What follows belongs to an exercise in optimizing a design on an open flow for small area; a production flow would make more cautious choices. At most, simulation tests tie the RTL to the original design; equivalence was not proved. Not every run is shown, and edits may drop behaviour that the tests do not exercise. Only the layout flow was run in runs 3 to 6, 9 to 14 and 16; the RTL was not checked for function there. Power is estimated from default activity; no workload was simulated.

run_1/clk_routes.png
(2 px per um)
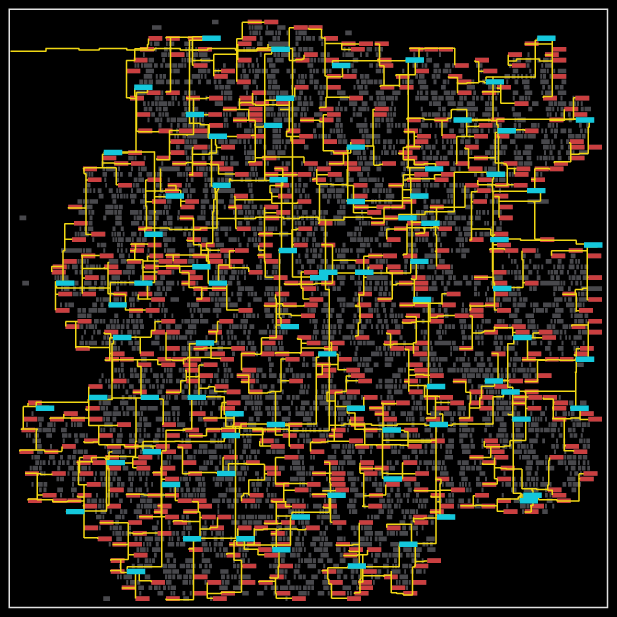
run_1/routing.png
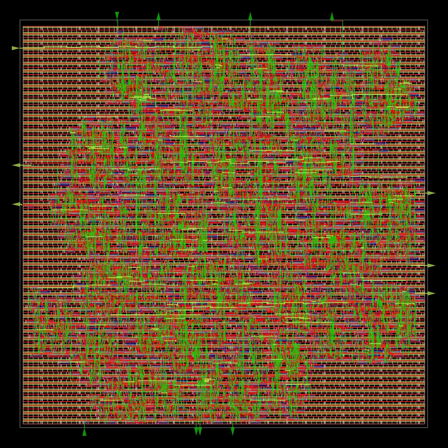
run_1/io_placement.png
(1 px per um) Pins as bars across the die edge, other pins in grey.
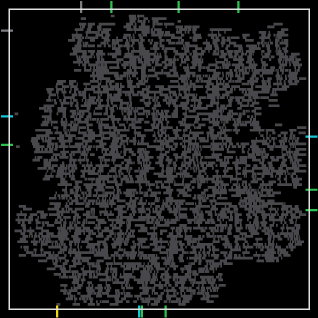
**config.mk**
```make
export PLATFORM = sky130hd
export DESIGN_NAME = RainbowRGB
export DESIGN_NICKNAME = RainbowRGB
export VERILOG_FILES = /design/flow/design.v
export SDC_FILE = /design/flow/constraint.sdc
export NUM_CORES = 4
export LEC_CHECK = 0
export CAP_MARGIN = 20
export CORE_MARGIN = 2
export CORE_UTILIZATION = 40
export SLEW_MARGIN = 20
```
**constraint.sdc**
```tcl
create_clock -name core_clock -period 10.0 [get_ports {CLK}]
set_input_delay 2.0000 -clock core_clock [delete_from_list [all_inputs] [get_ports {CLK}]]
set_output_delay 2.0000 -clock core_clock [all_outputs]
set_load 0.01 [all_outputs]
```
**design.v**
```verilog
module PWM
(input CLK
,input RST 
,input FLAG 
,output STT 
,output STR 
,output PWM
);
reg[12:0]cnt1;
reg[12:0]cnt2;
parameter[12:0]freq=13'd300; 
reg stt;
always@(posedge CLK)
	if(RST)
		stt<=1'b0;
	else if(cnt2==freq-1'b1)
		stt<=1'b1;
	else
		stt<=1'b0;
assign STT=stt;
assign STR=(cnt2==freq-1'b1)&&!stt;
always@(posedge CLK)
	if(RST)
		cnt1<=1'b0;
	else if(cnt1>=freq-1'b1)
		cnt1<=1'b0;
	else
		cnt1<=cnt1+1'b1;
always@(posedge CLK)
	if(RST)
		cnt2<=1'b0;
	else if(cnt1==freq-1'b1)
		if(FLAG)
			if(cnt2>=freq-1'b1)
				cnt2<=1'b0;
			else
				cnt2<=cnt2+1'b1;
		else
			if(cnt2<=0)
				cnt2<=freq-1'b1;
			else
				cnt2<=cnt2-1'b1;
	else
		cnt2<=cnt2;
assign PWM=(cnt1<cnt2)?1'b0:1'b1;
endmodule
module DBC
(input CLK
,input RST 
,input KEY 
,output KP 
,output KR 
);
reg[18:0]cnt_h; 
reg[18:0]cnt_l; 
reg kp;
always @(posedge CLK)
	if(RST)
		cnt_l<=0;
	else if(!KEY)
		cnt_l<=cnt_l+1'b1;
	else
		cnt_l<=0;
always@(posedge CLK)
	if(RST)
		cnt_h<=0;
	else if(KEY)
		cnt_h<=cnt_h+1'b1;
	else
		cnt_h<= 0;
always@(posedge CLK)
	if(RST)
		kp<=0;
	else if(cnt_h==19'h00bb8)
		kp<=1;
	else if(cnt_l==19'h00bb8)
		kp<=0;
	else
		kp<=kp;
assign KP=kp;
assign KR=(cnt_h==19'h00bb8)&&!kp;
endmodule
module LED(input CLK,input RST,input[2:0]FLAG,output LED);
wire UP;
wire DW;
wire STT0;
wire STT1;
wire STR0;
wire STR1;
PWM up(CLK,RST,1'b1,STT0,STR0,UP);
PWM dw(CLK,RST,1'b0,STT1,STR1,DW);
reg[2:0]flag;
reg E;
always@(posedge CLK)
	if(RST)begin
		flag<=FLAG;
		E<=1'b0;
	end
	else if(STR0)
		if(!E)begin
			flag<=FLAG;
			E<=1'b1;
		end
		else if(flag==3'b111)
			flag<=1'b0;
		else
			flag<=flag+1'b1;
assign LED=(flag==3'b000)?UP:((flag==3'b001)?DW:1'b1);
endmodule
module RGB(input CLK,input RST,input[1:0]FLAG,output LED);
wire UP;
wire DW;
wire STT0;
wire STT1;
wire STR0;
wire STR1;
PWM up(CLK,RST,1'b1,STT0,STR0,UP);
PWM dw(CLK,RST,1'b0,STT1,STR1,DW);
reg[1:0]flag;
reg E;
always@(posedge CLK)
	if(RST)begin
		flag<=FLAG;
		E<=1'b0;
	end
	else if(STR0)
		if(!E)begin
			flag<=FLAG;
			E<=1'b1;
		end
		else if(flag==2'b10)
			flag<=1'b0;
		else
			flag<=flag+1'b1;
assign LED=(flag==2'b00)?UP:((flag==2'b01)?DW:1'b1);
endmodule
module RainbowRGB
(input CLK
,input RST
,input BTN
,output[7:0]LED
,output[2:0]RGB
);
wire BP;
wire BR;
DBC i0(CLK,RST,BTN,BP,BR);
reg E;
always@(posedge CLK)
	if(RST)
		E<=1'b0;
	else if(BR)
		E<=~E;
wire[7:0]led;
LED i1(CLK,RST,3'b000,led[0]);
LED i2(CLK,RST,3'b001,led[1]);
LED i3(CLK,RST,3'b010,led[2]);
LED i4(CLK,RST,3'b011,led[3]);
LED i5(CLK,RST,3'b100,led[4]);
LED i6(CLK,RST,3'b101,led[5]);
LED i7(CLK,RST,3'b110,led[6]);
LED i8(CLK,RST,3'b111,led[7]);
assign LED=(E==1)?led:8'b1111_1111;
wire[2:0]rgb;
RGB i9(CLK,RST,2'b00,rgb[0]);
RGB i10(CLK,RST,2'b01,rgb[1]);
RGB i11(CLK,RST,2'b10,rgb[2]);
assign RGB=(E==0)?rgb:3'b111;
endmodule
```
**run.sh**
```bash
#!/bin/bash
# synth_recipe.tcl (not shown) runs the flow's synth.tcl, then flattens the netlist and writes it again
# the make line also repeats each setting of config.mk as NAME=value (left out here)
make -C /OpenROAD-flow-scripts/flow DESIGN_CONFIG=/design/flow/config.mk WORK_HOME=/design/flow/orfs CLKGATE_MAP_FILE= SYNTH_SCRIPT=/design/flow/synth_recipe.tcl finish
```
==> key figures, run 1 <==
Final layout
  – Largest registers: i0.cnt_h: 19 flops, i0.cnt_l: 19 flops
  – Sequential cell area share: 0.340
  – Fillers: 8,324
  – Layout net count: 4,518
  – Most common cell after layout, fill and taps aside: dfxtp_1
  – Multi-input combinational area share: 0.514
  – Top cell category: multi-input combinational cells
  – Clock buf count: 110
  – Antenna Cells: 0
  – Comb_multi_in: 3,063
  – Fin util: 0.457
  – Clock Network Area Fraction: 0.0714
  – Final Non-Filler Cells: 5,374
  – Seq. cell area: 13,300 um^2
  – Non-Clock Buffer Count: 23
  – Most frequent cells in the layout: 663 x dfxtp_1, 511 x nor2_1, 344 x ha_1
  – Sequential cells: 664
  – Layout cells sized above 1: 0.0463
  – Signal buf overhead: 0.00534
  – Layout area overhead: 12.8%
  – Multi-input logic area: 20,100 um^2
  – Inverter count: 340
  – Post-route cell area: 39,100 um^2

Clock network
  – CTS Hold Buffers Added: 0
  – Clock Path Buffers: 3
  – Postcts setup bufs: 0
  – Clock Sink Count: 664
  – Num CTS Buffers: 79
  – Post_cts resized: 0
  – Clk pin slew, worst setup/hold paths: 60 ps
  – CTS tree: yes
  – CTS Root Cell: clkbuf_16
  – H-tree depth: 3

Setup path
  – Worst Path Required: 8000 ps
  – R2r startpoint: i8.dw.cnt1[10]
  – Setup Crit Path Kind: register to output port
  – Flop2flop setup slack: 7160 ps
  – Family with the most delay on the worst path: compound AO/OA/AOI/OAI gates
  – Worst EP arrival: 3230 ps
  – Worst path slowest cell: clkdlybuf4s50_1
  – Crit path from: i11.up.cnt2[2]
  – Startpoint Class: register
  – Cell depth of the worst setup path: 8
  – CP Buf/Inv Count: 2
  – Critical Path End Type: output port
  – Crit-path max cell delay: 640 ps
  – Worst setup path endpoint: RGB[2]
  – Worst Path Max Fanout: 6
  – Cell Chain, Critical Path: inv_1 -> ha_1 -> a21o_1 -> a31oi_1 -> o21ai_0 -> nand3_1 -> a211oi_1 -> clkdlybuf4s50_1
  – Worst R2R Path Depth: 5
  – Reg2reg end: i8.dw.cnt2[2]

Power and ir drop
  – LEAKAGE: 14.8 nW
  – Cell Int Power: 4.59 mW
  – Comb. pwr: 112 uW
  – Reg power frac: 0.459
  – Comb pwr share: 0.019
  – P_seq: 2.68 mW
  – Switching fraction of total power: 0.214
  – Power Dens Cells: 149 nW/um^2
  – Switching power total: 1.25 mW
  – Final Power: 5.84 mW
  – Peak supply drop: 113 uV
  – Pwr top: clock

Run status
  – Status: finished clean

Floorplan
  – Io pins: 14
  – Site Rows: 107
  – Chip Height: 298 um
  – Placeable Area: 85,500 um^2
  – Full die area: 89,000 um^2
  – N_taps: 1,144
  – Die width: 298 um
  – Starting density of the core: 0.405

Synthesis
  – Syn Area/Cell: 8.54 um^2
  – EDFF count, synth: 0
  – Most numerous cell in the Yosys netlist: dfxtp_1
  – Yosys top cell by area: dfxtp_1
  – Yosys cell types: 92
  – Post-synth top flop: dfxtp_1
  – Largest family of logic cells by synthesized area: simple AND/OR/NAND/NOR gates
  – Mapped Cells: 4,060
  – Async set-or-reset flop fraction in the synthesized netlist: 0
  – Post-synth top area share: 0.383
  – Register area share after synthesis: 0.383
  – Most frequent cells after synthesis: 664 x dfxtp_1, 511 x nor2_1, 344 x ha_1
  – Synth area leaders: dfxtp_1 38%, ha_1 12%, nor2_1 5.5%
  – Mapped cell area: 34,700 um^2
  – Mux share of post-synthesis cell area: 0.00563
  – Yosys Warn Count: 5
  – Compound-Gate Fraction of Synth Area: 0.131
  – Synth Area in XOR/XNOR: 0.0596
  – Yosys reg bits: 664
  – Synth Area in Simple Gates: 0.249
  – Post-Synth Adder-Cell Area: 0.124

Global routing
  – M2 GR Usage: 0.253
  – First-pass GRT wire length: 123,000 um
  – Gr busiest metal: met2
  – Grt met3 use: 0.0260
  – Gr ovfl total: 0
  – Global-route track usage on met1: 0.219
  – Largest net degree at the start of global routing: 71
  – Tot GR Track Use: 0.158
  – Antenna violations before repair: 0
  – Vias in the first global route: 26.1k

Routing
  – DR iter-0 viols: 1,384
  – DRT met1 WL: 36,100 um
  – WL per Instance: 13.2 um
  – Pre-antenna DRT Iters: 5
  – Routed wl met2: 31,300 um
  – Detailed-route wire length: 71,100 um
  – DRC Markers: 0
  – Via density per instance: 5.24
  – Post-route ant nets: 0

Timing
  – Finish-stage setup viols: 0
  – F_max: 191 MHz
  – Final Hold Vio Count: 0
  – Fin crit period: 5230 ps
  – Final hold slack: 456 ps
  – Worst-Margin Slew: 1060 ps
  – Max-slew headroom: 0.285
  – Pins Over Slew Limit: 0
  – Final cycle utilization of the critical path: 0.523
  – Final Worst Setup Slack: 4770 ps
  – Sum of negative setup slack: 0 ps
  – Unrepaired setup endpoints after global routing: no

Min path
  – Worst Hold Class: register to register
  – Worst hold path endpoint: i4.up.cnt1[0]
  – Cell count of the worst hold path: 1
  – HP Start: i4.up.cnt1[0]

Job
  – Max-cap viol count: 0

Placed design
  – Inst Count DP: 5,234
  – Dpl cell area: 36,300 um^2
  – DP Wirelength: 49,900 um
  – DP Worst Slack: 5320 ps
  – GP Congestion: 0.808
  – I/O Buffers: 13
## Picture notes: clk_routes.png
clock wires -> yellow  # length 9,390 um
clock drivers -> cyan  # count 79
flip-flops -> red  # count 664
flops lie = all over the die
routed clock nets = 80
Clock Skew: 25.0 ps
clk pwr: 3.05 mW
worst skew pair latency: 640 ps
Clk pwr share: 0.522

## Picture notes: routing.png
met3 WL: 2230 um
via count: 28.2k
top sig layer: met4

## Picture notes: io_placement.png
`LED` -> green  # pins 8, direction output, edge 3 top, 2 right, 2 bottom, 1 left
`BTN` -> yellow  # pins 1, direction input, edge bottom
`RGB` -> cyan  # pins 3, direction output, edge 1 right, 1 left, 1 bottom
all pins by edge = 4 bottom, 4 top, 3 left, 3 right

run_1/placement_by_type.png
(2 px per um)
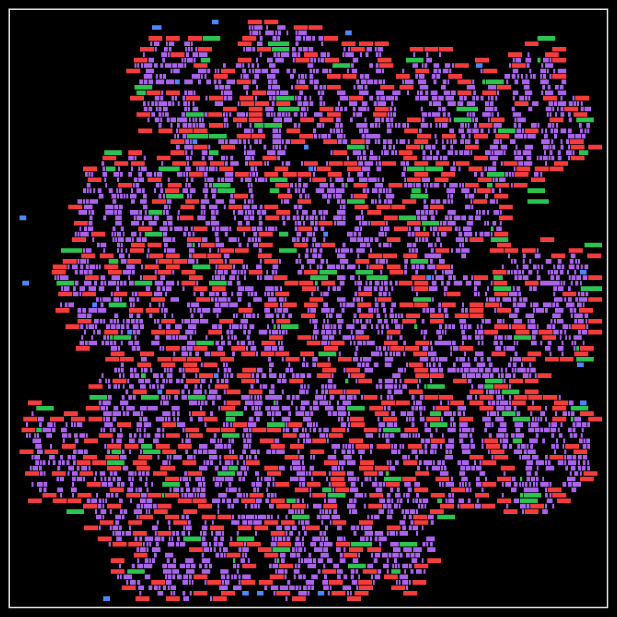

==> run 1 -> run 2 <==
==> design.v (replaced) <==
module RainbowRGB
(input CLK
,input RST
,input BTN
,output[7:0]LED
,output[2:0]RGB
);
reg[8:0]c;    
reg[8:0]u;    
wire cw=c[8]&c[5]&c[3]&c[1]&c[0];    
wire uw=u[8]&u[5]&u[3]&u[1]&u[0];    
always@(posedge CLK)
	if(RST)
		c<=9'd0;
	else if(cw)
		c<=9'd0;
	else
		c<=c+1'b1;
always@(posedge CLK)
	if(RST)
		u<=9'd0;
	else if(cw)
		u<=uw?9'd0:u+1'b1;
wire up_low=c<u;
wire dw_low=(u!=9'd0)&&({1'b0,c}+{1'b0,u}<10'd300);
wire ramp=uw&&(c==9'd0);    
reg[2:0]k8;   
reg[1:0]k3;   
always@(posedge CLK)
	if(RST)begin
		k8<=3'd0;
		k3<=2'd3;
	end
	else if(ramp)begin
		if(k3==2'd3)
			k3<=2'd0;
		else begin
			k8<=k8+1'b1;
			k3<=(k3==2'd2)?2'd0:k3+1'b1;
		end
	end
reg b;           
reg[11:0]s;      
reg kp;          
reg sel;         
wire D=s[11]&s[10];    
always@(posedge CLK)
	b<=BTN;
always@(posedge CLK)
	if(RST)
		s<=12'd72;
	else if(BTN!=b)
		s<=12'd73;
	else
		s<=s+1'b1;
always@(posedge CLK)
	if(RST)
		kp<=1'b0;
	else if(D)
		kp<=b;
always@(posedge CLK)
	if(RST)
		sel<=1'b0;
	else if(D&&b&&!kp)
		sel<=~sel;
wire[2:0]k3e={1'b0,(k3==2'd3)?2'd0:k3};
genvar i;
generate
for(i=0;i<8;i=i+1)begin:gl
	wire[2:0]ph=k8+i;
	assign LED[i]=~(sel&&((ph==3'd0&&up_low)||(ph==3'd1&&dw_low)));
end
for(i=0;i<3;i=i+1)begin:gr
	wire[2:0]ph=(k3e+i>=3)?k3e+i-3:k3e+i;
	assign RGB[i]=~(!sel&&((ph==3'd0&&up_low)||(ph==3'd1&&dw_low)));
end
endgenerate
endmodule
run_2/placement_by_type.png
(6 px per um)
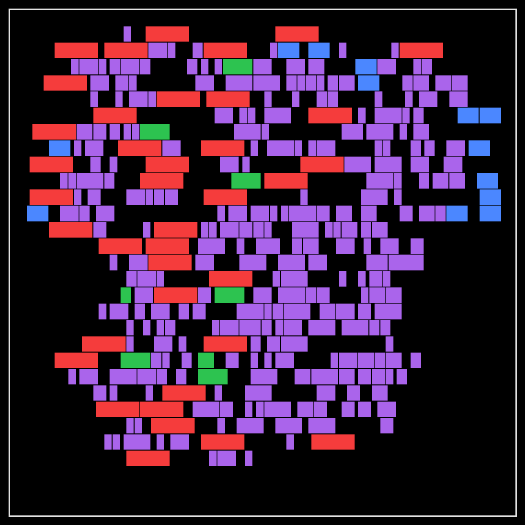
flops -> red  # cells 38, share of their area 27%
clock drivers and dummy loads -> green  # cells 8, share of their area 3.4%
other buffers and delay cells -> blue  # cells 13, share of their area 4.7%
combinational and other logic -> purple  # cells 268, share of their area 64%

==> run 2 against run 1 <==
  * Count of clock-buffer cells in the layout shrank 104
  * Design area down 93%
  * Global-route usage down 0.83 points
  * Clock skew shrank 21 ps
  * Via count is 93% lower
  * Sequential share of layout area decreased by 7.5 points
  * Worst setup slack got worse by 180 ps
  * Non-clock buffer count is 10 lower
  * Utilization rose by 0.056 points
  * Sequential power decreased by 94%
  * Critical path depth up 1
  * Total power fell by 95%
==> key figures, run 2 <==
Placed design
  – Dpl cell area: 2780 um^2
  – GP Congestion: 0.863
  – Inst Count DP: 396
  – I/O Buffers: 13

Final layout
  – Signal buf overhead: 0.0453
  – Fillers: 632
  – Comb_multi_in: 242
  – Largest registers: s: 12 flops, c: 9 flops, u: 9 flops
  – Layout cells sized above 1: 0.0520
  – Inverter count: 26
  – Layout net count: 361
  – Sequential cell area share: 0.265
  – Most frequent cells in the layout: 47 x nor2_1, 38 x dfxtp_1, 32 x ha_1
  – Top cell category: multi-input combinational cells
  – Seq. cell area: 761 um^2
  – Non-Clock Buffer Count: 13
  – Multi-input logic area: 1690 um^2
  – Clock Network Area Fraction: 0.0331
  – Fin util: 0.458
  – Final Non-Filler Cells: 404
  – Sequential cells: 38
  – Post-route cell area: 2870 um^2

Floorplan
  – Starting density of the core: 0.410
  – Io pins: 14
  – Full die area: 7100 um^2
  – N_taps: 77

Setup path
  – Flop2flop setup slack: 8090 ps
  – Reg2reg end: k8[2]
  – CP Buf/Inv Count: 2
  – Cell depth of the worst setup path: 9
  – R2r startpoint: c[0]
  – Critical Path End Type: output port
  – Crit path from: u[2]
  – Worst EP arrival: 3420 ps
  – Setup Crit Path Kind: register to output port
  – Startpoint Class: register
  – Worst setup path endpoint: LED[0]

Power and ir drop
  – P_seq: 156 uW
  – Peak supply drop: 74.2 uV
  – LEAKAGE: 1.10 nW
  – Final Power: 282 uW
  – Comb. pwr: 16.5 uW
  – Switching power total: 67.0 uW
  – Pwr top: registers
  – Power Dens Cells: 98.3 nW/um^2

Timing
  – Finish-stage setup viols: 0
  – Worst-Margin Slew: 737 ps
  – Fin crit period: 5420 ps
  – Pins Over Slew Limit: 0
  – Unrepaired setup endpoints after global routing: no
  – Final cycle utilization of the critical path: 0.542
  – Max-slew headroom: 0.505
  – Sum of negative setup slack: 0 ps

Clock network
  – Clock Path Buffers: 2
  – CTS Hold Buffers Added: 0
  – Clock Sink Count: 38
  – CTS tree: yes
  – Postcts setup bufs: 0
  – Clk pin slew, worst setup/hold paths: 80 ps

Synthesis
  – Async set-or-reset flop fraction in the synthesized netlist: 0
  – Most numerous cell in the Yosys netlist: nor2_1
  – Mapped Cells: 312
  – Yosys reg bits: 38
  – Synth Area in XOR/XNOR: 0.116
  – Yosys cell types: 49
  – Synth area leaders: dfxtp_1 30%, ha_1 16%, nor2_1 6.9%
  – Compound-Gate Fraction of Synth Area: 0.138
  – Post-synth top flop: dfxtp_1
  – Yosys top cell by area: dfxtp_1
  – Mux share of post-synthesis cell area: 0.00777
  – Post-synth top area share: 0.295
  – EDFF count, synth: 0

Min path
  – Worst hold path endpoint: kp
  – HP Start: kp
  – Worst Hold Class: register to register

Routing
  – WL per Instance: 12.4 um
  – DR iter-0 viols: 69
  – Routed wl met2: 2220 um
  – Pre-antenna DRT Iters: 5

Global routing
  – Tot GR Track Use: 0.149
  – Antenna violations before repair: 0
  – Vias in the first global route: 1,916
  – First-pass GRT wire length: 8770 um
  – Gr ovfl total: 0
  – Grt met3 use: 0.0285
  – Largest net degree at the start of global routing: 15

Job
  – Max-cap viol count: 0

Run status
  – Status: finished clean
run_2/clk_routes.png
(8 px per um)
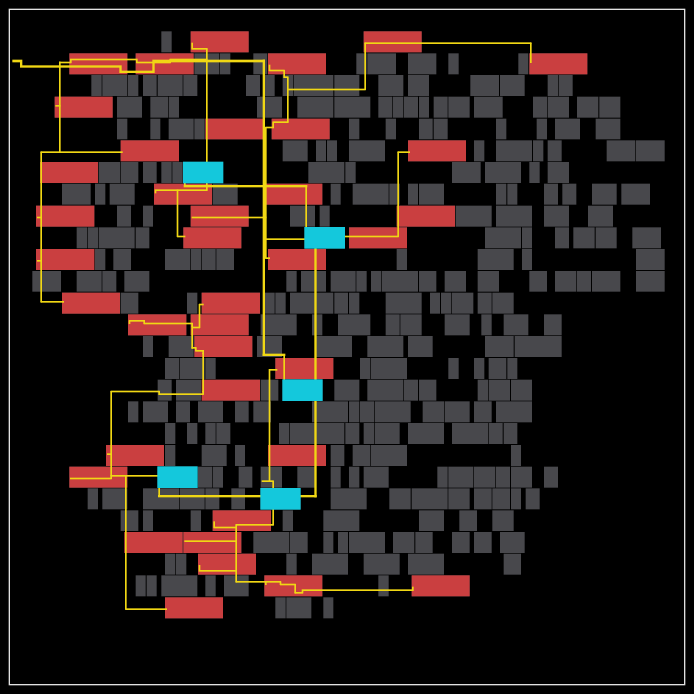
worst skew pair latency: 290 ps
clk pwr: 110 uW
Clk pwr share: 0.388
Clock Skew: 3.98 ps

==> run 2 -> run 3 <==
==> design.v (replaced) <==
module RainbowRGB
(input CLK
,input RST
,input BTN
,output[7:0]LED
,output[2:0]RGB
);
reg[8:0]x;
reg[8:0]v;
wire xw=x[8]&x[7]&x[4]&x[2]&x[0];          
wire vw=v[8]&v[7]&v[4]&v[2]&v[0];          
wire x0=~(x[8]|x[7]|x[4]|x[2]|x[0]);       
wire v0=~(v[8]|v[7]|v[4]|v[2]|v[0]);       
always@(posedge CLK)
	if(RST|xw)
		x<=9'd106;
	else
		x<=x+1'b1;
always@(posedge CLK)
	if(RST)
		v<=9'd106;
	else if(xw)
		v<=vw?9'd106:v+1'b1;
wire up_low=x<v;
wire dw_low=!v0&&!(~x<v);
wire ramp=vw&&x0;    
reg[2:0]a;    
reg[1:0]q;    
always@(posedge CLK)
	if(RST)begin
		a<=3'd0;
		q<=2'd0;
	end
	else if(ramp)begin
		q<={q[1]^q[0],q[1]|~q[0]};
		if(q!=2'd0)
			a<=a-1'b1;
	end
reg b;           
reg[11:0]s;
reg kp;          
reg sel;         
wire D=s[11]&s[10]&!s[9]&!s[7]&s[6]&!s[5]&!s[4]&s[3]&!s[1];
always@(posedge CLK)
	b<=BTN;
always@(posedge CLK)
	if(RST)
		s<=12'h100;
	else if(BTN!=b)
		s<=12'h200;
	else
		s<={s[10:0],s[11]^s[10]};
always@(posedge CLK)
	if(RST)
		kp<=1'b0;
	else if(D)
		kp<=b;
always@(posedge CLK)
	if(RST)
		sel<=1'b0;
	else if(D&&b&&!kp)
		sel<=~sel;
wire U=up_low&&sel;
wire W=dw_low&&sel;
genvar i;
generate
for(i=0;i<8;i=i+1)begin:gl
	assign LED[i]=~((a==i&&U)||(a==((i+7)&7)&&W));
end
endgenerate
wire Ur=up_low&&!sel;
wire Wr=dw_low&&!sel;
assign RGB[0]=~((!q[1]&&Ur)||(q[1]&&!q[0]&&Wr));
assign RGB[1]=~((q[1]&&q[0]&&Ur)||(!q[1]&&Wr));
assign RGB[2]=~((q[1]&&!q[0]&&Ur)||(q[1]&&q[0]&&Wr));
endmodule
==> flow/run.sh (new file) <==
#!/bin/bash
D=$(pwd)
bash standard.sh "SYNTH_SCRIPT=$D/flow/synth.tcl" 'ADDER_MAP_FILE=' 'BUFFER_PORTS_ARGS=-buffer_cell sky130_fd_sc_hd__buf_1' finish > standard.log 2>&1
==> flow/synth.tcl (new file) <==
proc synth {args} { yosys synth -nofsm -noshare {*}$args }
# The standard synthesis (synth_recipe.tcl), with abc given a different script.
proc abc {args} {
  set out {}
  set skip 0
  foreach a $args {
    if {$skip} { set skip 0; lappend out {+strash;dc2;dch -f;map -a;topo}; continue }
    if {$a eq "-script"} { set skip 1 }
    lappend out $a
  }
  yosys abc {*}$out
}
source $::env(SCRIPTS_DIR)/synth.tcl
# left out here: clear keep_hierarchy, flatten, clean up, hide names made inside functions, write 1_2_yosys.v
==> standard.sh (new file) <==
#!/bin/bash
# synth_recipe.tcl (not shown) runs the flow's synth.tcl, then flattens the netlist and writes it again
# the make line also repeats each setting of config.mk as NAME=value (left out here)
make -C /OpenROAD-flow-scripts/flow DESIGN_CONFIG=/design/flow/config.mk WORK_HOME=/design/flow/orfs CLKGATE_MAP_FILE= SYNTH_SCRIPT=/design/flow/synth_recipe.tcl "${@:-finish}"
removed: run.sh
run_3/clk_routes.png
(10 px per um)
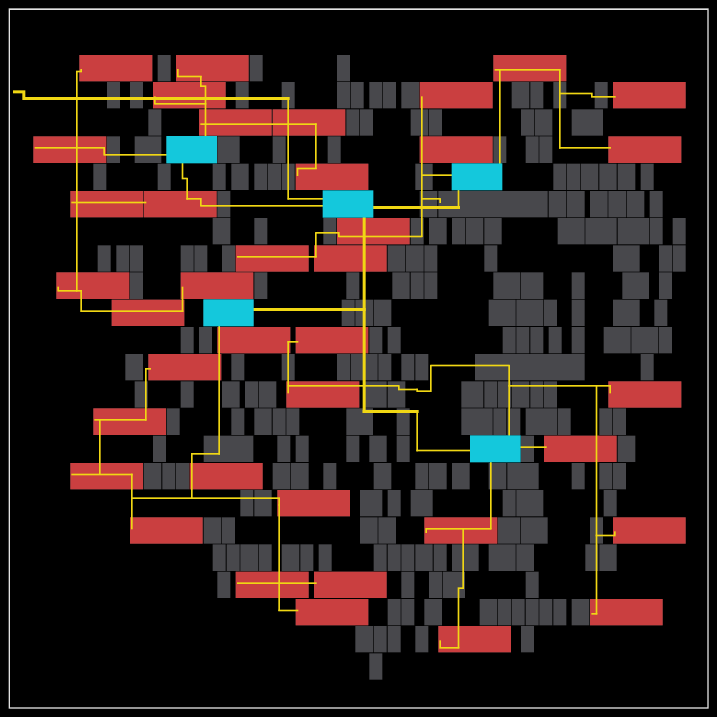
clock drivers -> cyan  # count 5
flip-flops -> red  # count 38
clock wires -> yellow  # length 509 um
flops lie = all over the die

==> run 3 against run 2 <==
  * Sequential power hardly changed
  * Register-to-register slack worse by 210 ps
  * Worst setup slack better by 980 ps
  * Design area is 31% lower
  * Maximum frequency is 22% higher
  * Non-clock buffer count stayed put
  * Global-route usage is 0.78 points higher
  * Via count is 22% lower
  * Critical endpoint unchanged
==> key figures, run 3 <==
Routing
  – DRT met1 WL: 1880 um
  – Routed wl met2: 1500 um
  – Met3 WL: 177 um
  – DRC Markers: 0
  – Via count: 1,601
  – Post-route ant nets: 0
  – Pre-antenna DRT Iters: 4
  – WL per Instance: 11.1 um

Final layout
  – Clock Network Area Fraction: 0.0720
  – Top cell category: multi-input combinational cells
  – Antenna Cells: 0
  – Most common cell after layout, fill and taps aside: nor2_1
  – Fillers: 422
  – Post-route cell area: 1980 um^2
  – Inverter count: 44
  – Comb_multi_in: 168
  – Multi-input logic area: 802 um^2
  – Fin util: 0.485
  – Clock buf count: 6
  – Non-Clock Buffer Count: 13

Timing
  – Fin crit period: 4440 ps
  – Pins Over Slew Limit: 0
  – Final Hold Vio Count: 0

Global routing
  – Gr busiest metal: met2
  – Largest net degree at the start of global routing: 13
  – Gr ovfl total: 0
  – Vias in the first global route: 1,405
  – First-pass GRT wire length: 6230 um
  – Antenna violations before repair: 0
  – Global-route track usage on met1: 0.221

Placed design
  – Inst Count DP: 313
  – Dpl cell area: 1840 um^2
  – DP Wirelength: 2700 um

Power and ir drop
  – Reg power frac: 0.470
  – Comb. pwr: 14.0 uW
  – Final Power: 333 uW
  – P_seq: 156 uW
  – Clk pwr: 162 uW
  – Pwr top: clock
  – LEAKAGE: 0.690 nW
  – Switching power total: 67.7 uW
  – Peak supply drop: 83.8 uV

Synthesis
  – Synth Area in Simple Gates: 0.263
  – Register area share after synthesis: 0.440
  – Syn Area/Cell: 6.91 um^2
  – EDFF count, synth: 0
  – Post-synth top area share: 0.440
  – Most numerous cell in the Yosys netlist: nor2_1
  – Yosys reg bits: 38
  – Synth area leaders: dfxtp_1 44%, nor2_1 15%, clkinv_1 9.6%
  – Post-synth top flop: dfxtp_1
  – Async set-or-reset flop fraction in the synthesized netlist: 0
  – Post-Synth Adder-Cell Area: 0
  – Synth Area in XOR/XNOR: 0.00507

Floorplan
  – Full die area: 4860 um^2
  – Site Rows: 23
  – Io pins: 14

Setup path
  – Worst EP arrival: 2440 ps
  – CP Buf/Inv Count: 2
  – Worst path slowest cell: dfxtp_1
  – Crit path from: v[0]
  – Worst setup path endpoint: LED[0]
  – Family with the most delay on the worst path: simple AND/OR/NAND/NOR gates
  – Startpoint Class: register
  – Worst Path Required: 8000 ps
  – R2r startpoint: x[2]
  – Worst Path Max Fanout: 8
  – Worst R2R Path Depth: 12

Clock network
  – Clock Path Buffers: 2
  – CTS tree: yes
  – Clk pin slew, worst setup/hold paths: 80 ps

Min path
  – HP Start: s[0]
  – Worst hold path endpoint: s[1]
  – Worst Hold Class: register to register

Run status
  – Status: finished clean
run_3/io_placement.png
(6 px per um) Pins as bars across the die edge, other pins in grey.
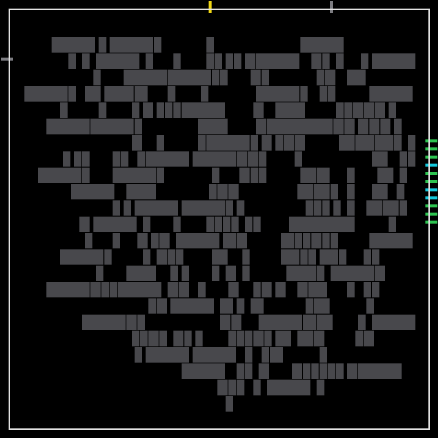
die width: 69.7 um
I/O Buffers: 13
Chip Height: 69.7 um

==> run 3 -> run 4 <==
==> flow/run.sh (replaced) <==
#!/bin/bash
D=$(pwd)
bash standard.sh "SYNTH_SCRIPT=$D/flow/synth.tcl" 'ADDER_MAP_FILE=' 'BUFFER_PORTS_ARGS=-buffer_cell sky130_fd_sc_hd__buf_1' 'CTS_ARGS=-sink_clustering_enable -repair_clock_nets -sink_clustering_size 40 -sink_clustering_max_diameter 200 -buf_list {sky130_fd_sc_hd__clkbuf_4 sky130_fd_sc_hd__clkbuf_8} -dont_use_dummy_load' finish > standard.log 2>&1
==> run 4 against run 3 <==
  * Still clean
  * Sequential share of layout area is 1.5 points higher
  * Design area is 3.7% lower
  * Count of clock-buffer cells in the layout is 1 lower
  * Global-route usage hardly changed
  * First-iteration DRC count is 29% higher
  * Routed wire length is 1.3% lower
  * Non-clock buffer count stayed put
  * Clock power is 43% lower
  * Hold slack hardly changed
  * Synthesized area stayed put
  * Maximum frequency is 1.1% higher
  * Critical path type unchanged
==> key figures, run 4 <==
Setup path
  – Worst Path Max Fanout: 8
  – Flop2flop setup slack: 7880 ps
  – Worst EP arrival: 2390 ps
  – R2r startpoint: x[2]
  – Worst path slowest cell: dfxtp_1
  – Crit path from: v[0]
  – Reg2reg end: v[7]
  – Family with the most delay on the worst path: simple AND/OR/NAND/NOR gates
  – Cell depth of the worst setup path: 11
  – Worst setup path endpoint: LED[0]
  – Critical Path End Type: output port

Clock network
  – H-tree depth: 2
  – Clk pin slew, worst setup/hold paths: 70 ps
  – Postcts setup bufs: 0
  – Num CTS Buffers: 5
  – CTS Root Cell: clkbuf_8
  – Clock Sink Count: 38
  – CTS Hold Buffers Added: 0
  – Post_cts resized: 0
  – Clock Path Buffers: 2

Timing
  – Unrepaired setup endpoints after global routing: no
  – Finish-stage setup viols: 0
  – F_max: 228 MHz
  – Max-slew headroom: 0.636
  – Worst-Margin Slew: 545 ps
  – Final hold slack: 403 ps
  – Pins Over Slew Limit: 0
  – Sum of negative setup slack: 0 ps
  – Final cycle utilization of the critical path: 0.439
  – Clock Skew: 12.0 ps

Power and ir drop
  – Switching power total: 59.8 uW
  – Comb pwr share: 0.053
  – Peak supply drop: 74.9 uV
  – Final Power: 263 uW
  – LEAKAGE: 0.654 nW
  – Comb. pwr: 13.8 uW
  – Clk pwr: 92.9 uW
  – Reg power frac: 0.595
  – Cell Int Power: 204 uW
  – Pwr top: registers
  – P_seq: 157 uW
  – Clk pwr share: 0.353

Floorplan
  – Placeable Area: 4090 um^2
  – Site Rows: 23
  – Starting density of the core: 0.423
  – Chip Height: 69.7 um
  – Io pins: 14
  – Die width: 69.7 um

Global routing
  – Antenna violations before repair: 0
  – Vias in the first global route: 1,392
  – Grt met3 use: 0.0552
  – Global-route track usage on met1: 0.221
  – First-pass GRT wire length: 6220 um
  – Gr busiest metal: met2

Routing
  – Met3 WL: 234 um
  – Via density per instance: 5.08
  – Top sig layer: met4
  – Pre-antenna DRT Iters: 4
  – Post-route ant nets: 0
  – DRC Markers: 0

Final layout
  – Signal buf overhead: 0.0256
  – Multi-input logic area: 802 um^2
  – Clock buf count: 5
  – Non-Clock Buffer Count: 13
  – Final Non-Filler Cells: 318
  – Inverter count: 44
  – Clock Network Area Fraction: 0.0361
  – Fin util: 0.467
  – Seq. cell area: 761 um^2
  – Layout cells sized above 1: 0.0224
  – Layout area overhead: 10.4%
  – Layout net count: 273
  – Post-route cell area: 1910 um^2
  – Most common cell after layout, fill and taps aside: nor2_1
  – Largest registers: s: 12 flops, v: 9 flops, x: 9 flops
  – Fillers: 436
  – Top cell category: multi-input combinational cells

Synthesis
  – Mapped Cells: 250
  – Synth Area in XOR/XNOR: 0.00507
  – Compound-Gate Fraction of Synth Area: 0.196
  – Syn Area/Cell: 6.91 um^2
  – Yosys reg bits: 38
  – Post-Synth Adder-Cell Area: 0
  – Post-synth top flop: dfxtp_1
  – Yosys top cell by area: dfxtp_1
  – Synth Area in Simple Gates: 0.263
  – Mapped cell area: 1730 um^2
  – Most numerous cell in the Yosys netlist: nor2_1
  – Yosys cell types: 20
  – Yosys Warn Count: 1
  – Largest family of logic cells by synthesized area: simple AND/OR/NAND/NOR gates
  – Synth area leaders: dfxtp_1 44%, nor2_1 15%, clkinv_1 9.6%

Placed design
  – DP Wirelength: 2700 um
  – Inst Count DP: 313
  – DP Worst Slack: 5930 ps
  – I/O Buffers: 13
  – Dpl cell area: 1840 um^2
  – GP Congestion: 0.896

Min path
  – HP Start: s[2]
  – Worst hold path endpoint: s[3]
  – Cell count of the worst hold path: 2
  – Worst Hold Class: register to register

Run status
  – Status: finished clean
run_4/routing.png
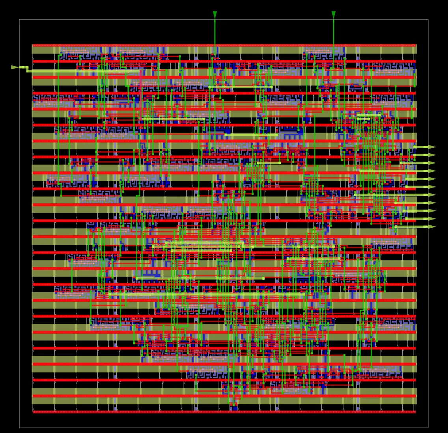
routed wl met2: 1510 um
via count: 1,615
WL per Instance: 11.1 um
DRT met1 WL: 1780 um

run_4/io_placement.png
(6 px per um) Pins as bars across the die edge, other pins in grey.
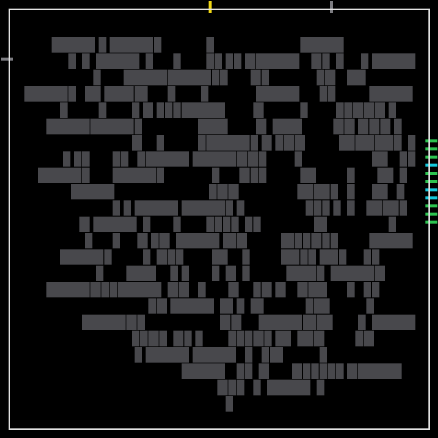

run_4/layer_met3.png
(6 px per um)
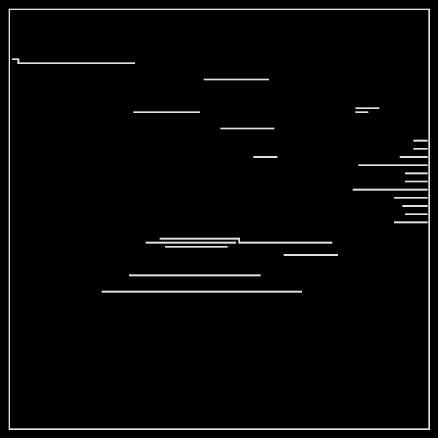

==> run 4 -> run 5 <==
==> flow/run.sh (replaced) <==
#!/bin/bash
D=$(pwd)
bash standard.sh "SYNTH_SCRIPT=$D/flow/synth.tcl" 'ADDER_MAP_FILE=' 'BUFFER_PORTS_ARGS=-buffer_cell sky130_fd_sc_hd__buf_1' 'CTS_ARGS=-repair_clock_nets -buf_list {sky130_fd_sc_hd__clkbuf_16} -root_buf sky130_fd_sc_hd__clkbuf_16 -dont_use_dummy_load' finish > standard.log 2>&1
run_5/layer_met3.png
(6 px per um)
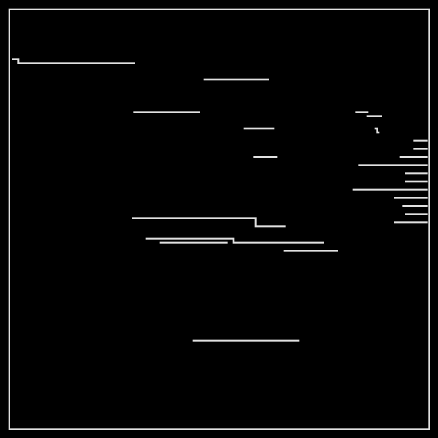
wire length on this layer = 207 um
longest straight run = 20.5 um
nets with wire on the layer = 22
share of all routed wire = 5.8%

==> run 5 against run 4 <==
  * Sequential share of layout area is 1.1 points lower
  * Still clean on timing, DRC and antenna
  * Clock power rose by 54%
  * Maximum frequency shrank 0.48%
  * Sequential power about the same
  * Total power increased by 19%
  * Routed wire length grew 0.99%
  * Highest routed layer unchanged
  * Non-clock buffer count did not move
  * Sequential cell count unchanged
  * Critical path depth unchanged
==> key figures, run 5 <==
Run status
  – Status: finished clean

Timing
  – Pins Over Slew Limit: 0
  – Final Hold Vio Count: 0
  – Max-slew headroom: 0.633
  – Unrepaired setup endpoints after global routing: no
  – Worst-Margin Slew: 550 ps
  – Sum of negative setup slack: 0 ps
  – Final cycle utilization of the critical path: 0.441
  – Finish-stage setup viols: 0
  – Final Worst Setup Slack: 5590 ps
  – Fin crit period: 4410 ps
  – Final hold slack: 401 ps
  – Clock Skew: 7.27 ps

Routing
  – Via count: 1,610
  – Pre-antenna DRT Iters: 4
  – DR iter-0 viols: 79
  – Routed wl met2: 1480 um
  – Met3 WL: 206 um

Clock network
  – CTS tree: yes
  – CTS Hold Buffers Added: 0
  – Worst skew pair latency: 270 ps
  – Postcts setup bufs: 0
  – Clk pin slew, worst setup/hold paths: 60 ps
  – Post_cts resized: 0

Setup path
  – Flop2flop setup slack: 7870 ps
  – Reg2reg end: v[8]
  – Family with the most delay on the worst path: simple AND/OR/NAND/NOR gates
  – CP Buf/Inv Count: 2
  – Worst setup path endpoint: LED[0]
  – Startpoint Class: register
  – Worst Path Required: 8000 ps
  – Cell Chain, Critical Path: clkinv_1 -> nor2_1 -> o21ai_0 -> o21ai_0 -> a21oi_1 -> o21ai_0 -> a2111oi_0 -> or2_2 -> nor2_1 -> a32oi_1 -> buf_1
  – R2r startpoint: x[2]
  – Worst EP arrival: 2410 ps
  – Setup Crit Path Kind: register to output port
  – Cell depth of the worst setup path: 11
  – Worst R2R Path Depth: 12
  – Crit-path max cell delay: 390 ps

Final layout
  – Inverter count: 44
  – Layout net count: 273
  – Multi-input logic area: 802 um^2
  – Multi-input combinational area share: 0.408
  – Layout cells sized above 1: 0.0224
  – Layout area overhead: 13.7%
  – Clock buf count: 5
  – Comb_multi_in: 168
  – Top cell category: multi-input combinational cells
  – Sequential cells: 38
  – Most common cell after layout, fill and taps aside: nor2_1
  – Fillers: 429
  – Most frequent cells in the layout: 67 x nor2_1, 44 x clkinv_1, 38 x dfxtp_1
  – Non-Clock Buffer Count: 13
  – Post-route cell area: 1960 um^2
  – Largest registers: s: 12 flops, v: 9 flops, x: 9 flops
  – Seq. cell area: 761 um^2
  – Final Non-Filler Cells: 318
  – Fin util: 0.481
  – Signal buf overhead: 0.0248

Power and ir drop
  – Final Power: 314 uW
  – P_seq: 157 uW
  – Reg power frac: 0.500
  – Comb. pwr: 14.0 uW
  – Switching power total: 66.9 uW
  – Comb pwr share: 0.045
  – Clk pwr share: 0.456
  – Cell Int Power: 247 uW
  – Clk pwr: 143 uW
  – Power Dens Cells: 160 nW/um^2
  – Switching fraction of total power: 0.213
  – LEAKAGE: 0.680 nW
  – Pwr top: registers

Floorplan
  – Full die area: 4860 um^2
  – Die width: 69.7 um
  – N_taps: 50
  – Site Rows: 23
  – Starting density of the core: 0.423
  – Io pins: 14

Synthesis
  – Async set-or-reset flop fraction in the synthesized netlist: 0
  – Yosys cell types: 20
  – Mapped Cells: 250
  – Synth Area in Simple Gates: 0.263
  – Syn Area/Cell: 6.91 um^2
  – Register area share after synthesis: 0.440
  – Mapped cell area: 1730 um^2
  – Post-synth top area share: 0.440
  – Mux share of post-synthesis cell area: 0
  – Most numerous cell in the Yosys netlist: nor2_1
  – Synth area leaders: dfxtp_1 44%, nor2_1 15%, clkinv_1 9.6%
  – Yosys top cell by area: dfxtp_1
  – Compound-Gate Fraction of Synth Area: 0.196
  – Yosys reg bits: 38
  – EDFF count, synth: 0
  – Yosys Warn Count: 1
  – Largest family of logic cells by synthesized area: simple AND/OR/NAND/NOR gates

Global routing
  – Tot GR Track Use: 0.157
  – Antenna violations before repair: 0
  – Grt met3 use: 0.0422
  – M2 GR Usage: 0.237
  – Gr busiest metal: met2
  – Largest net degree at the start of global routing: 13
  – Global-route track usage on met1: 0.223
  – First-pass GRT wire length: 6250 um
  – Gr ovfl total: 0

Placed design
  – GP Congestion: 0.896
  – Inst Count DP: 313
  – DP Worst Slack: 5930 ps
  – I/O Buffers: 13

Min path
  – Cell count of the worst hold path: 2
  – HP Start: s[0]
  – Worst Hold Class: register to register
run_5/routing.png
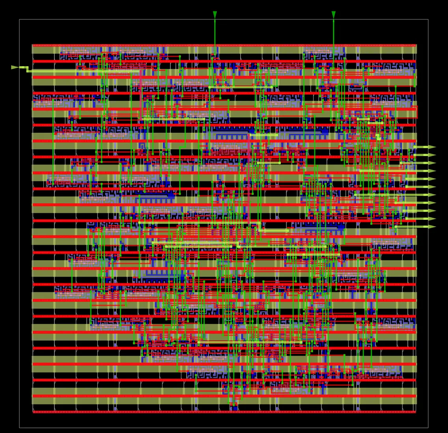
detailed-route wire length: 3570 um
DRT met1 WL: 1850 um
WL per Instance: 11.2 um

==> run 5 -> run 6 <==
==> flow/run.sh (replaced) <==
#!/bin/bash
D=$(pwd)
bash standard.sh "SYNTH_SCRIPT=$D/flow/synth.tcl" 'ADDER_MAP_FILE=' 'BUFFER_PORTS_ARGS=-buffer_cell sky130_fd_sc_hd__buf_1' 'CTS_ARGS=-sink_clustering_enable -repair_clock_nets -buf_list {sky130_fd_sc_hd__clkbuf_4} -root_buf sky130_fd_sc_hd__clkbuf_4 -dont_use_dummy_load' finish > standard.log 2>&1
run_6/routing.png
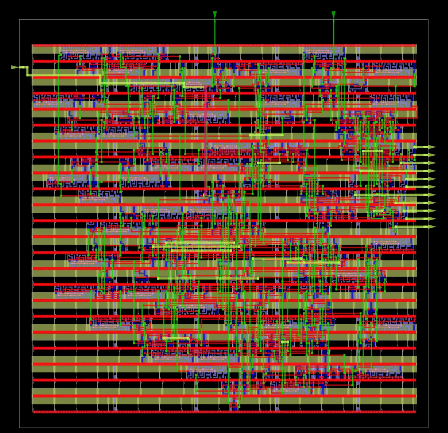
WL per Instance: 11.2 um
routed wl met2: 1480 um
detailed-route wire length: 3550 um
DRT met1 WL: 1870 um
Tot GR Track Use: 0.158

run_6/clk_routes.png
(10 px per um)
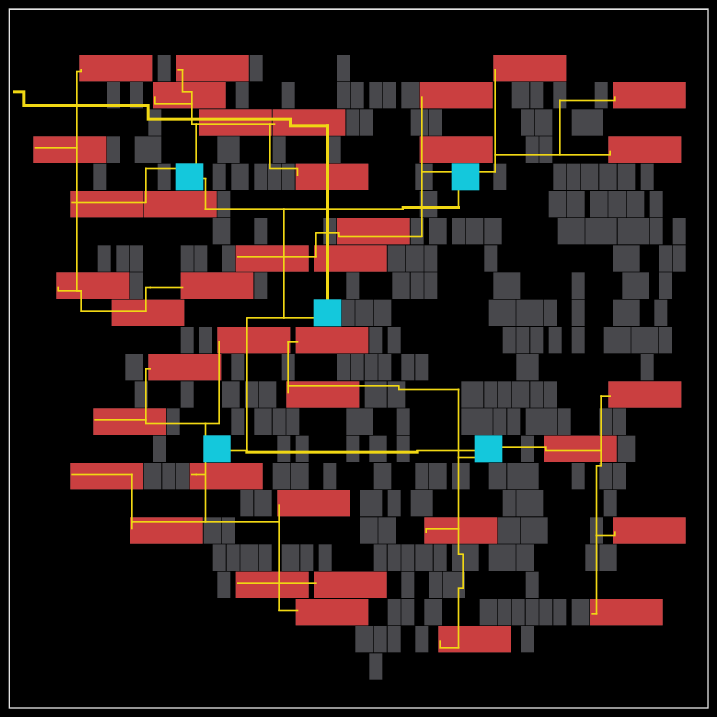
clock drivers -> cyan  # count 5
flip-flops -> red  # count 38
clock wires -> yellow  # length 496 um
routed clock nets = 6

==> run 6 against run 5 <==
  * Still clean on timing, DRC and antenna
  * Sequential power hardly changed
  * Via count is 0.87% lower
  * Clock power is 51% lower
  * Clock skew is 11 ps higher
  * Utilization is 2.1 points lower
  * Design area is 4.5% lower
  * Die area stayed put
  * Maximum frequency is 1.2% lower
  * Combinational power hardly changed
  * Worst setup slack worse by 53 ps
  * Critical path type unchanged
  * Highest routed layer unchanged
==> key figures, run 6 <==
Routing
  – DR iter-0 viols: 84
  – Pre-antenna DRT Iters: 4
  – Met3 WL: 180 um
  – Via density per instance: 5.02
  – Top sig layer: met4
  – DRC Markers: 0
  – Post-route ant nets: 0

Clock network
  – Postcts setup bufs: 0
  – H-tree depth: 2
  – Post_cts resized: 0
  – Num CTS Buffers: 5
  – Clock Path Buffers: 2
  – CTS Hold Buffers Added: 0
  – Worst skew pair latency: 340 ps
  – Clock Sink Count: 38
  – CTS tree: yes

Global routing
  – Vias in the first global route: 1,414
  – Gr busiest metal: met2
  – M2 GR Usage: 0.230
  – Largest net degree at the start of global routing: 13
  – First-pass GRT wire length: 6200 um
  – Antenna violations before repair: 0

Floorplan
  – Die width: 69.7 um
  – Full die area: 4860 um^2
  – Site Rows: 23
  – Chip Height: 69.7 um
  – Placeable Area: 4090 um^2
  – Starting density of the core: 0.423

Synthesis
  – EDFF count, synth: 0
  – Most frequent cells after synthesis: 67 x nor2_1, 44 x clkinv_1, 38 x dfxtp_1
  – Synth Area in XOR/XNOR: 0.00507
  – Mapped Cells: 250
  – Most numerous cell in the Yosys netlist: nor2_1
  – Yosys reg bits: 38
  – Async set-or-reset flop fraction in the synthesized netlist: 0
  – Synth Area in Simple Gates: 0.263
  – Mux share of post-synthesis cell area: 0
  – Syn Area/Cell: 6.91 um^2
  – Largest family of logic cells by synthesized area: simple AND/OR/NAND/NOR gates
  – Post-synth top area share: 0.440
  – Post-synth top flop: dfxtp_1
  – Yosys cell types: 20
  – Post-Synth Adder-Cell Area: 0

Final layout
  – Signal buf overhead: 0.0260
  – Top cell category: multi-input combinational cells
  – Fin util: 0.459
  – Post-route cell area: 1880 um^2
  – Layout cells sized above 1: 0.0224
  – Antenna Cells: 0
  – Seq. cell area: 761 um^2
  – Clock buf count: 5
  – Layout net count: 273
  – Most common cell after layout, fill and taps aside: nor2_1
  – Fillers: 438
  – Multi-input combinational area share: 0.427
  – Sequential cells: 38
  – Layout area overhead: 8.62%
  – Sequential cell area share: 0.405

Setup path
  – CP Buf/Inv Count: 2
  – Cell depth of the worst setup path: 11
  – Worst Path Max Fanout: 8
  – Setup Crit Path Kind: register to output port
  – Critical Path End Type: output port
  – Startpoint Class: register
  – Reg2reg end: v[8]
  – Worst path slowest cell: dfxtp_1
  – Flop2flop setup slack: 7860 ps
  – Worst EP arrival: 2460 ps
  – R2r startpoint: x[2]
  – Worst Path Required: 8000 ps
  – Worst setup path endpoint: LED[0]
  – Crit-path max cell delay: 410 ps
  – Cell Chain, Critical Path: clkinv_1 -> nor2_1 -> o21ai_0 -> o21ai_0 -> a21oi_1 -> o21ai_0 -> a2111oi_0 -> or2_2 -> nor2_1 -> a32oi_1 -> buf_1

Placed design
  – DP Wirelength: 2700 um
  – Dpl cell area: 1840 um^2
  – Inst Count DP: 313
  – I/O Buffers: 13

Job
  – Max-cap viol count: 0

Timing
  – F_max: 224 MHz
  – Clock Skew: 18.0 ps
  – Final hold slack: 409 ps
  – Final Worst Setup Slack: 5540 ps
  – Final Hold Vio Count: 0
  – Worst-Margin Slew: 544 ps
  – Final cycle utilization of the critical path: 0.446
  – Max-slew headroom: 0.637
  – Unrepaired setup endpoints after global routing: no
  – Pins Over Slew Limit: 0

Power and ir drop
  – Switching power total: 58.3 uW
  – Pwr top: registers
  – Final Power: 241 uW
  – Peak supply drop: 70.0 uV
  – Comb pwr share: 0.058
  – Power Dens Cells: 128 nW/um^2
  – Clk pwr: 70.1 uW
  – LEAKAGE: 0.641 nW
  – Switching fraction of total power: 0.243
  – Clk pwr share: 0.291
  – Cell Int Power: 182 uW
  – Comb. pwr: 13.9 uW

Min path
  – Cell count of the worst hold path: 2
  – Worst Hold Class: register to register
  – Worst hold path endpoint: s[3]

Run status
  – Status: finished clean
==> run 6 -> run 7 <==
--- a/design.v
+++ b/design.v
@@ -38,5 +38,6 @@
 	end
 reg b;           
-reg[11:0]s;
+reg[11:0]sr;     
+wire[11:0]s=sr^12'haaa;
 reg kp;          
 reg sel;         
@@ -46,9 +47,9 @@
 always@(posedge CLK)
 	if(RST)
-		s<=12'h100;
+		sr<=12'h100^12'haaa;
 	else if(BTN!=b)
-		s<=12'h200;
+		sr<=12'h200^12'haaa;
 	else
-		s<={s[10:0],s[11]^s[10]};
+		sr<={s[10:0],s[11]^s[10]}^12'haaa;
 always@(posedge CLK)
 	if(RST)
@@ -63,8 +64,13 @@
 wire U=up_low&&sel;
 wire W=dw_low&&sel;
-genvar i;
+wire U0=U&&!a[0];
+wire W1=W&&a[0];
+wire M=a[0]?U:W;
+wire[3:0]d={a[2:1]==2'd3,a[2:1]==2'd2,a[2:1]==2'd1,a[2:1]==2'd0};
+genvar j;
 generate
-for(i=0;i<8;i=i+1)begin:gl
-	assign LED[i]=~((a==i&&U)||(a==((i+7)&7)&&W));
+for(j=0;j<4;j=j+1)begin:gl
+	assign LED[2*j]=~((d[j]&&U0)||(d[(j+3)%4]&&W1));
+	assign LED[2*j+1]=~(d[j]&&M);
 end
 endgenerate
run_7/clk_routes.png
(10 px per um)
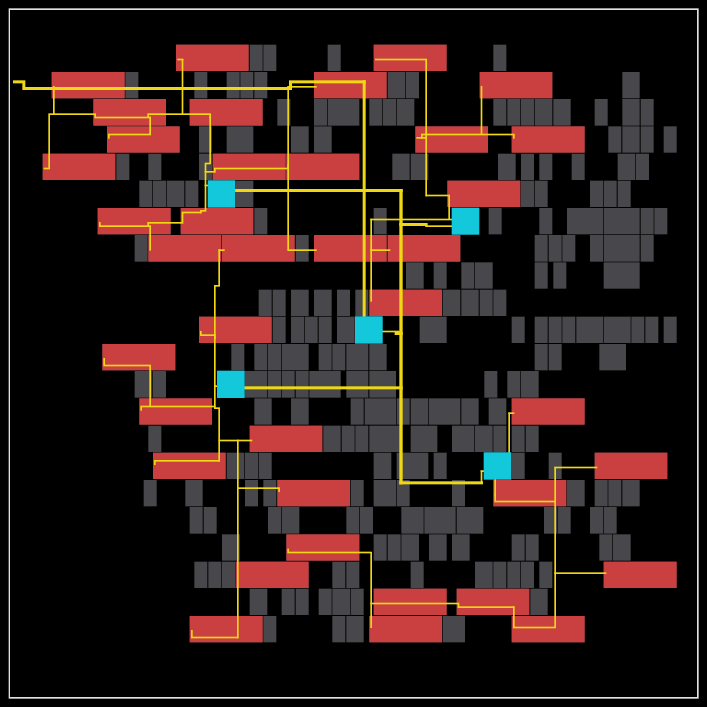
clock wires -> yellow  # length 461 um
flip-flops -> red  # count 38
clock drivers -> cyan  # count 5
routed clock nets = 6
Clock Skew: 35.1 ps
Clk pwr share: 0.287

==> run 7 against run 6 <==
  * Clock skew is 17 ps higher
  * Combinational power is 7% lower
  * Non-clock buffer count unchanged
  * Worst setup slack better by 150 ps
  * Routed wire length down 5.1%
  * Largest cell class unchanged
==> key figures, run 7 <==
Run status
  – Status: finished clean

Setup path
  – Worst setup path endpoint: LED[0]
  – Worst Path Required: 8000 ps
  – R2r startpoint: x[4]
  – Worst path slowest cell: dfxtp_1
  – Crit-path max cell delay: 400 ps
  – Family with the most delay on the worst path: compound AO/OA/AOI/OAI gates
  – Critical Path End Type: output port
  – Worst R2R Path Depth: 14
  – Setup Crit Path Kind: register to output port
  – CP Buf/Inv Count: 2
  – Crit path from: x[0]
  – Worst Path Max Fanout: 4
  – Cell Chain, Critical Path: clkinv_1 -> o21ai_0 -> o221ai_1 -> o221ai_1 -> o221ai_1 -> a21oi_1 -> o221ai_1 -> o21ai_0 -> nor2_1 -> nand2_1 -> o22a_2 -> buf_1
  – Flop2flop setup slack: 7770 ps
  – Cell depth of the worst setup path: 12

Synthesis
  – Syn Area/Cell: 7.10 um^2
  – Post-synth top area share: 0.454
  – Mapped cell area: 1680 um^2
  – Yosys Warn Count: 1
  – Yosys cell types: 19
  – Mapped Cells: 236
  – Mux share of post-synthesis cell area: 0
  – Most frequent cells after synthesis: 47 x nor2_1, 40 x clkinv_1, 38 x dfxtp_1
  – Yosys reg bits: 38
  – Most numerous cell in the Yosys netlist: nor2_1
  – Synth area leaders: dfxtp_1 45%, nor2_1 11%, clkinv_1 9.0%
  – EDFF count, synth: 0
  – Yosys top cell by area: dfxtp_1
  – Register area share after synthesis: 0.454
  – Synth Area in XOR/XNOR: 0.00523
  – Largest family of logic cells by synthesized area: simple AND/OR/NAND/NOR gates
  – Compound-Gate Fraction of Synth Area: 0.216
  – Synth Area in Simple Gates: 0.235
  – Async set-or-reset flop fraction in the synthesized netlist: 0
  – Post-synth top flop: dfxtp_1

Clock network
  – Post_cts resized: 0
  – CTS tree: yes
  – Worst skew pair latency: 350 ps
  – Num CTS Buffers: 5
  – Postcts setup bufs: 0
  – Clock Path Buffers: 2
  – CTS Hold Buffers Added: 0
  – CTS Root Cell: clkbuf_4
  – Clock Sink Count: 38

Power and ir drop
  – LEAKAGE: 0.637 nW
  – Peak supply drop: 66.2 uV
  – Power Dens Cells: 130 nW/um^2
  – Pwr top: registers
  – Switching power total: 55.7 uW
  – Comb pwr share: 0.054
  – P_seq: 156 uW
  – Comb. pwr: 12.9 uW
  – Final Power: 238 uW
  – Cell Int Power: 182 uW
  – Switching fraction of total power: 0.235
  – Reg power frac: 0.659
  – Clk pwr: 68.2 uW

Final layout
  – Seq. cell area: 761 um^2
  – Largest registers: sr: 12 flops, v: 9 flops, x: 9 flops
  – Signal buf overhead: 0.0267
  – Multi-input combinational area share: 0.419
  – Antenna Cells: 0
  – Fin util: 0.453
  – Clock buf count: 5
  – Sequential cells: 38
  – Sequential cell area share: 0.417
  – Layout area overhead: 8.89%
  – Layout net count: 259
  – Most frequent cells in the layout: 47 x nor2_1, 40 x clkinv_1, 38 x dfxtp_1
  – Final Non-Filler Cells: 304
  – Inverter count: 40
  – Layout cells sized above 1: 0.0394
  – Most common cell after layout, fill and taps aside: nor2_1
  – Fillers: 401
  – Non-Clock Buffer Count: 13
  – Clock Network Area Fraction: 0.0206
  – Comb_multi_in: 158

Placed design
  – Dpl cell area: 1790 um^2
  – GP Congestion: 0.948
  – I/O Buffers: 13
  – Inst Count DP: 299
  – DP Wirelength: 2520 um
  – DP Worst Slack: 6030 ps

Timing
  – Final Hold Vio Count: 0
  – Final Worst Setup Slack: 5680 ps
  – Max-slew headroom: 0.677
  – Finish-stage setup viols: 0
  – F_max: 232 MHz
  – Sum of negative setup slack: 0 ps
  – Unrepaired setup endpoints after global routing: no
  – Pins Over Slew Limit: 0

Global routing
  – Largest net degree at the start of global routing: 14
  – M2 GR Usage: 0.233
  – Tot GR Track Use: 0.157
  – Global-route track usage on met1: 0.209
  – Antenna violations before repair: 0
  – Gr ovfl total: 0
  – First-pass GRT wire length: 5490 um

Floorplan
  – N_taps: 50
  – Site Rows: 23
  – Placeable Area: 4030 um^2
  – Die width: 68.7 um
  – Io pins: 14
  – Chip Height: 68.7 um
  – Full die area: 4720 um^2
  – Starting density of the core: 0.416

Routing
  – Routed wl met2: 1420 um
  – Via density per instance: 5.16
  – DRT met1 WL: 1690 um
  – Post-route ant nets: 0
  – WL per Instance: 11.1 um
  – Top sig layer: met4
  – DRC Markers: 0
  – DR iter-0 viols: 91
  – Met3 WL: 199 um

Min path
  – Cell count of the worst hold path: 1
  – Worst hold path endpoint: sr[3]
  – Worst Hold Class: register to register
  – HP Start: sr[2]

Job
  – Max-cap viol count: 0
run_7/layer_met3.png
(6 px per um)
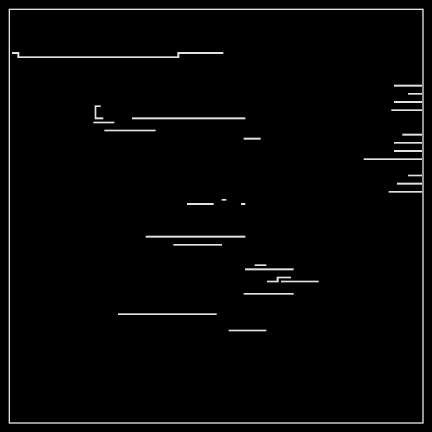
detailed-route wire length: 3370 um
via count: 1,568
grt met3 use: 0.0584

run_7/placement_by_type.png
(8 px per um)
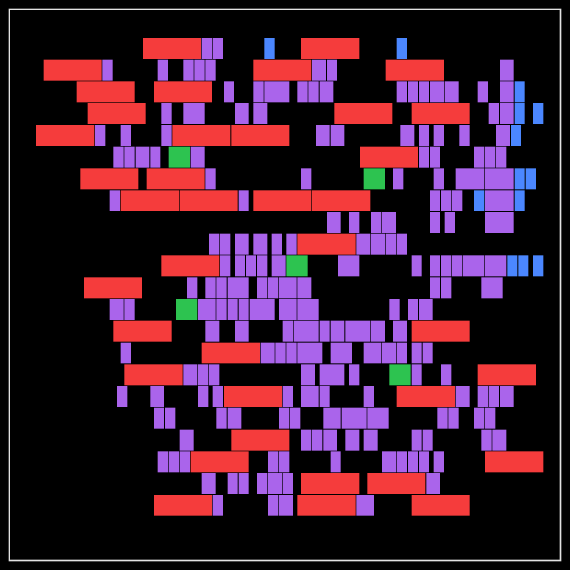

==> run 7 -> run 8 <==
--- a/flow/synth.tcl
+++ b/flow/synth.tcl
@@ -5,5 +5,5 @@
   set skip 0
   foreach a $args {
-    if {$skip} { set skip 0; lappend out {+strash;dc2;dch -f;map -a;topo}; continue }
+    if {$skip} { set skip 0; lappend out {+strash;dc2;dch -f;map -a;strash;dc2;dch -f;map -a;strash;dc2;dch -f;map -a;strash;dc2;dch -f;map -a;topo}; continue }
     if {$a eq "-script"} { set skip 1 }
     lappend out $a
run_8/placement_by_type.png
(8 px per um)
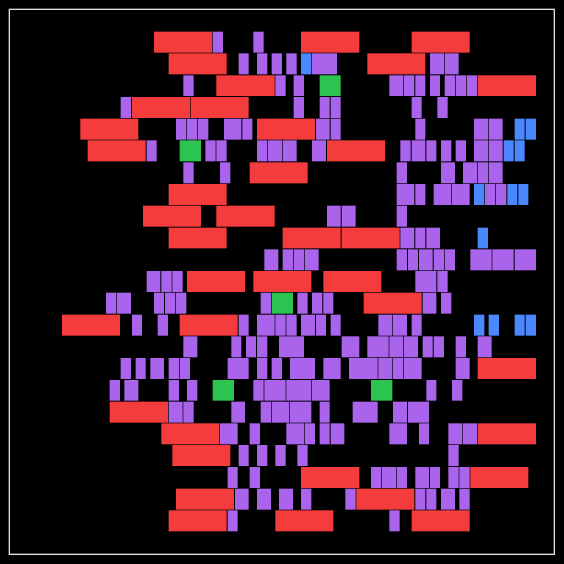
combinational and other logic -> purple  # cells 191, share of their area 51%
clock drivers -> green  # cells 5, share of their area 2.2%
other buffers and delay cells -> blue  # cells 13, share of their area 2.8%
flops -> red  # cells 38, share of their area 44%

==> run 8 against run 7 <==
  * Sequential share of layout area grew 0.94 points
  * Clock skew shrank 21 ps
  * Global-route usage grew 0.78 points
  * Design area shrank 2.2%
  * Combinational power grew 5%
  * Worst setup slack lost 390 ps
  * First-iteration DRC count grew 36%
  * Critical endpoint is now LED[2]
==> key figures, run 8 <==
Synthesis
  – Syn Area/Cell: 7.14 um^2
  – Most frequent cells after synthesis: 50 x nor2_1, 38 x dfxtp_1, 36 x clkinv_1
  – Most numerous cell in the Yosys netlist: nor2_1
  – Mapped cell area: 1640 um^2
  – Post-synth top flop: dfxtp_1
  – Register area share after synthesis: 0.465
  – Yosys reg bits: 38
  – Mux share of post-synthesis cell area: 0
  – Synth Area in Simple Gates: 0.234
  – Async set-or-reset flop fraction in the synthesized netlist: 0
  – Yosys Warn Count: 1
  – Mapped Cells: 229
  – Yosys cell types: 18
  – Largest family of logic cells by synthesized area: simple AND/OR/NAND/NOR gates
  – Synth Area in XOR/XNOR: 0.00536

Final layout
  – Clock Network Area Fraction: 0.0210
  – Inverter count: 36
  – Signal buf overhead: 0.0273
  – Largest registers: sr: 12 flops, v: 9 flops, x: 9 flops
  – Most common cell after layout, fill and taps aside: nor2_1
  – Seq. cell area: 761 um^2
  – Non-Clock Buffer Count: 13
  – Comb_multi_in: 155
  – Post-route cell area: 1780 um^2

Power and ir drop
  – P_seq: 156 uW
  – Comb pwr share: 0.057
  – Final Power: 239 uW
  – Clk pwr: 68.9 uW
  – Comb. pwr: 13.5 uW
  – LEAKAGE: 0.623 nW
  – Pwr top: registers
  – Switching power total: 56.7 uW

Global routing
  – Grt met3 use: 0.0444
  – Global-route track usage on met1: 0.219
  – Gr busiest metal: met2
  – First-pass GRT wire length: 5660 um
  – Vias in the first global route: 1,287
  – M2 GR Usage: 0.249
  – Antenna violations before repair: 0
  – Tot GR Track Use: 0.165

Setup path
  – Setup Crit Path Kind: register to output port
  – Crit path from: x[0]
  – Crit-path max cell delay: 390 ps
  – R2r startpoint: x[4]
  – Worst R2R Path Depth: 14
  – Reg2reg end: v[7]
  – Critical Path End Type: output port
  – Flop2flop setup slack: 7940 ps
  – Cell depth of the worst setup path: 15
  – Worst Path Required: 8000 ps
  – Worst path slowest cell: dfxtp_1
  – Cell Chain, Critical Path: clkinv_1 -> a22oi_1 -> a221oi_1 -> a221oi_1 -> o22ai_1 -> maj3_1 -> a21oi_1 -> o21ai_0 -> o21ai_0 -> or2_2 -> nor2_1 -> nand2_1 -> o21ai_0 -> nand2_1 -> buf_1
  – Worst EP arrival: 2710 ps
  – Startpoint Class: register
  – Family with the most delay on the worst path: compound AO/OA/AOI/OAI gates

Min path
  – Cell count of the worst hold path: 1
  – Worst Hold Class: register to register
  – Worst hold path endpoint: sr[3]

Floorplan
  – Full die area: 4620 um^2
  – Site Rows: 23
  – Chip Height: 67.9 um
  – Io pins: 14
  – N_taps: 50
  – Die width: 67.9 um

Routing
  – DRT met1 WL: 1710 um
  – Detailed-route wire length: 3380 um
  – Via count: 1,513
  – Top sig layer: met4
  – Met3 WL: 212 um
  – DRC Markers: 0
  – DR iter-0 viols: 124
  – Routed wl met2: 1400 um
  – WL per Instance: 11.4 um
  – Pre-antenna DRT Iters: 4

Timing
  – Clock Skew: 14.0 ps
  – Final Worst Setup Slack: 5290 ps
  – Final hold slack: 384 ps
  – Final cycle utilization of the critical path: 0.471
  – F_max: 212 MHz
  – Pins Over Slew Limit: 0
  – Finish-stage setup viols: 0
  – Final Hold Vio Count: 0
  – Sum of negative setup slack: 0 ps
  – Fin crit period: 4710 ps

Clock network
  – CTS Hold Buffers Added: 0
  – CTS tree: yes
  – Clk pin slew, worst setup/hold paths: 110 ps
  – Num CTS Buffers: 5
  – Clock Path Buffers: 2
  – Post_cts resized: 0
  – Worst skew pair latency: 340 ps
  – Postcts setup bufs: 0

Placed design
  – DP Wirelength: 2570 um
  – DP Worst Slack: 5690 ps
  – Dpl cell area: 1750 um^2
  – I/O Buffers: 13

Run status
  – Status: finished clean

Job
  – Max-cap viol count: 0
run_8/clk_routes.png
(10 px per um)
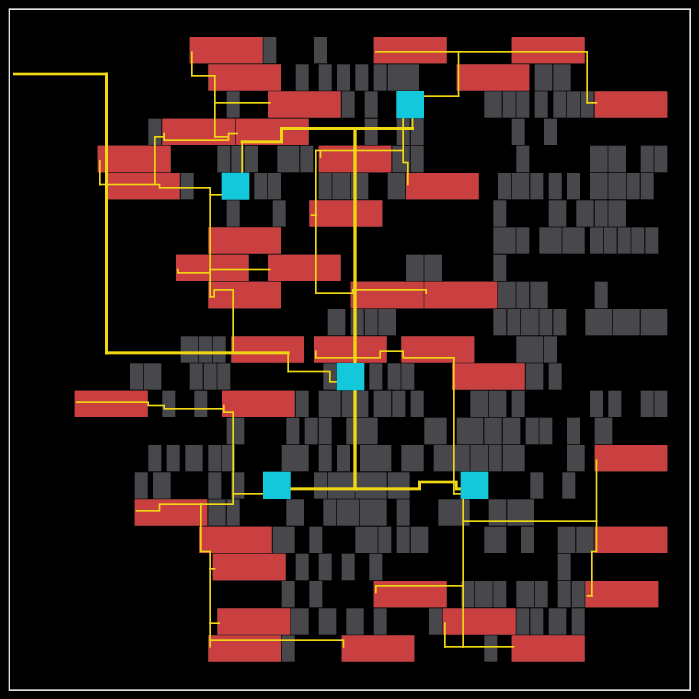
flip-flops -> red  # count 38
clock drivers -> cyan  # count 5
clock wires -> yellow  # length 475 um
routed clock nets = 6

==> run 8 -> run 9 <==
--- a/design.v
+++ b/design.v
@@ -38,6 +38,5 @@
 	end
 reg b;           
-reg[11:0]sr;     
-wire[11:0]s=sr^12'haaa;
+reg[11:0]s;
 reg kp;          
 reg sel;         
@@ -47,9 +46,9 @@
 always@(posedge CLK)
 	if(RST)
-		sr<=12'h100^12'haaa;
+		s<=12'h100;
 	else if(BTN!=b)
-		sr<=12'h200^12'haaa;
+		s<=12'h200;
 	else
-		sr<={s[10:0],s[11]^s[10]}^12'haaa;
+		s<={s[10:0],s[11]^s[10]};
 always@(posedge CLK)
 	if(RST)
@@ -64,13 +63,8 @@
 wire U=up_low&&sel;
 wire W=dw_low&&sel;
-wire U0=U&&!a[0];
-wire W1=W&&a[0];
-wire M=a[0]?U:W;
-wire[3:0]d={a[2:1]==2'd3,a[2:1]==2'd2,a[2:1]==2'd1,a[2:1]==2'd0};
-genvar j;
+genvar i;
 generate
-for(j=0;j<4;j=j+1)begin:gl
-	assign LED[2*j]=~((d[j]&&U0)||(d[(j+3)%4]&&W1));
-	assign LED[2*j+1]=~(d[j]&&M);
+for(i=0;i<8;i=i+1)begin:gl
+	assign LED[i]=~((a==i&&U)||(a==((i+7)&7)&&W));
 end
 endgenerate
==> flow/run.sh (replaced) <==
#!/bin/bash
D=$(pwd)
bash standard.sh "SYNTH_SCRIPT=$D/flow/synth.tcl" 'ADDER_MAP_FILE=' 'BUFFER_PORTS_ARGS=-buffer_cell sky130_fd_sc_hd__buf_1' 'CTS_ARGS=-sink_clustering_enable -repair_clock_nets -sink_clustering_size 50 -sink_clustering_max_diameter 1000 -sink_buffer_max_cap_derate 1.0 -buf_list {sky130_fd_sc_hd__clkbuf_8 sky130_fd_sc_hd__clkbuf_16} -root_buf sky130_fd_sc_hd__clkbuf_8 -dont_use_dummy_load' finish > standard.log 2>&1
--- a/flow/synth.tcl
+++ b/flow/synth.tcl
@@ -5,5 +5,5 @@
   set skip 0
   foreach a $args {
-    if {$skip} { set skip 0; lappend out {+strash;dc2;dch -f;map -a;strash;dc2;dch -f;map -a;strash;dc2;dch -f;map -a;strash;dc2;dch -f;map -a;topo}; continue }
+    if {$skip} { set skip 0; lappend out {+strash;dc2;dch -f;map -a;topo}; continue }
     if {$a eq "-script"} { set skip 1 }
     lappend out $a
run_9/clk_routes.png
(10 px per um)
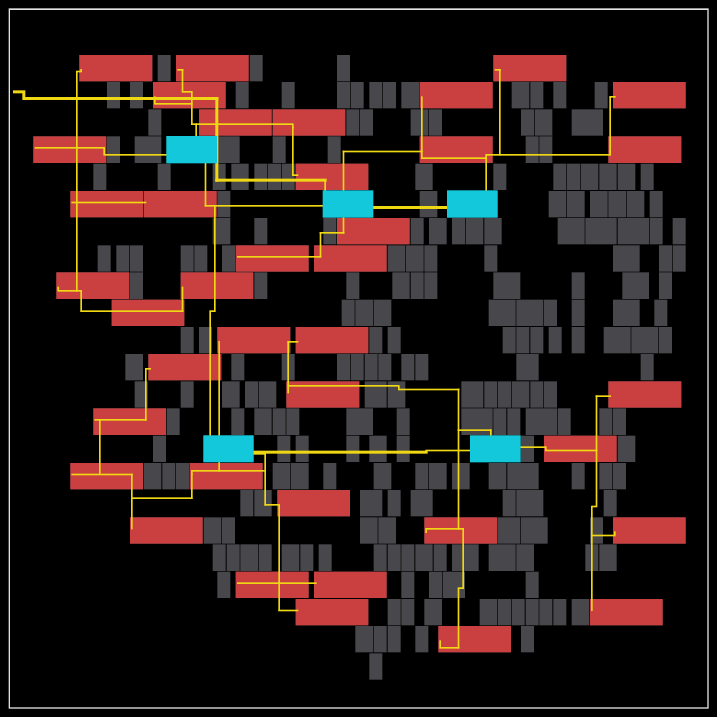
clock drivers -> cyan  # count 5
clock wires -> yellow  # length 480 um
flip-flops -> red  # count 38
routed clock nets = 6
clk pwr: 92.9 uW
Clk pwr share: 0.353
worst skew pair latency: 280 ps
Clock Skew: 12.0 ps

run_9/placement_by_type.png
(8 px per um)
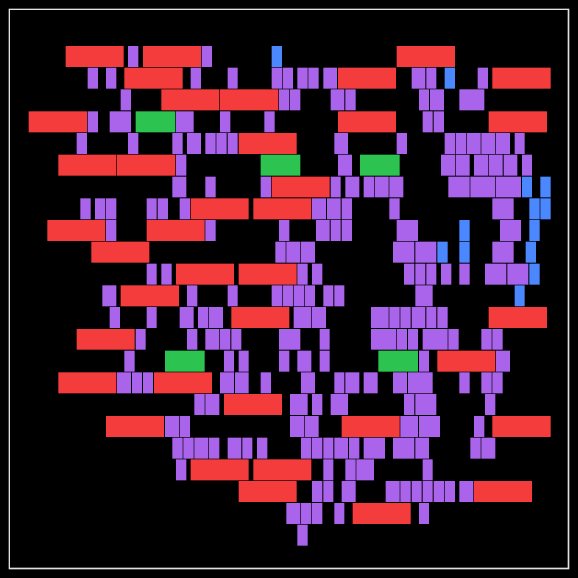
clock drivers -> green  # cells 5, share of their area 3.7%
other buffers and delay cells -> blue  # cells 13, share of their area 2.6%
flops -> red  # cells 38, share of their area 41%
combinational and other logic -> purple  # cells 212, share of their area 52%

==> run 9 against run 8 <==
  * Synthesized cell count up 9.2%
  * Combinational power about the same
  * Global-route usage shrank 0.76 points
  * Utilization up 1.8 points
  * Sequential power is essentially flat
  * Non-clock buffer count unchanged
  * Count of clock-buffer cells in the layout is the same
  * Critical path depth shrank 4
  * Maximum frequency increased by 7.3%
  * Clock skew down 2.0 ps
  * Critical endpoint is now LED[0]
  * Largest power group unchanged
==> key figures, run 9 <==
Final layout
  – Seq. cell area: 761 um^2
  – Post-route cell area: 1910 um^2
  – Largest registers: s: 12 flops, v: 9 flops, x: 9 flops
  – Clock Network Area Fraction: 0.0361
  – Fillers: 436
  – Sequential cell area share: 0.399
  – Fin util: 0.467
  – Most frequent cells in the layout: 67 x nor2_1, 44 x clkinv_1, 38 x dfxtp_1
  – Layout area overhead: 10.4%
  – Layout cells sized above 1: 0.0224
  – Layout net count: 273
  – Top reg by flops: s
  – Multi-input logic area: 802 um^2
  – Sequential cells: 38
  – Non-Clock Buffer Count: 13
  – Antenna Cells: 0
  – Clock buf count: 5
  – Largest register FFs: 12
  – Final Non-Filler Cells: 318
  – Signal buf overhead: 0.0256
  – Multi-input combinational area share: 0.420
  – Top cell category: multi-input combinational cells
  – Inverter count: 44
  – Comb_multi_in: 168
  – Most common cell after layout, fill and taps aside: nor2_1

Setup path
  – Cell depth of the worst setup path: 11
  – Cell Chain, Critical Path: clkinv_1 -> nor2_1 -> o21ai_0 -> o21ai_0 -> a21oi_1 -> o21ai_0 -> a2111oi_0 -> or2_2 -> nor2_1 -> a32oi_1 -> buf_1
  – Reg2reg end: v[7]
  – Startpoint Class: register
  – Worst path slowest cell: dfxtp_1
  – Flop2flop setup slack: 7880 ps
  – Worst R2R Path Depth: 11
  – Setup Crit Path Kind: register to output port
  – Worst setup path endpoint: LED[0]
  – R2r startpoint: x[2]
  – Family with the most delay on the worst path: simple AND/OR/NAND/NOR gates
  – Crit path top cell by count: o21ai_0
  – Crit path from: v[0]
  – Critical Path End Type: output port
  – Crit-path max cell delay: 390 ps
  – Worst EP arrival: 2390 ps
  – Worst Path Max Fanout: 8
  – CP Buf/Inv Count: 2
  – Worst Path Required: 8000 ps

Synthesis
  – Yosys Warn Count: 1
  – Async set-or-reset flop fraction in the synthesized netlist: 0
  – Mapped Cells: 250
  – Register area share after synthesis: 0.440
  – Yosys cell types: 20
  – EDFF count, synth: 0
  – Post-synth top flop: dfxtp_1
  – Post-Synth Adder-Cell Area: 0
  – Yosys reg bits: 38
  – Mapped cell area: 1730 um^2
  – Synth Area in XOR/XNOR: 0.00507
  – Mux share of post-synthesis cell area: 0
  – Synth Area in Simple Gates: 0.263
  – Largest family of logic cells by synthesized area: simple AND/OR/NAND/NOR gates
  – Syn Area/Cell: 6.91 um^2
  – Most numerous cell in the Yosys netlist: nor2_1
  – Most frequent cells after synthesis: 67 x nor2_1, 44 x clkinv_1, 38 x dfxtp_1
  – Yosys top cell by area: dfxtp_1
  – Post-synth top area share: 0.440
  – Synth area leaders: dfxtp_1 44%, nor2_1 15%, clkinv_1 9.6%
  – Compound-Gate Fraction of Synth Area: 0.196

Placed design
  – Dpl cell area: 1840 um^2
  – GP Congestion: 0.896
  – DP Wirelength: 2700 um
  – DP Worst Slack: 5930 ps
  – Inst Count DP: 313
  – I/O Buffers: 13

Timing
  – Worst-Margin Slew: 545 ps
  – Max-slew headroom: 0.636
  – Fin crit period: 4390 ps
  – Finish-stage setup viols: 0
  – Final hold slack: 403 ps
  – F_max: 228 MHz
  – Final Hold Vio Count: 0
  – Unrepaired setup endpoints after global routing: no
  – Sum of negative setup slack: 0 ps
  – Pins Over Slew Limit: 0
  – Final Worst Setup Slack: 5610 ps
  – Final cycle utilization of the critical path: 0.439

Min path
  – Worst Hold Class: register to register
  – Cell count of the worst hold path: 2
  – Worst hold path endpoint: s[3]
  – HP Start: s[2]

Routing
  – Post-route ant nets: 0
  – WL per Instance: 11.1 um
  – Via density per instance: 5.08
  – DRC Markers: 0
  – Routed wl met2: 1510 um
  – Top sig layer: met4
  – Via count: 1,615
  – DRT met1 WL: 1780 um
  – Pre-antenna DRT Iters: 4
  – Detailed-route wire length: 3530 um
  – DR iter-0 viols: 75
  – Met3 WL: 234 um

Floorplan
  – Site Rows: 23
  – Io pins: 14
  – Full die area: 4860 um^2
  – Starting density of the core: 0.423
  – Placeable Area: 4090 um^2
  – N_taps: 50
  – Chip Height: 69.7 um
  – Die width: 69.7 um

Run status
  – Status: finished clean

Clock network
  – H-tree depth: 2
  – Num CTS Buffers: 5
  – CTS Hold Buffers Added: 0
  – Clock Path Buffers: 2
  – CTS Root Cell: clkbuf_8
  – Post_cts resized: 0
  – Clk pin slew, worst setup/hold paths: 70 ps
  – Postcts setup bufs: 0
  – CTS tree: yes
  – Clock Sink Count: 38

Global routing
  – Tot GR Track Use: 0.157
  – Largest net degree at the start of global routing: 13
  – Grt met3 use: 0.0552
  – Antenna violations before repair: 0
  – First-pass GRT wire length: 6220 um
  – Gr busiest metal: met2
  – M2 GR Usage: 0.231
  – Gr ovfl total: 0
  – Vias in the first global route: 1,392
  – Global-route track usage on met1: 0.221

Power and ir drop
  – Pwr top: registers
  – Switching power total: 59.8 uW
  – Reg power frac: 0.595
  – Peak supply drop: 74.9 uV
  – Comb. pwr: 13.8 uW
  – Switching fraction of total power: 0.227
  – LEAKAGE: 0.654 nW
  – P_seq: 157 uW
  – Final Power: 263 uW
  – Power Dens Cells: 138 nW/um^2
  – Cell Int Power: 204 uW
  – Comb pwr share: 0.053

Job
  – Max-cap viol count: 0
==> run 9 -> run 10 <==
==> run.sh (new file) <==
#!/bin/bash
# synth_recipe.tcl (not shown) runs the flow's synth.tcl, then flattens the netlist and writes it again
# the make line also repeats each setting of config.mk as NAME=value (left out here)
make -C /OpenROAD-flow-scripts/flow DESIGN_CONFIG=/design/flow/config.mk WORK_HOME=/design/flow/orfs CLKGATE_MAP_FILE= SYNTH_SCRIPT=/design/flow/synth_recipe.tcl finish
removed: flow/run.sh
removed: flow/synth.tcl
removed: standard.sh
run_10/layer_met3.png
(4 px per um)
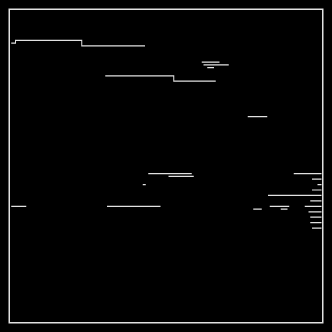
grt met3 use: 0.0360
detailed-route wire length: 4100 um
via count: 1,674

run_10/io_placement.png
(4 px per um) Pins as bars across the die edge, other pins in grey.
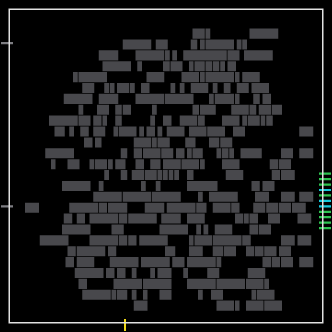
`RGB` -> cyan  # pins 3, direction output, edge right
`BTN` -> yellow  # pins 1, direction input, edge bottom
`LED` -> green  # pins 8, direction output, edge right
all pins by edge = 11 right, 2 left, 1 bottom

==> run 10 against run 9 <==
  * Count of clock-buffer cells in the layout grew 1
  * Combinational power grew 85%
  * Maximum frequency shrank 13%
  * Critical path depth shrank 3
  * Still clean on timing, DRC and antenna
  * Clock power grew 42%
  * Synthesized cell count shrank 2.4%
  * Total power grew 20%
  * First-iteration DRC count grew 40%
  * Final cell count grew 2.5%
  * Non-clock buffer count is the same
==> key figures, run 10 <==
Run status
  – Status: finished clean

Timing
  – Sum of negative setup slack: 0 ps
  – Final Hold Vio Count: 0
  – Finish-stage setup viols: 0
  – Final hold slack: 430 ps
  – Worst-Margin Slew: 803 ps
  – Pins Over Slew Limit: 0
  – Max-slew headroom: 0.463
  – Clock Skew: 4.21 ps
  – Unrepaired setup endpoints after global routing: no
  – Final cycle utilization of the critical path: 0.503
  – Final Worst Setup Slack: 4970 ps
  – Fin crit period: 5030 ps

Power and ir drop
  – Power Dens Cells: 127 nW/um^2
  – Cell Int Power: 246 uW
  – Switching fraction of total power: 0.221
  – Clk pwr: 132 uW
  – Reg power frac: 0.500
  – Clk pwr share: 0.419
  – Comb. pwr: 25.5 uW
  – Peak supply drop: 78.2 uV
  – Final Power: 315 uW
  – Comb pwr share: 0.081
  – Pwr top: registers
  – Switching power total: 69.8 uW

Final layout
  – Sequential cells: 38
  – Fillers: 522
  – Top reg by flops: s
  – Non-Clock Buffer Count: 13
  – Clock Network Area Fraction: 0.0454
  – Fin util: 0.476
  – Final Non-Filler Cells: 326
  – Largest register FFs: 12
  – Layout area overhead: 13.2%
  – Signal buf overhead: 0.0525
  – Sequential cell area share: 0.307
  – Largest registers: s: 12 flops, v: 9 flops, x: 9 flops
  – Multi-input combinational area share: 0.525
  – Post-route cell area: 2480 um^2
  – Top cell category: multi-input combinational cells
  – Clock buf count: 6
  – Antenna Cells: 0
  – Seq. cell area: 761 um^2
  – Layout cells sized above 1: 0.0547
  – Most frequent cells in the layout: 38 x dfxtp_1, 28 x ha_1, 27 x nor2_1
  – Layout net count: 287
  – Multi-input logic area: 1300 um^2
  – Most common cell after layout, fill and taps aside: dfxtp_1

Floorplan
  – Site Rows: 26
  – Chip Height: 78.0 um
  – Placeable Area: 5200 um^2
  – Io pins: 14
  – Starting density of the core: 0.421
  – Full die area: 6080 um^2
  – N_taps: 70
  – Die width: 78.0 um

Routing
  – Post-route ant nets: 0
  – Routed wl met2: 1840 um
  – DRT met1 WL: 2030 um
  – WL per Instance: 12.6 um
  – Top sig layer: met4
  – Pre-antenna DRT Iters: 5
  – Via density per instance: 5.13
  – Met3 WL: 161 um

Global routing
  – Antenna violations before repair: 0
  – Largest net degree at the start of global routing: 19
  – Tot GR Track Use: 0.147
  – Gr busiest metal: met2
  – Vias in the first global route: 1,580
  – Gr ovfl total: 0
  – Global-route track usage on met1: 0.187
  – M2 GR Usage: 0.234
  – First-pass GRT wire length: 7090 um

Setup path
  – Startpoint Class: register
  – Worst Path Max Fanout: 11
  – Worst EP arrival: 3030 ps
  – Cell Chain, Critical Path: inv_1 -> ha_1 -> or2b_2 -> a31oi_1 -> o21bai_1 -> a311oi_2 -> a32oi_1 -> clkdlybuf4s50_1
  – Worst setup path endpoint: LED[1]
  – Crit path from: v[1]
  – Flop2flop setup slack: 8150 ps
  – Setup Crit Path Kind: register to output port
  – Worst R2R Path Depth: 5
  – Worst Path Required: 8000 ps
  – CP Buf/Inv Count: 2
  – Family with the most delay on the worst path: compound AO/OA/AOI/OAI gates
  – R2r startpoint: x[2]
  – Reg2reg end: v[5]
  – Crit-path max cell delay: 660 ps
  – Cell depth of the worst setup path: 8

Synthesis
  – Post-synth top flop: dfxtp_1
  – Async set-or-reset flop fraction in the synthesized netlist: 0
  – Compound-Gate Fraction of Synth Area: 0.113
  – Yosys cell types: 42
  – EDFF count, synth: 0
  – Yosys reg bits: 38
  – Post-synth top area share: 0.347
  – Most numerous cell in the Yosys netlist: dfxtp_1
  – Mux share of post-synthesis cell area: 0.00914
  – Synth Area in XOR/XNOR: 0.0720
  – Mapped Cells: 244
  – Yosys top cell by area: dfxtp_1
  – Yosys Warn Count: 1
  – Syn Area/Cell: 8.97 um^2
  – Most frequent cells after synthesis: 38 x dfxtp_1, 28 x ha_1, 27 x nor2_1
  – Mapped cell area: 2190 um^2
  – Largest family of logic cells by synthesized area: simple AND/OR/NAND/NOR gates
  – Synth area leaders: dfxtp_1 35%, ha_1 16%, xnor2_1 6.4%

Min path
  – Worst Hold Class: register to register
  – Worst hold path endpoint: s[3]
  – HP Start: s[2]
  – Cell count of the worst hold path: 1

Clock network
  – Clk pin slew, worst setup/hold paths: 70 ps
  – Clock Sink Count: 38
  – Clock Path Buffers: 2
  – Postcts setup bufs: 0
  – CTS Root Cell: clkbuf_8
  – Worst skew pair latency: 290 ps
  – Post_cts resized: 0
  – CTS tree: yes
  – Num CTS Buffers: 5
  – CTS Hold Buffers Added: 0

Placed design
  – Inst Count DP: 319
  – I/O Buffers: 13
  – DP Worst Slack: 5210 ps
  – DP Wirelength: 3140 um
  – GP Congestion: 0.841
  – Dpl cell area: 2370 um^2

Job
  – Max-cap viol count: 0
==> run 10 -> run 11 <==
--- a/config.mk
+++ b/config.mk
@@ -6,4 +6,5 @@
 export NUM_CORES = 4
 export LEC_CHECK = 0
+export ABC_AREA = 1
 export CAP_MARGIN = 20
 export CORE_MARGIN = 2
run_11/clk_routes.png
(8 px per um)
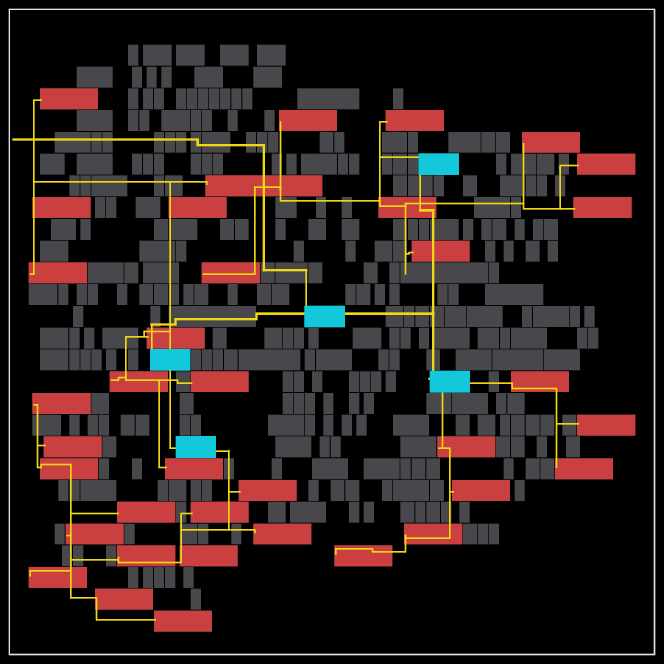
Clock Skew: 9.92 ps
worst skew pair latency: 290 ps
clk pwr: 158 uW
Clk pwr share: 0.464

==> run 11 against run 10 <==
  * Clock power increased by about 20%
  * Highest routed layer unchanged
  * Routed wire length is 11% higher
  * Design area is 8.6% higher
  * Maximum frequency is 8.7% higher
  * Critical endpoint is now LED[3]
==> key figures, run 11 <==
Min path
  – Worst hold path endpoint: s[3]
  – Cell count of the worst hold path: 2

Routing
  – Via density per instance: 4.65
  – DRT met1 WL: 2280 um
  – Pre-antenna DRT Iters: 4
  – Top sig layer: met4
  – Detailed-route wire length: 4540 um
  – Post-route ant nets: 0

Power and ir drop
  – Comb. pwr: 24.9 uW
  – Comb pwr share: 0.073
  – Final Power: 340 uW
  – Peak supply drop: 69.0 uV

Timing
  – Final Hold Vio Count: 0
  – Unrepaired setup endpoints after global routing: no
  – Final cycle utilization of the critical path: 0.463
  – F_max: 216 MHz
  – Pins Over Slew Limit: 0

Global routing
  – Antenna violations before repair: 0
  – M2 GR Usage: 0.263
  – Gr ovfl total: 0
  – Vias in the first global route: 1,846
  – First-pass GRT wire length: 8060 um
  – Global-route track usage on met1: 0.203

Synthesis
  – Mapped cell area: 2340 um^2
  – Register area share after synthesis: 0.325
  – Most frequent cells after synthesis: 61 x nor2_1, 57 x nand2_1, 55 x inv_1
  – Syn Area/Cell: 7.13 um^2
  – Compound-Gate Fraction of Synth Area: 0.0845
  – Yosys reg bits: 38
  – Yosys Warn Count: 1
  – Async set-or-reset flop fraction in the synthesized netlist: 0
  – Largest family of logic cells by synthesized area: simple AND/OR/NAND/NOR gates

Clock network
  – Num CTS Buffers: 5
  – CTS tree: yes
  – CTS Hold Buffers Added: 0
  – H-tree depth: 2
  – Clk pin slew, worst setup/hold paths: 80 ps
  – Post_cts resized: 0

Floorplan
  – Placeable Area: 5570 um^2
  – N_taps: 72

Placed design
  – I/O Buffers: 13

Setup path
  – Worst Path Max Fanout: 8
  – Worst path slowest cell: clkdlybuf4s50_1
  – Worst R2R Path Depth: 6
  – CP Buf/Inv Count: 2
  – Cell depth of the worst setup path: 10
  – Worst EP arrival: 2630 ps
  – Cell Chain, Critical Path: inv_1 -> ha_1 -> a21oi_1 -> nand2_1 -> nand2_1 -> nand3_1 -> nand3_1 -> nor2_1 -> nor2_1 -> clkdlybuf4s50_1
  – Worst setup path endpoint: LED[3]

Final layout
  – Multi-input logic area: 1350 um^2
  – Most common cell after layout, fill and taps aside: nor2_1
  – Post-route cell area: 2690 um^2
  – Top reg by flops: s
  – Sequential cell area share: 0.283
  – Layout cells sized above 1: 0.0891
  – Inverter count: 59
  – Fin util: 0.483
  – Sequential cells: 38
  – Multi-input combinational area share: 0.502
  – Antenna Cells: 0
  – Clock buf count: 5

Run status
  – Status: finished clean
run_11/io_placement.png
(4 px per um) Pins as bars across the die edge, other pins in grey.
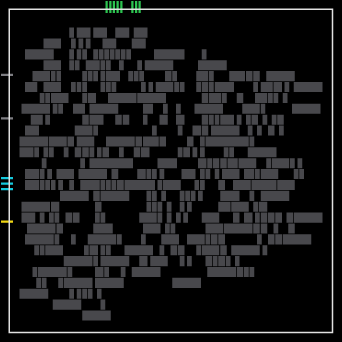
Chip Height: 80.5 um
die width: 80.5 um

run_11/routing.png
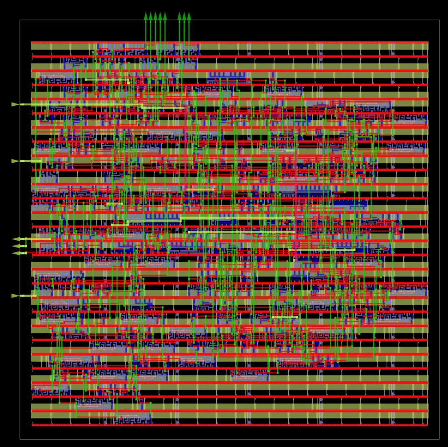

==> run 11 -> run 12 <==
==> flow/run.sh (new file) <==
#!/bin/bash
bash standard.sh ADDER_MAP_FILE= finish > standard.log 2>&1
==> standard.sh (new file) <==
#!/bin/bash
# synth_recipe.tcl (not shown) runs the flow's synth.tcl, then flattens the netlist and writes it again
# the make line also repeats each setting of config.mk as NAME=value (left out here)
make -C /OpenROAD-flow-scripts/flow DESIGN_CONFIG=/design/flow/config.mk WORK_HOME=/design/flow/orfs CLKGATE_MAP_FILE= SYNTH_SCRIPT=/design/flow/synth_recipe.tcl "${@:-finish}"
--- a/config.mk
+++ b/config.mk
@@ -6,5 +6,4 @@
 export NUM_CORES = 4
 export LEC_CHECK = 0
-export ABC_AREA = 1
 export CAP_MARGIN = 20
 export CORE_MARGIN = 2
removed: run.sh
run_12/routing.png
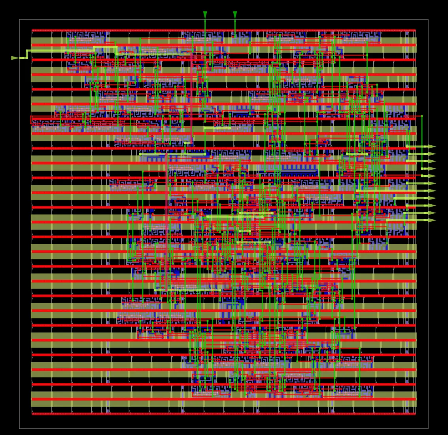
met3 WL: 139 um
via count: 1,521

run_12/placement_by_type.png
(8 px per um)
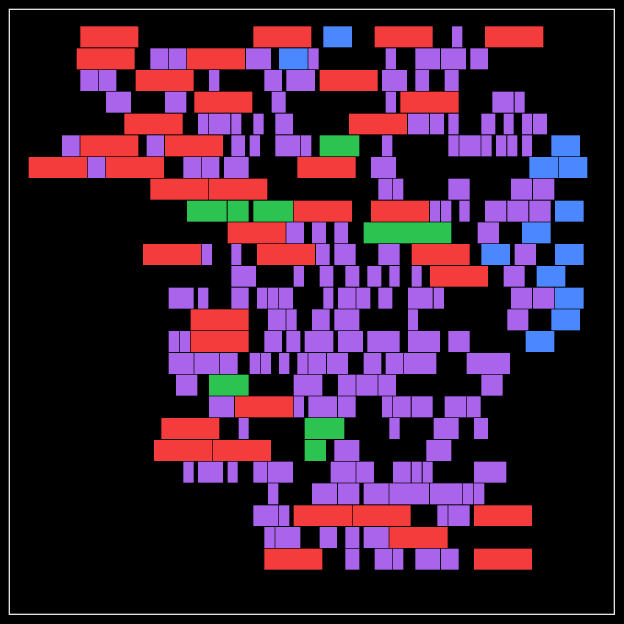
clock drivers and dummy loads -> green  # cells 8, share of their area 5.4%
flops -> red  # cells 38, share of their area 36%
other buffers and delay cells -> blue  # cells 13, share of their area 6.2%
combinational and other logic -> purple  # cells 178, share of their area 52%
sequential cell area share: 0.346
Placeable Area: 5010 um^2

==> run 12 against run 11 <==
  * Critical path depth down 4
  * Clock skew down 5.3 ps
  * Clock power down 19%
  * Routed wire length down 23%
  * Final cell count down 27%
  * Via count down 22%
  * Synthesized cell count down 28%
  * Maximum frequency down 4.2%
  * Count of clock-buffer cells in the layout unchanged
  * Highest routed layer unchanged
==> key figures, run 12 <==
Final layout
  – Top reg by flops: s
  – Layout cells sized above 1: 0.0675
  – Comb_multi_in: 170
  – Seq. cell area: 761 um^2
  – Layout net count: 239
  – Non-Clock Buffer Count: 13
  – Most frequent cells in the layout: 38 x dfxtp_1, 32 x nor2_1, 17 x nand2_1
  – Sequential cells: 38
  – Multi-input combinational area share: 0.489
  – Signal buf overhead: 0.0593
  – Post-route cell area: 2200 um^2
  – Clock Network Area Fraction: 0.0519
  – Multi-input logic area: 1070 um^2
  – Largest register FFs: 12
  – Final Non-Filler Cells: 307
  – Clock buf count: 5
  – Fillers: 529
  – Most common cell after layout, fill and taps aside: dfxtp_1
  – Top cell category: multi-input combinational cells
  – Inverter count: 8
  – Largest registers: s: 12 flops, v: 9 flops, x: 9 flops
  – Fin util: 0.438
  – Antenna Cells: 0
  – Layout area overhead: 7.54%

Synthesis
  – Largest family of logic cells by synthesized area: simple AND/OR/NAND/NOR gates
  – Yosys cell types: 52
  – Synth Area in XOR/XNOR: 0.0858
  – Synth area leaders: dfxtp_1 37%, nor2_1 5.9%, buf_6 5.5%
  – Post-Synth Adder-Cell Area: 0.0319
  – Yosys Warn Count: 1
  – Most frequent cells after synthesis: 38 x dfxtp_1, 32 x nor2_1, 17 x nand2_1
  – Syn Area/Cell: 8.69 um^2
  – Post-synth top area share: 0.373
  – Yosys reg bits: 38
  – Register area share after synthesis: 0.373
  – EDFF count, synth: 0
  – Mapped Cells: 235
  – Most numerous cell in the Yosys netlist: dfxtp_1
  – Synth Area in Simple Gates: 0.258
  – Mux share of post-synthesis cell area: 0.00490
  – Mapped cell area: 2040 um^2
  – Compound-Gate Fraction of Synth Area: 0.145
  – Async set-or-reset flop fraction in the synthesized netlist: 0
  – Yosys top cell by area: dfxtp_1
  – Post-synth top flop: dfxtp_1

Clock network
  – Clock Path Buffers: 2
  – Clk pin slew, worst setup/hold paths: 80 ps
  – CTS tree: yes
  – Clock Sink Count: 38
  – CTS Hold Buffers Added: 0
  – CTS Root Cell: clkbuf_8
  – Worst skew pair latency: 280 ps
  – H-tree depth: 2
  – Post_cts resized: 0
  – Postcts setup bufs: 0
  – Num CTS Buffers: 5

Power and ir drop
  – Cell Int Power: 237 uW
  – Switching fraction of total power: 0.221
  – Clk pwr share: 0.421
  – Switching power total: 67.0 uW
  – Reg power frac: 0.522
  – Pwr top: registers
  – Power Dens Cells: 138 nW/um^2
  – Comb. pwr: 17.3 uW
  – P_seq: 159 uW
  – Clk pwr: 128 uW
  – Peak supply drop: 67.6 uV
  – LEAKAGE: 0.772 nW
  – Final Power: 304 uW
  – Comb pwr share: 0.057

Setup path
  – Cell Chain, Critical Path: nand2b_1 -> maj3_2 -> maj3_2 -> a221oi_2 -> a22oi_1 -> clkdlybuf4s50_1
  – Flop2flop setup slack: 7950 ps
  – R2r startpoint: x[7]
  – Crit path top cell by count: maj3_2
  – Reg2reg end: v[7]
  – Worst Path Required: 8000 ps
  – Startpoint Class: register
  – Worst EP arrival: 2830 ps
  – Worst setup path endpoint: RGB[2]
  – Worst Path Max Fanout: 11
  – Critical Path End Type: output port
  – CP Buf/Inv Count: 1
  – Crit path from: v[2]
  – Family with the most delay on the worst path: compound AO/OA/AOI/OAI gates
  – Worst R2R Path Depth: 5
  – Worst path slowest cell: a221oi_2
  – Cell depth of the worst setup path: 6
  – Crit-path max cell delay: 610 ps
  – Setup Crit Path Kind: register to output port

Routing
  – Detailed-route wire length: 3520 um
  – WL per Instance: 11.4 um
  – Pre-antenna DRT Iters: 4
  – DRT met1 WL: 1830 um
  – Top sig layer: met4
  – DRC Markers: 0
  – DR iter-0 viols: 101
  – Routed wl met2: 1500 um
  – Via density per instance: 4.95
  – Post-route ant nets: 0

Min path
  – Cell count of the worst hold path: 1
  – HP Start: s[2]
  – Worst hold path endpoint: s[3]
  – Worst Hold Class: register to register

Timing
  – Finish-stage setup viols: 0
  – Clock Skew: 4.64 ps
  – Worst-Margin Slew: 791 ps
  – Final Hold Vio Count: 0
  – Sum of negative setup slack: 0 ps
  – Unrepaired setup endpoints after global routing: no
  – Final Worst Setup Slack: 5170 ps
  – Final cycle utilization of the critical path: 0.483
  – F_max: 207 MHz
  – Max-slew headroom: 0.468
  – Fin crit period: 4830 ps
  – Pins Over Slew Limit: 0
  – Final hold slack: 431 ps

Floorplan
  – Site Rows: 26
  – Chip Height: 75.5 um
  – Die width: 75.5 um
  – N_taps: 70
  – Io pins: 14
  – Starting density of the core: 0.408
  – Full die area: 5690 um^2

Global routing
  – Gr ovfl total: 0
  – Largest net degree at the start of global routing: 20
  – Global-route track usage on met1: 0.188
  – Gr busiest metal: met2
  – Grt met3 use: 0.0357
  – First-pass GRT wire length: 5780 um
  – M2 GR Usage: 0.190
  – Antenna violations before repair: 0
  – Vias in the first global route: 1,268
  – Tot GR Track Use: 0.131

Placed design
  – DP Worst Slack: 5490 ps
  – DP Wirelength: 2550 um
  – GP Congestion: 0.799
  – Inst Count DP: 299
  – Dpl cell area: 2080 um^2
  – I/O Buffers: 13

Run status
  – Status: finished clean

Job
  – Max-cap viol count: 0
==> run 12 -> run 13 <==
==> flow/run.sh (replaced) <==
#!/bin/bash
bash standard.sh 'ADDER_MAP_FILE=' 'BUFFER_PORTS_ARGS=-buffer_cell sky130_fd_sc_hd__buf_1' finish > standard.log 2>&1
==> run 13 against run 12 <==
  * Sequential cell count unchanged
  * Via count up 0.59%
  * Final cell count is the same
  * Sequential power hardly changed
  * Sequential share of layout area rose by 1.7 points
  * Utilization shrank 2.0 points
==> key figures, run 13 <==
Floorplan
  – Die width: 75.5 um
  – Placeable Area: 5010 um^2
  – Starting density of the core: 0.408
  – Io pins: 14
  – Site Rows: 26
  – Chip Height: 75.5 um
  – N_taps: 70

Global routing
  – Tot GR Track Use: 0.134
  – Grt met3 use: 0.0317
  – Vias in the first global route: 1,295
  – Global-route track usage on met1: 0.177
  – Largest net degree at the start of global routing: 20
  – Antenna violations before repair: 0
  – Gr ovfl total: 0
  – Gr busiest metal: met2
  – M2 GR Usage: 0.210
  – First-pass GRT wire length: 5830 um

Clock network
  – H-tree depth: 2
  – CTS Hold Buffers Added: 0
  – Num CTS Buffers: 5
  – Post_cts resized: 0
  – CTS Root Cell: clkbuf_8
  – Worst skew pair latency: 290 ps
  – CTS tree: yes
  – Clock Sink Count: 38
  – Postcts setup bufs: 0
  – Clock Path Buffers: 2
  – Clk pin slew, worst setup/hold paths: 80 ps

Synthesis
  – Most numerous cell in the Yosys netlist: dfxtp_1
  – Mux share of post-synthesis cell area: 0.00490
  – Yosys cell types: 52
  – Synth area leaders: dfxtp_1 37%, nor2_1 5.9%, buf_6 5.5%
  – Post-synth top flop: dfxtp_1
  – EDFF count, synth: 0
  – Largest family of logic cells by synthesized area: simple AND/OR/NAND/NOR gates
  – Yosys reg bits: 38
  – Async set-or-reset flop fraction in the synthesized netlist: 0
  – Mapped cell area: 2040 um^2
  – Compound-Gate Fraction of Synth Area: 0.145
  – Synth Area in XOR/XNOR: 0.0858
  – Most frequent cells after synthesis: 38 x dfxtp_1, 32 x nor2_1, 17 x nand2_1
  – Synth Area in Simple Gates: 0.258
  – Post-Synth Adder-Cell Area: 0.0319
  – Yosys top cell by area: dfxtp_1
  – Post-synth top area share: 0.373
  – Mapped Cells: 235

Job
  – Max-cap viol count: 0

Routing
  – DRC Markers: 0
  – Via count: 1,530
  – Met3 WL: 142 um
  – Top sig layer: met4
  – Pre-antenna DRT Iters: 4
  – Post-route ant nets: 0
  – DR iter-0 viols: 124
  – Via density per instance: 4.98
  – Routed wl met2: 1600 um
  – DRT met1 WL: 1850 um
  – WL per Instance: 11.8 um

Final layout
  – Top reg by flops: s
  – Sequential cells: 38
  – Signal buf overhead: 0.0233
  – Final Non-Filler Cells: 307
  – Seq. cell area: 761 um^2
  – Largest register FFs: 12
  – Clock Network Area Fraction: 0.0454
  – Clock buf count: 6
  – Multi-input logic area: 1070 um^2
  – Top cell category: multi-input combinational cells
  – Layout area overhead: 2.63%
  – Inverter count: 8
  – Most frequent cells in the layout: 38 x dfxtp_1, 32 x nor2_1, 17 x nand2_1
  – Non-Clock Buffer Count: 13
  – Post-route cell area: 2100 um^2
  – Largest registers: s: 12 flops, v: 9 flops, x: 9 flops
  – Comb_multi_in: 170
  – Fin util: 0.418
  – Multi-input combinational area share: 0.512
  – Fillers: 534
  – Layout net count: 239
  – Antenna Cells: 0
  – Layout cells sized above 1: 0.0675
  – Most common cell after layout, fill and taps aside: dfxtp_1

Power and ir drop
  – Clk pwr share: 0.385
  – LEAKAGE: 0.728 nW
  – Comb. pwr: 16.0 uW
  – Peak supply drop: 69.4 uV
  – P_seq: 159 uW
  – Pwr top: registers
  – Power Dens Cells: 135 nW/um^2
  – Reg power frac: 0.559
  – Cell Int Power: 217 uW
  – Clk pwr: 109 uW
  – Switching power total: 67.2 uW
  – Comb pwr share: 0.056
  – Final Power: 284 uW

Timing
  – Final Worst Setup Slack: 5500 ps
  – Fin crit period: 4500 ps
  – Clock Skew: 10.1 ps
  – Pins Over Slew Limit: 0
  – Final hold slack: 433 ps
  – Finish-stage setup viols: 0
  – Final cycle utilization of the critical path: 0.450
  – F_max: 222 MHz
  – Unrepaired setup endpoints after global routing: no
  – Sum of negative setup slack: 0 ps
  – Worst-Margin Slew: 777 ps
  – Max-slew headroom: 0.482
  – Final Hold Vio Count: 0

Min path
  – Worst hold path endpoint: s[3]
  – Worst Hold Class: register to register
  – HP Start: s[2]
  – Cell count of the worst hold path: 1

Placed design
  – Inst Count DP: 299
  – I/O Buffers: 13
  – DP Wirelength: 2630 um
  – DP Worst Slack: 5830 ps
  – GP Congestion: 0.784
  – Dpl cell area: 2000 um^2

Setup path
  – Setup Crit Path Kind: register to output port
  – Critical Path End Type: output port
  – Worst R2R Path Depth: 5
  – R2r startpoint: x[7]
  – Worst setup path endpoint: RGB[2]
  – Flop2flop setup slack: 7950 ps
  – Worst Path Required: 8000 ps
  – Crit path from: v[2]
  – Worst EP arrival: 2500 ps
  – Cell depth of the worst setup path: 6
  – Worst path slowest cell: a221oi_2
  – Worst Path Max Fanout: 11
  – Family with the most delay on the worst path: compound AO/OA/AOI/OAI gates
  – CP Buf/Inv Count: 1
  – Crit-path max cell delay: 600 ps
  – Reg2reg end: v[7]
  – Cell Chain, Critical Path: nand2b_1 -> maj3_2 -> maj3_2 -> a221oi_2 -> a22oi_1 -> buf_1
  – Crit path top cell by count: maj3_2

Run status
  – Status: finished clean
run_13/io_placement.png
(4 px per um) Pins as bars across the die edge, other pins in grey.
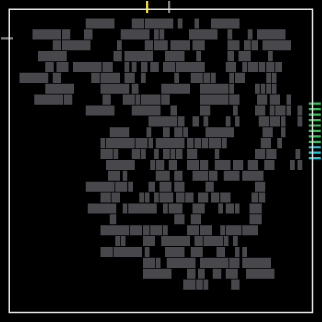
`RGB` -> cyan  # pins 3, direction output, edge right
`LED` -> green  # pins 8, direction output, edge right
`BTN` -> yellow  # pins 1, direction input, edge top
all pins by edge = 11 right, 2 top, 1 left

run_13/clk_routes.png
(10 px per um)
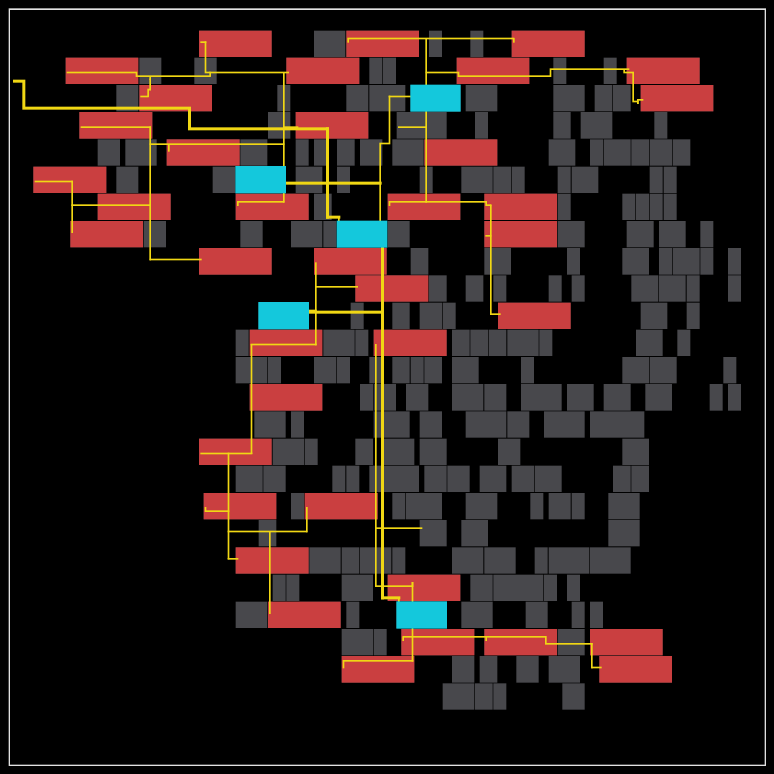
flip-flops -> red  # count 38
clock drivers -> cyan  # count 5
clock wires -> yellow  # length 468 um
routed clock nets = 6

==> run 13 -> run 14 <==
==> flow/run.sh (replaced) <==
#!/bin/bash
bash standard.sh 'ADDER_MAP_FILE=' 'BUFFER_PORTS_ARGS=-buffer_cell sky130_fd_sc_hd__buf_1' 'CTS_ARGS=-sink_clustering_enable -repair_clock_nets -sink_clustering_size 40 -sink_clustering_max_diameter 200 -buf_list sky130_fd_sc_hd__clkbuf_4 sky130_fd_sc_hd__clkbuf_8 -dont_use_dummy_load' finish > standard.log 2>&1
==> run 14 against run 13 <==
  * Synthesized cell count stayed put
  * The flow now stops in clock tree synthesis
  * Synthesized area stayed put
==> key figures, run 14 <==
Run status
  – Status: aborted with a tool error
  – Fail Step: clock tree synthesis
  – First Err: [ERROR STA-0564] clock_tree_synthesis positional arguments not supported.

Synthesis
  – Syn Area/Cell: 8.69 um^2
  – Post-Synth Adder-Cell Area: 0.0319
  – Yosys cell types: 52
  – Mapped Cells: 235
  – Yosys Warn Count: 1
  – Most frequent cells after synthesis: 38 x dfxtp_1, 32 x nor2_1, 17 x nand2_1
  – Synth Area in Simple Gates: 0.258
  – Most numerous cell in the Yosys netlist: dfxtp_1
  – Post-synth top area share: 0.373
  – Mux share of post-synthesis cell area: 0.00490
  – Compound-Gate Fraction of Synth Area: 0.145
  – Post-synth top flop: dfxtp_1
  – Largest family of logic cells by synthesized area: simple AND/OR/NAND/NOR gates
  – Yosys top cell by area: dfxtp_1
  – Synth Area in XOR/XNOR: 0.0858
  – Mapped cell area: 2040 um^2
  – Register area share after synthesis: 0.373
  – Yosys reg bits: 38
  – EDFF count, synth: 0
  – Async set-or-reset flop fraction in the synthesized netlist: 0
  – Synth area leaders: dfxtp_1 37%, nor2_1 5.9%, buf_6 5.5%

Placed design
  – I/O Buffers: 13
  – DP Wirelength: 2630 um
  – DP Worst Slack: 5830 ps
  – Dpl cell area: 2000 um^2
  – GP Congestion: 0.784
  – Inst Count DP: 299

Floorplan
  – Site Rows: 26
  – Io pins: 14
  – Die width: 75.5 um
  – Starting density of the core: 0.408
  – Chip Height: 75.5 um
==> run 14 -> run 15 <==
--- a/design.v
+++ b/design.v
@@ -38,5 +38,6 @@
 	end
 reg b;           
-reg[11:0]s;
+reg[11:0]sr;     
+wire[11:0]s=sr^12'haaa;
 reg kp;          
 reg sel;         
@@ -46,9 +47,9 @@
 always@(posedge CLK)
 	if(RST)
-		s<=12'h100;
+		sr<=12'h100^12'haaa;
 	else if(BTN!=b)
-		s<=12'h200;
+		sr<=12'h200^12'haaa;
 	else
-		s<={s[10:0],s[11]^s[10]};
+		sr<={s[10:0],s[11]^s[10]}^12'haaa;
 always@(posedge CLK)
 	if(RST)
@@ -61,10 +62,13 @@
 	else if(D&&b&&!kp)
 		sel<=~sel;
-wire U=up_low&&sel;
-wire W=dw_low&&sel;
-genvar i;
+wire U0=up_low&&!a[0];
+wire W1=dw_low&&a[0];
+wire M=a[0]?up_low:dw_low;
+wire[3:0]d={sel&&a[2:1]==2'd3,sel&&a[2:1]==2'd2,sel&&a[2:1]==2'd1,sel&&a[2:1]==2'd0};
+genvar j;
 generate
-for(i=0;i<8;i=i+1)begin:gl
-	assign LED[i]=~((a==i&&U)||(a==((i+7)&7)&&W));
+for(j=0;j<4;j=j+1)begin:gl
+	assign LED[2*j]=~((d[j]&&U0)||(d[(j+3)%4]&&W1));
+	assign LED[2*j+1]=~(d[j]&&M);
 end
 endgenerate
==> run.sh (new file) <==
#!/bin/bash
# synth_recipe.tcl (not shown) runs the flow's synth.tcl, then flattens the netlist and writes it again
# the make line also repeats each setting of config.mk as NAME=value (left out here)
make -C /OpenROAD-flow-scripts/flow DESIGN_CONFIG=/design/flow/config.mk WORK_HOME=/design/flow/orfs CLKGATE_MAP_FILE= SYNTH_SCRIPT=/design/flow/synth_recipe.tcl finish
removed: flow/run.sh
removed: standard.sh
run_15/io_placement.png
(4 px per um) Pins as bars across the die edge, other pins in grey.
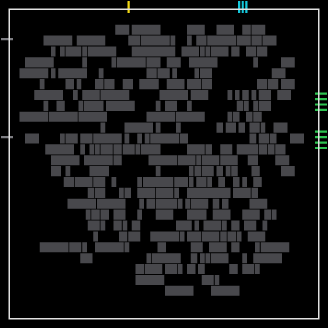
Chip Height: 77.0 um
die width: 77.0 um

==> run 15 against run 14 <==
  * Now clean on timing, DRC and antenna
  * Synthesized area grew 4.4%
  * Synthesized cell count grew 4.7%
==> key figures, run 15 <==
Synthesis
  – Async set-or-reset flop fraction in the synthesized netlist: 0
  – Post-synth top area share: 0.357
  – Post-Synth Adder-Cell Area: 0.141
  – Syn Area/Cell: 8.67 um^2
  – Compound-Gate Fraction of Synth Area: 0.126
  – Mux share of post-synthesis cell area: 0.00939
  – Most frequent cells after synthesis: 38 x dfxtp_1, 32 x nor2_1, 26 x inv_1
  – Post-synth top flop: dfxtp_1
  – Synth Area in XOR/XNOR: 0.0781
  – Largest family of logic cells by synthesized area: simple AND/OR/NAND/NOR gates
  – Register area share after synthesis: 0.357

Floorplan
  – Io pins: 14
  – Starting density of the core: 0.415
  – Site Rows: 26
  – Full die area: 5930 um^2
  – Placeable Area: 5140 um^2

Run status
  – Status: finished clean

Final layout
  – Post-route cell area: 2460 um^2
  – Layout area overhead: 15.3%
  – Multi-input logic area: 1240 um^2
  – Layout net count: 286
  – Inverter count: 26
  – Fillers: 526
  – Largest register FFs: 12
  – Final Non-Filler Cells: 330
  – Antenna Cells: 0
  – Most frequent cells in the layout: 38 x dfxtp_1, 32 x nor2_1, 26 x inv_1

Setup path
  – Flop2flop setup slack: 8190 ps
  – Cell depth of the worst setup path: 6
  – Worst Path Required: 8000 ps
  – Worst EP arrival: 2990 ps
  – Worst path slowest cell: nor4_1
  – Startpoint Class: register
  – R2r startpoint: x[8]
  – CP Buf/Inv Count: 2
  – Worst Path Max Fanout: 5
  – Family with the most delay on the worst path: simple AND/OR/NAND/NOR gates
  – Crit-path max cell delay: 700 ps
  – Crit path from: x[7]

Power and ir drop
  – Comb pwr share: 0.077
  – Final Power: 342 uW
  – P_seq: 158 uW
  – Power Dens Cells: 139 nW/um^2
  – Switching power total: 75.8 uW
  – Comb. pwr: 26.5 uW
  – Clk pwr: 157 uW
  – Clk pwr share: 0.460

Clock network
  – Postcts setup bufs: 0
  – Clock Sink Count: 38
  – CTS Hold Buffers Added: 0
  – Clock Path Buffers: 2

Timing
  – F_max: 200 MHz
  – Unrepaired setup endpoints after global routing: no
  – Final Worst Setup Slack: 5010 ps
  – Pins Over Slew Limit: 0
  – Final Hold Vio Count: 0
  – Sum of negative setup slack: 0 ps
  – Clock Skew: 4.63 ps

Routing
  – Detailed-route wire length: 4240 um
  – Post-route ant nets: 0
  – Via density per instance: 5.09
  – Pre-antenna DRT Iters: 4
  – DR iter-0 viols: 81

Global routing
  – Global-route track usage on met1: 0.209
  – Antenna violations before repair: 0
  – Vias in the first global route: 1,613
  – First-pass GRT wire length: 7470 um

Placed design
  – GP Congestion: 0.821
  – I/O Buffers: 13
  – Dpl cell area: 2320 um^2
  – Inst Count DP: 322

Min path
  – Worst hold path endpoint: sr[1]
  – Worst Hold Class: register to register

Job
  – Max-cap viol count: 0
run_15/routing.png
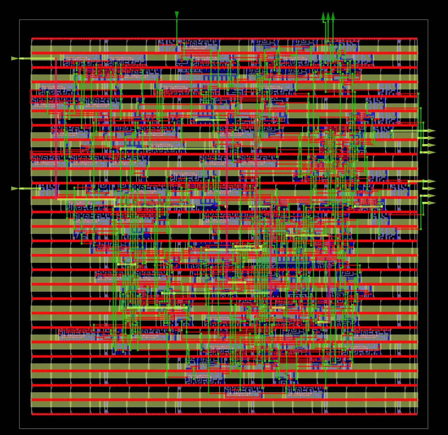
Tot GR Track Use: 0.156
WL per Instance: 12.8 um
routed wl met2: 1850 um
via count: 1,680
met3 WL: 154 um

==> run 15 -> run 16 <==
==> design.v (replaced) <==
module RainbowRGB
(input CLK
,input RST
,input BTN
,output[7:0]LED
,output[2:0]RGB
);
function[9:0]nx;
	input[9:0]s;
	begin
		nx={s[8:0],s[9]^~((s[0]&s[2])^(~s[6]&~s[8])^(s[4]?s[1]:~s[7]))};
	end
endfunction
reg[9:0]x;
reg[9:0]v;
reg up_low;
reg dw_low;
wire xw=(x&10'h0d5)==10'h091;      
wire x0=(x&10'h1aa)==10'h122;      
wire vw=(v&10'h156)==10'h044;      
wire[9:0]vm={~v[0],~v[1],~v[2],~v[3],~v[4],~v[5],~v[6],~v[7],~v[8],~v[9]};
always@(posedge CLK)
	if(RST)
		x<=10'h333;
	else
		x<=nx(x);
always@(posedge CLK)
	if(RST)
		v<=10'h199;
	else if(xw)
		v<=nx(v);
always@(posedge CLK)
	if(RST)begin
		up_low<=1'b0;
		dw_low<=1'b0;
	end
	else if(xw)begin
		up_low<=!vw;
		dw_low<=!vw;
	end
	else begin
		if(x==v)
			up_low<=1'b0;
		if(x==vm)
			dw_low<=1'b0;
	end
wire ramp=vw&&x0;    
reg[2:0]a;    
reg[1:0]q;    
always@(posedge CLK)
	if(RST)begin
		a<=3'd0;
		q<=2'd0;
	end
	else if(ramp)begin
		q<={q[1]^q[0],q[1]|~q[0]};
		if(q!=2'd0)
			a<=a-1'b1;
	end
reg b;           
reg[11:0]s;
reg kp;          
reg sel;         
wire D=s[11]&s[10]&!s[9]&!s[7]&s[6]&!s[5]&!s[4]&s[3]&!s[1];
always@(posedge CLK)
	b<=BTN;
always@(posedge CLK)
	if(RST)
		s<=12'h100;
	else if(BTN!=b)
		s<=12'h200;
	else
		s<={s[10:0],s[11]^s[10]};
always@(posedge CLK)
	if(RST)
		kp<=1'b0;
	else if(D)
		kp<=b;
always@(posedge CLK)
	if(RST)
		sel<=1'b0;
	else if(D&&b&&!kp)
		sel<=~sel;
wire U=up_low&&sel;
wire W=dw_low&&sel;
genvar i;
generate
for(i=0;i<8;i=i+1)begin:gl
	assign LED[i]=~((a==i&&U)||(a==((i+7)&7)&&W));
end
endgenerate
wire Ur=up_low&&!sel;
wire Wr=dw_low&&!sel;
assign RGB[0]=~((!q[1]&&Ur)||(q[1]&&!q[0]&&Wr));
assign RGB[1]=~((q[1]&&q[0]&&Ur)||(!q[1]&&Wr));
assign RGB[2]=~((q[1]&&!q[0]&&Ur)||(q[1]&&q[0]&&Wr));
endmodule
==> flow/run.sh (new file) <==
#!/bin/bash
bash standard.sh ADDER_MAP_FILE= finish > standard.log 2>&1
==> standard.sh (new file) <==
#!/bin/bash
# synth_recipe.tcl (not shown) runs the flow's synth.tcl, then flattens the netlist and writes it again
# the make line also repeats each setting of config.mk as NAME=value (left out here)
make -C /OpenROAD-flow-scripts/flow DESIGN_CONFIG=/design/flow/config.mk WORK_HOME=/design/flow/orfs CLKGATE_MAP_FILE= SYNTH_SCRIPT=/design/flow/synth_recipe.tcl "${@:-finish}"
removed: run.sh
run_16/layer_met3.png
(4 px per um)
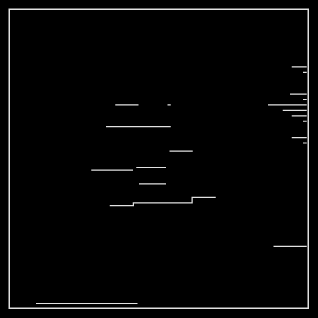
longest straight run = 25.1 um
share of all routed wire = 4.0%
main direction = horizontal

==> run 16 against run 15 <==
  * Critical path depth is 2 lower
  * Total power is 3.8% lower
  * Hold slack better by 72 ps
  * Largest cell class unchanged
  * Design area is 10% lower
  * Final cell count is 10% lower
  * Global-route usage is 0.85 points lower
  * Clock skew is 3.3 ps higher
  * Routed wire length is 15% lower
  * First-iteration DRC count is 25% higher
  * Non-clock buffer count is 1 higher
  * Synthesized cell count is 8.1% lower
  * Utilization is 1.3 points lower
==> key figures, run 16 <==
Run status
  – Status: finished clean

Final layout
  – Largest registers: s: 12 flops, v: 10 flops, x: 10 flops
  – Multi-input logic area: 1050 um^2
  – Clock Network Area Fraction: 0.0430
  – Post-route cell area: 2210 um^2
  – Layout area overhead: 11.6%
  – Layout net count: 232
  – Sequential cells: 42
  – Multi-input combinational area share: 0.473
  – Most frequent cells in the layout: 42 x dfxtp_1, 27 x nand2_1, 14 x nor2_1, 14 x xor2_1, 13 x clkdlybuf4s50_1
  – Sequential cell area share: 0.380
  – Top cell category: multi-input combinational cells
  – Top reg by flops: s
  – Non-Clock Buffer Count: 14
  – Inverter count: 2
  – Largest register FFs: 12
  – Final Non-Filler Cells: 297
  – Antenna Cells: 0
  – Comb_multi_in: 164

Timing
  – Clock Skew: 7.89 ps
  – Finish-stage setup viols: 0
  – Pins Over Slew Limit: 0
  – F_max: 256 MHz
  – Sum of negative setup slack: 0 ps
  – Worst-Margin Slew: 801 ps
  – Unrepaired setup endpoints after global routing: no
  – Final cycle utilization of the critical path: 0.391
  – Max-slew headroom: 0.465

Job
  – Max-cap viol count: 0

Routing
  – DR iter-0 viols: 101
  – Via count: 1,451
  – Via density per instance: 4.89
  – Post-route ant nets: 0
  – DRC Markers: 0
  – Routed wl met2: 1540 um
  – Top sig layer: met4

Power and ir drop
  – Power Dens Cells: 149 nW/um^2
  – Comb pwr share: 0.083
  – Comb. pwr: 27.4 uW
  – LEAKAGE: 0.792 nW
  – Clk pwr: 118 uW
  – P_seq: 184 uW
  – Clk pwr share: 0.358
  – Final Power: 329 uW
  – Pwr top: registers
  – Peak supply drop: 54.9 uV
  – Reg power frac: 0.558

Setup path
  – Worst Path Required: 8000 ps
  – Flop2flop setup slack: 7750 ps
  – Cell depth of the worst setup path: 4
  – Worst EP arrival: 1910 ps
  – Worst setup path endpoint: LED[7]
  – Crit-path max cell delay: 530 ps
  – R2r startpoint: v[2]
  – Reg2reg end: a[2]
  – Family with the most delay on the worst path: buffers and inverters
  – Worst path slowest cell: clkdlybuf4s50_1
  – Cell Chain, Critical Path: mux2_2 -> and2_1 -> nand3_1 -> clkdlybuf4s50_1
  – Crit path from: a[0]

Synthesis
  – Syn Area/Cell: 8.77 um^2
  – Post-synth top flop: dfxtp_1
  – Async set-or-reset flop fraction in the synthesized netlist: 0
  – Compound-Gate Fraction of Synth Area: 0.0777
  – Yosys reg bits: 42
  – Yosys top cell by area: dfxtp_1
  – Mux share of post-synthesis cell area: 0.0290
  – Post-Synth Adder-Cell Area: 0
  – Mapped Cells: 226
  – Largest family of logic cells by synthesized area: simple AND/OR/NAND/NOR gates
  – Post-synth top area share: 0.424
  – Yosys Warn Count: 1
  – Yosys cell types: 43
  – Synth Area in Simple Gates: 0.304
  – Most numerous cell in the Yosys netlist: dfxtp_1
  – Register area share after synthesis: 0.424

Global routing
  – Antenna violations before repair: 0
  – Grt met3 use: 0.0488
  – Global-route track usage on met1: 0.199
  – Tot GR Track Use: 0.148
  – First-pass GRT wire length: 6150 um
  – Largest net degree at the start of global routing: 39
  – Gr ovfl total: 0

Floorplan
  – Io pins: 14
  – Die width: 74.4 um
  – Chip Height: 74.4 um
  – Full die area: 5530 um^2
  – Starting density of the core: 0.417
  – Site Rows: 25

Clock network
  – CTS Root Cell: clkbuf_8
  – CTS tree: yes
  – Num CTS Buffers: 5
  – Post_cts resized: 0
  – CTS Hold Buffers Added: 0
  – Clock Sink Count: 42
  – Clock Path Buffers: 2
  – Worst skew pair latency: 300 ps

Min path
  – HP Start: s[2]
  – Cell count of the worst hold path: 1
  – Worst Hold Class: register to register
  – Worst hold path endpoint: s[3]

Placed design
  – DP Worst Slack: 6420 ps
  – DP Wirelength: 2480 um
  – I/O Buffers: 13
  – Inst Count DP: 289
  – GP Congestion: 0.767
run_16/routing.png
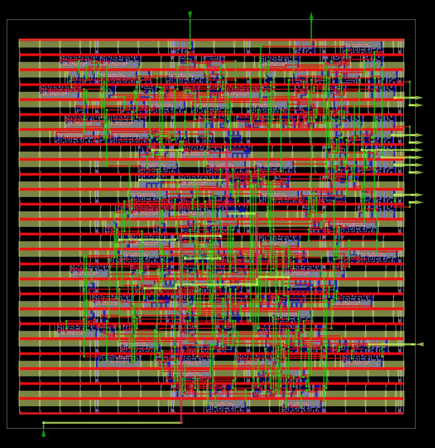
detailed-route wire length: 3590 um
DRT met1 WL: 1850 um


==> notes/layouts.md <==
Pictures saved along the way, in no particular order.

Clock distribution.
panel A
(10 px per um)
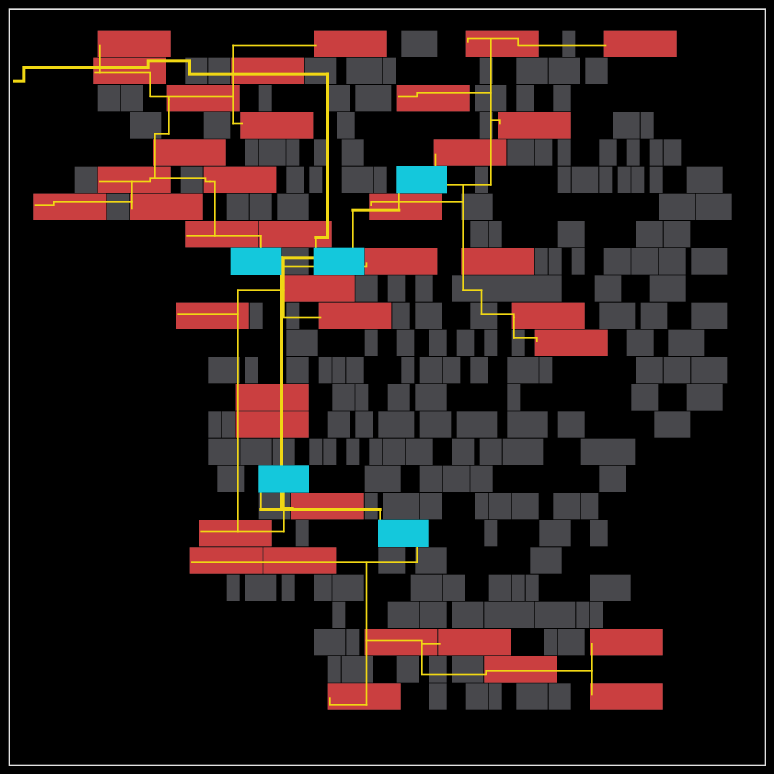
panel B
(10 px per um)
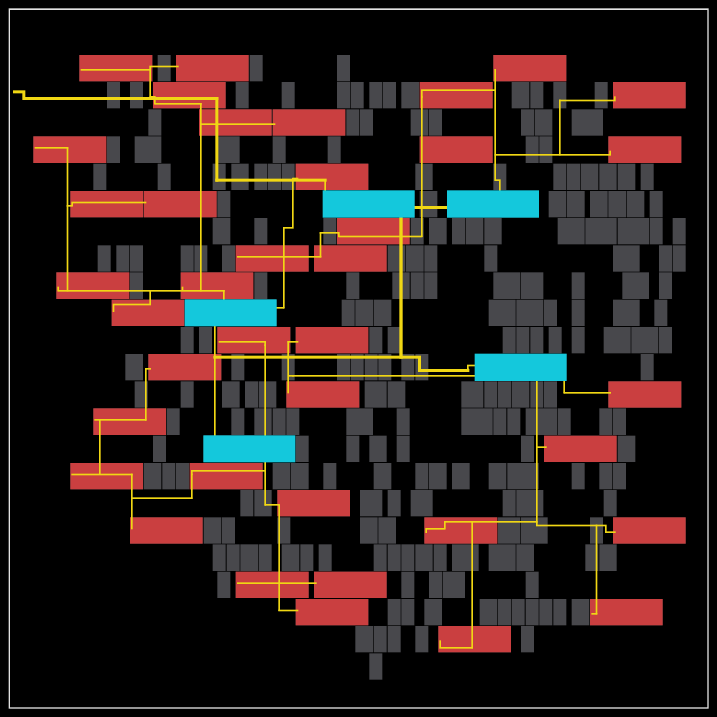
panel C
(8 px per um)
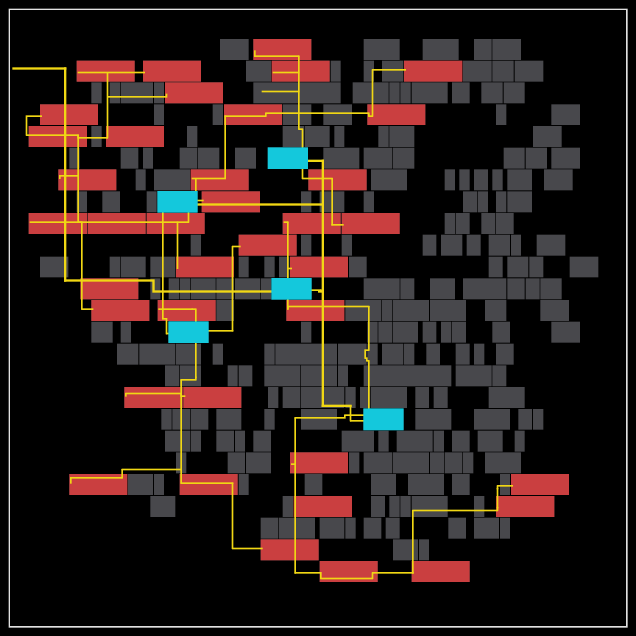
panel D
(10 px per um)
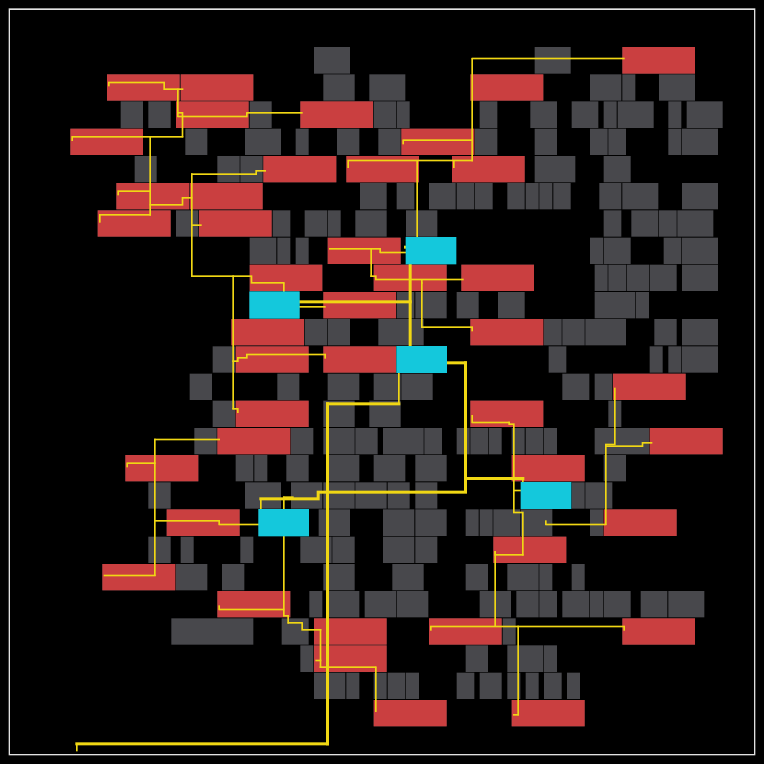
panel E
(8 px per um)
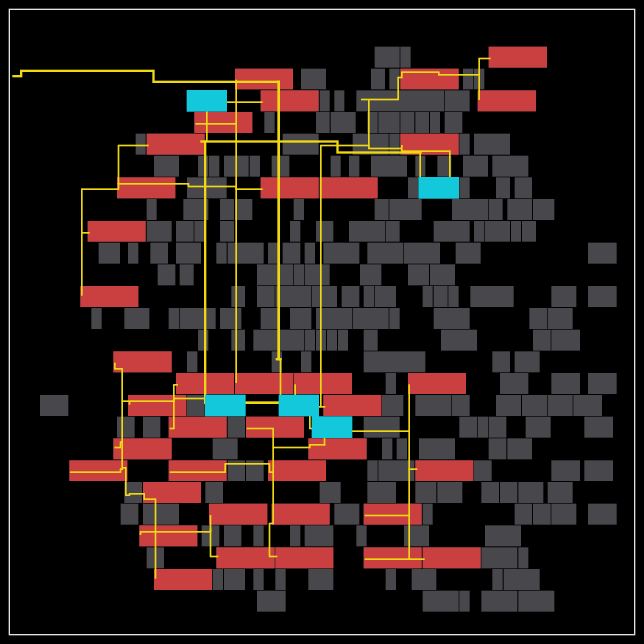
Panel C is run 15.
Panel E is run 10.
Panel A is run 12.
Panel D is run 16.
Panel B is run 5.

Key to panel B:
clock drivers -> cyan  # count 5
flip-flops -> red  # count 38
clock wires -> yellow  # length 488 um
flops lie = all over the die


==> gallery <==
Signal wires on met3.
Plate I
(6 px per um)
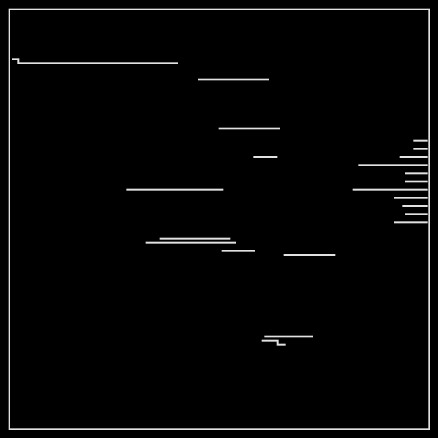
Plate II
(6 px per um)
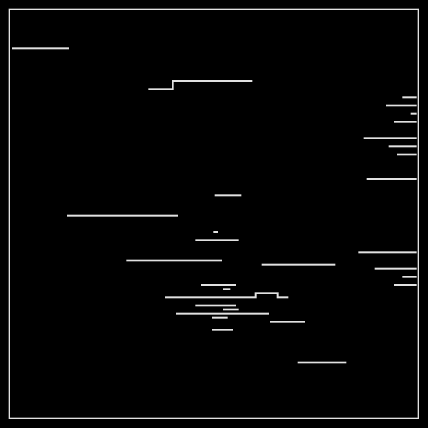
Plate III
(4 px per um)
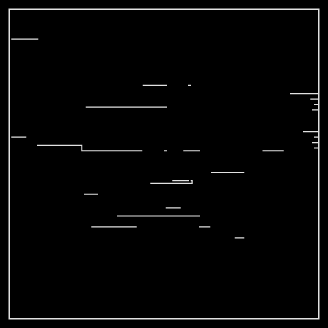
The one with the largest die is Plate III.
Plate I comes from run 3.
Plate III comes from run 15.
Plate II comes from run 8.

Setup slack of run 16, layout unchanged: 6.091 ns with ideal ports, 6.063 ns with driving cells assumed (clock clkbuf_16, inputs buf_2), 6.391 ns with port delays also shifted by the 0.328 ns mid clock arrival.
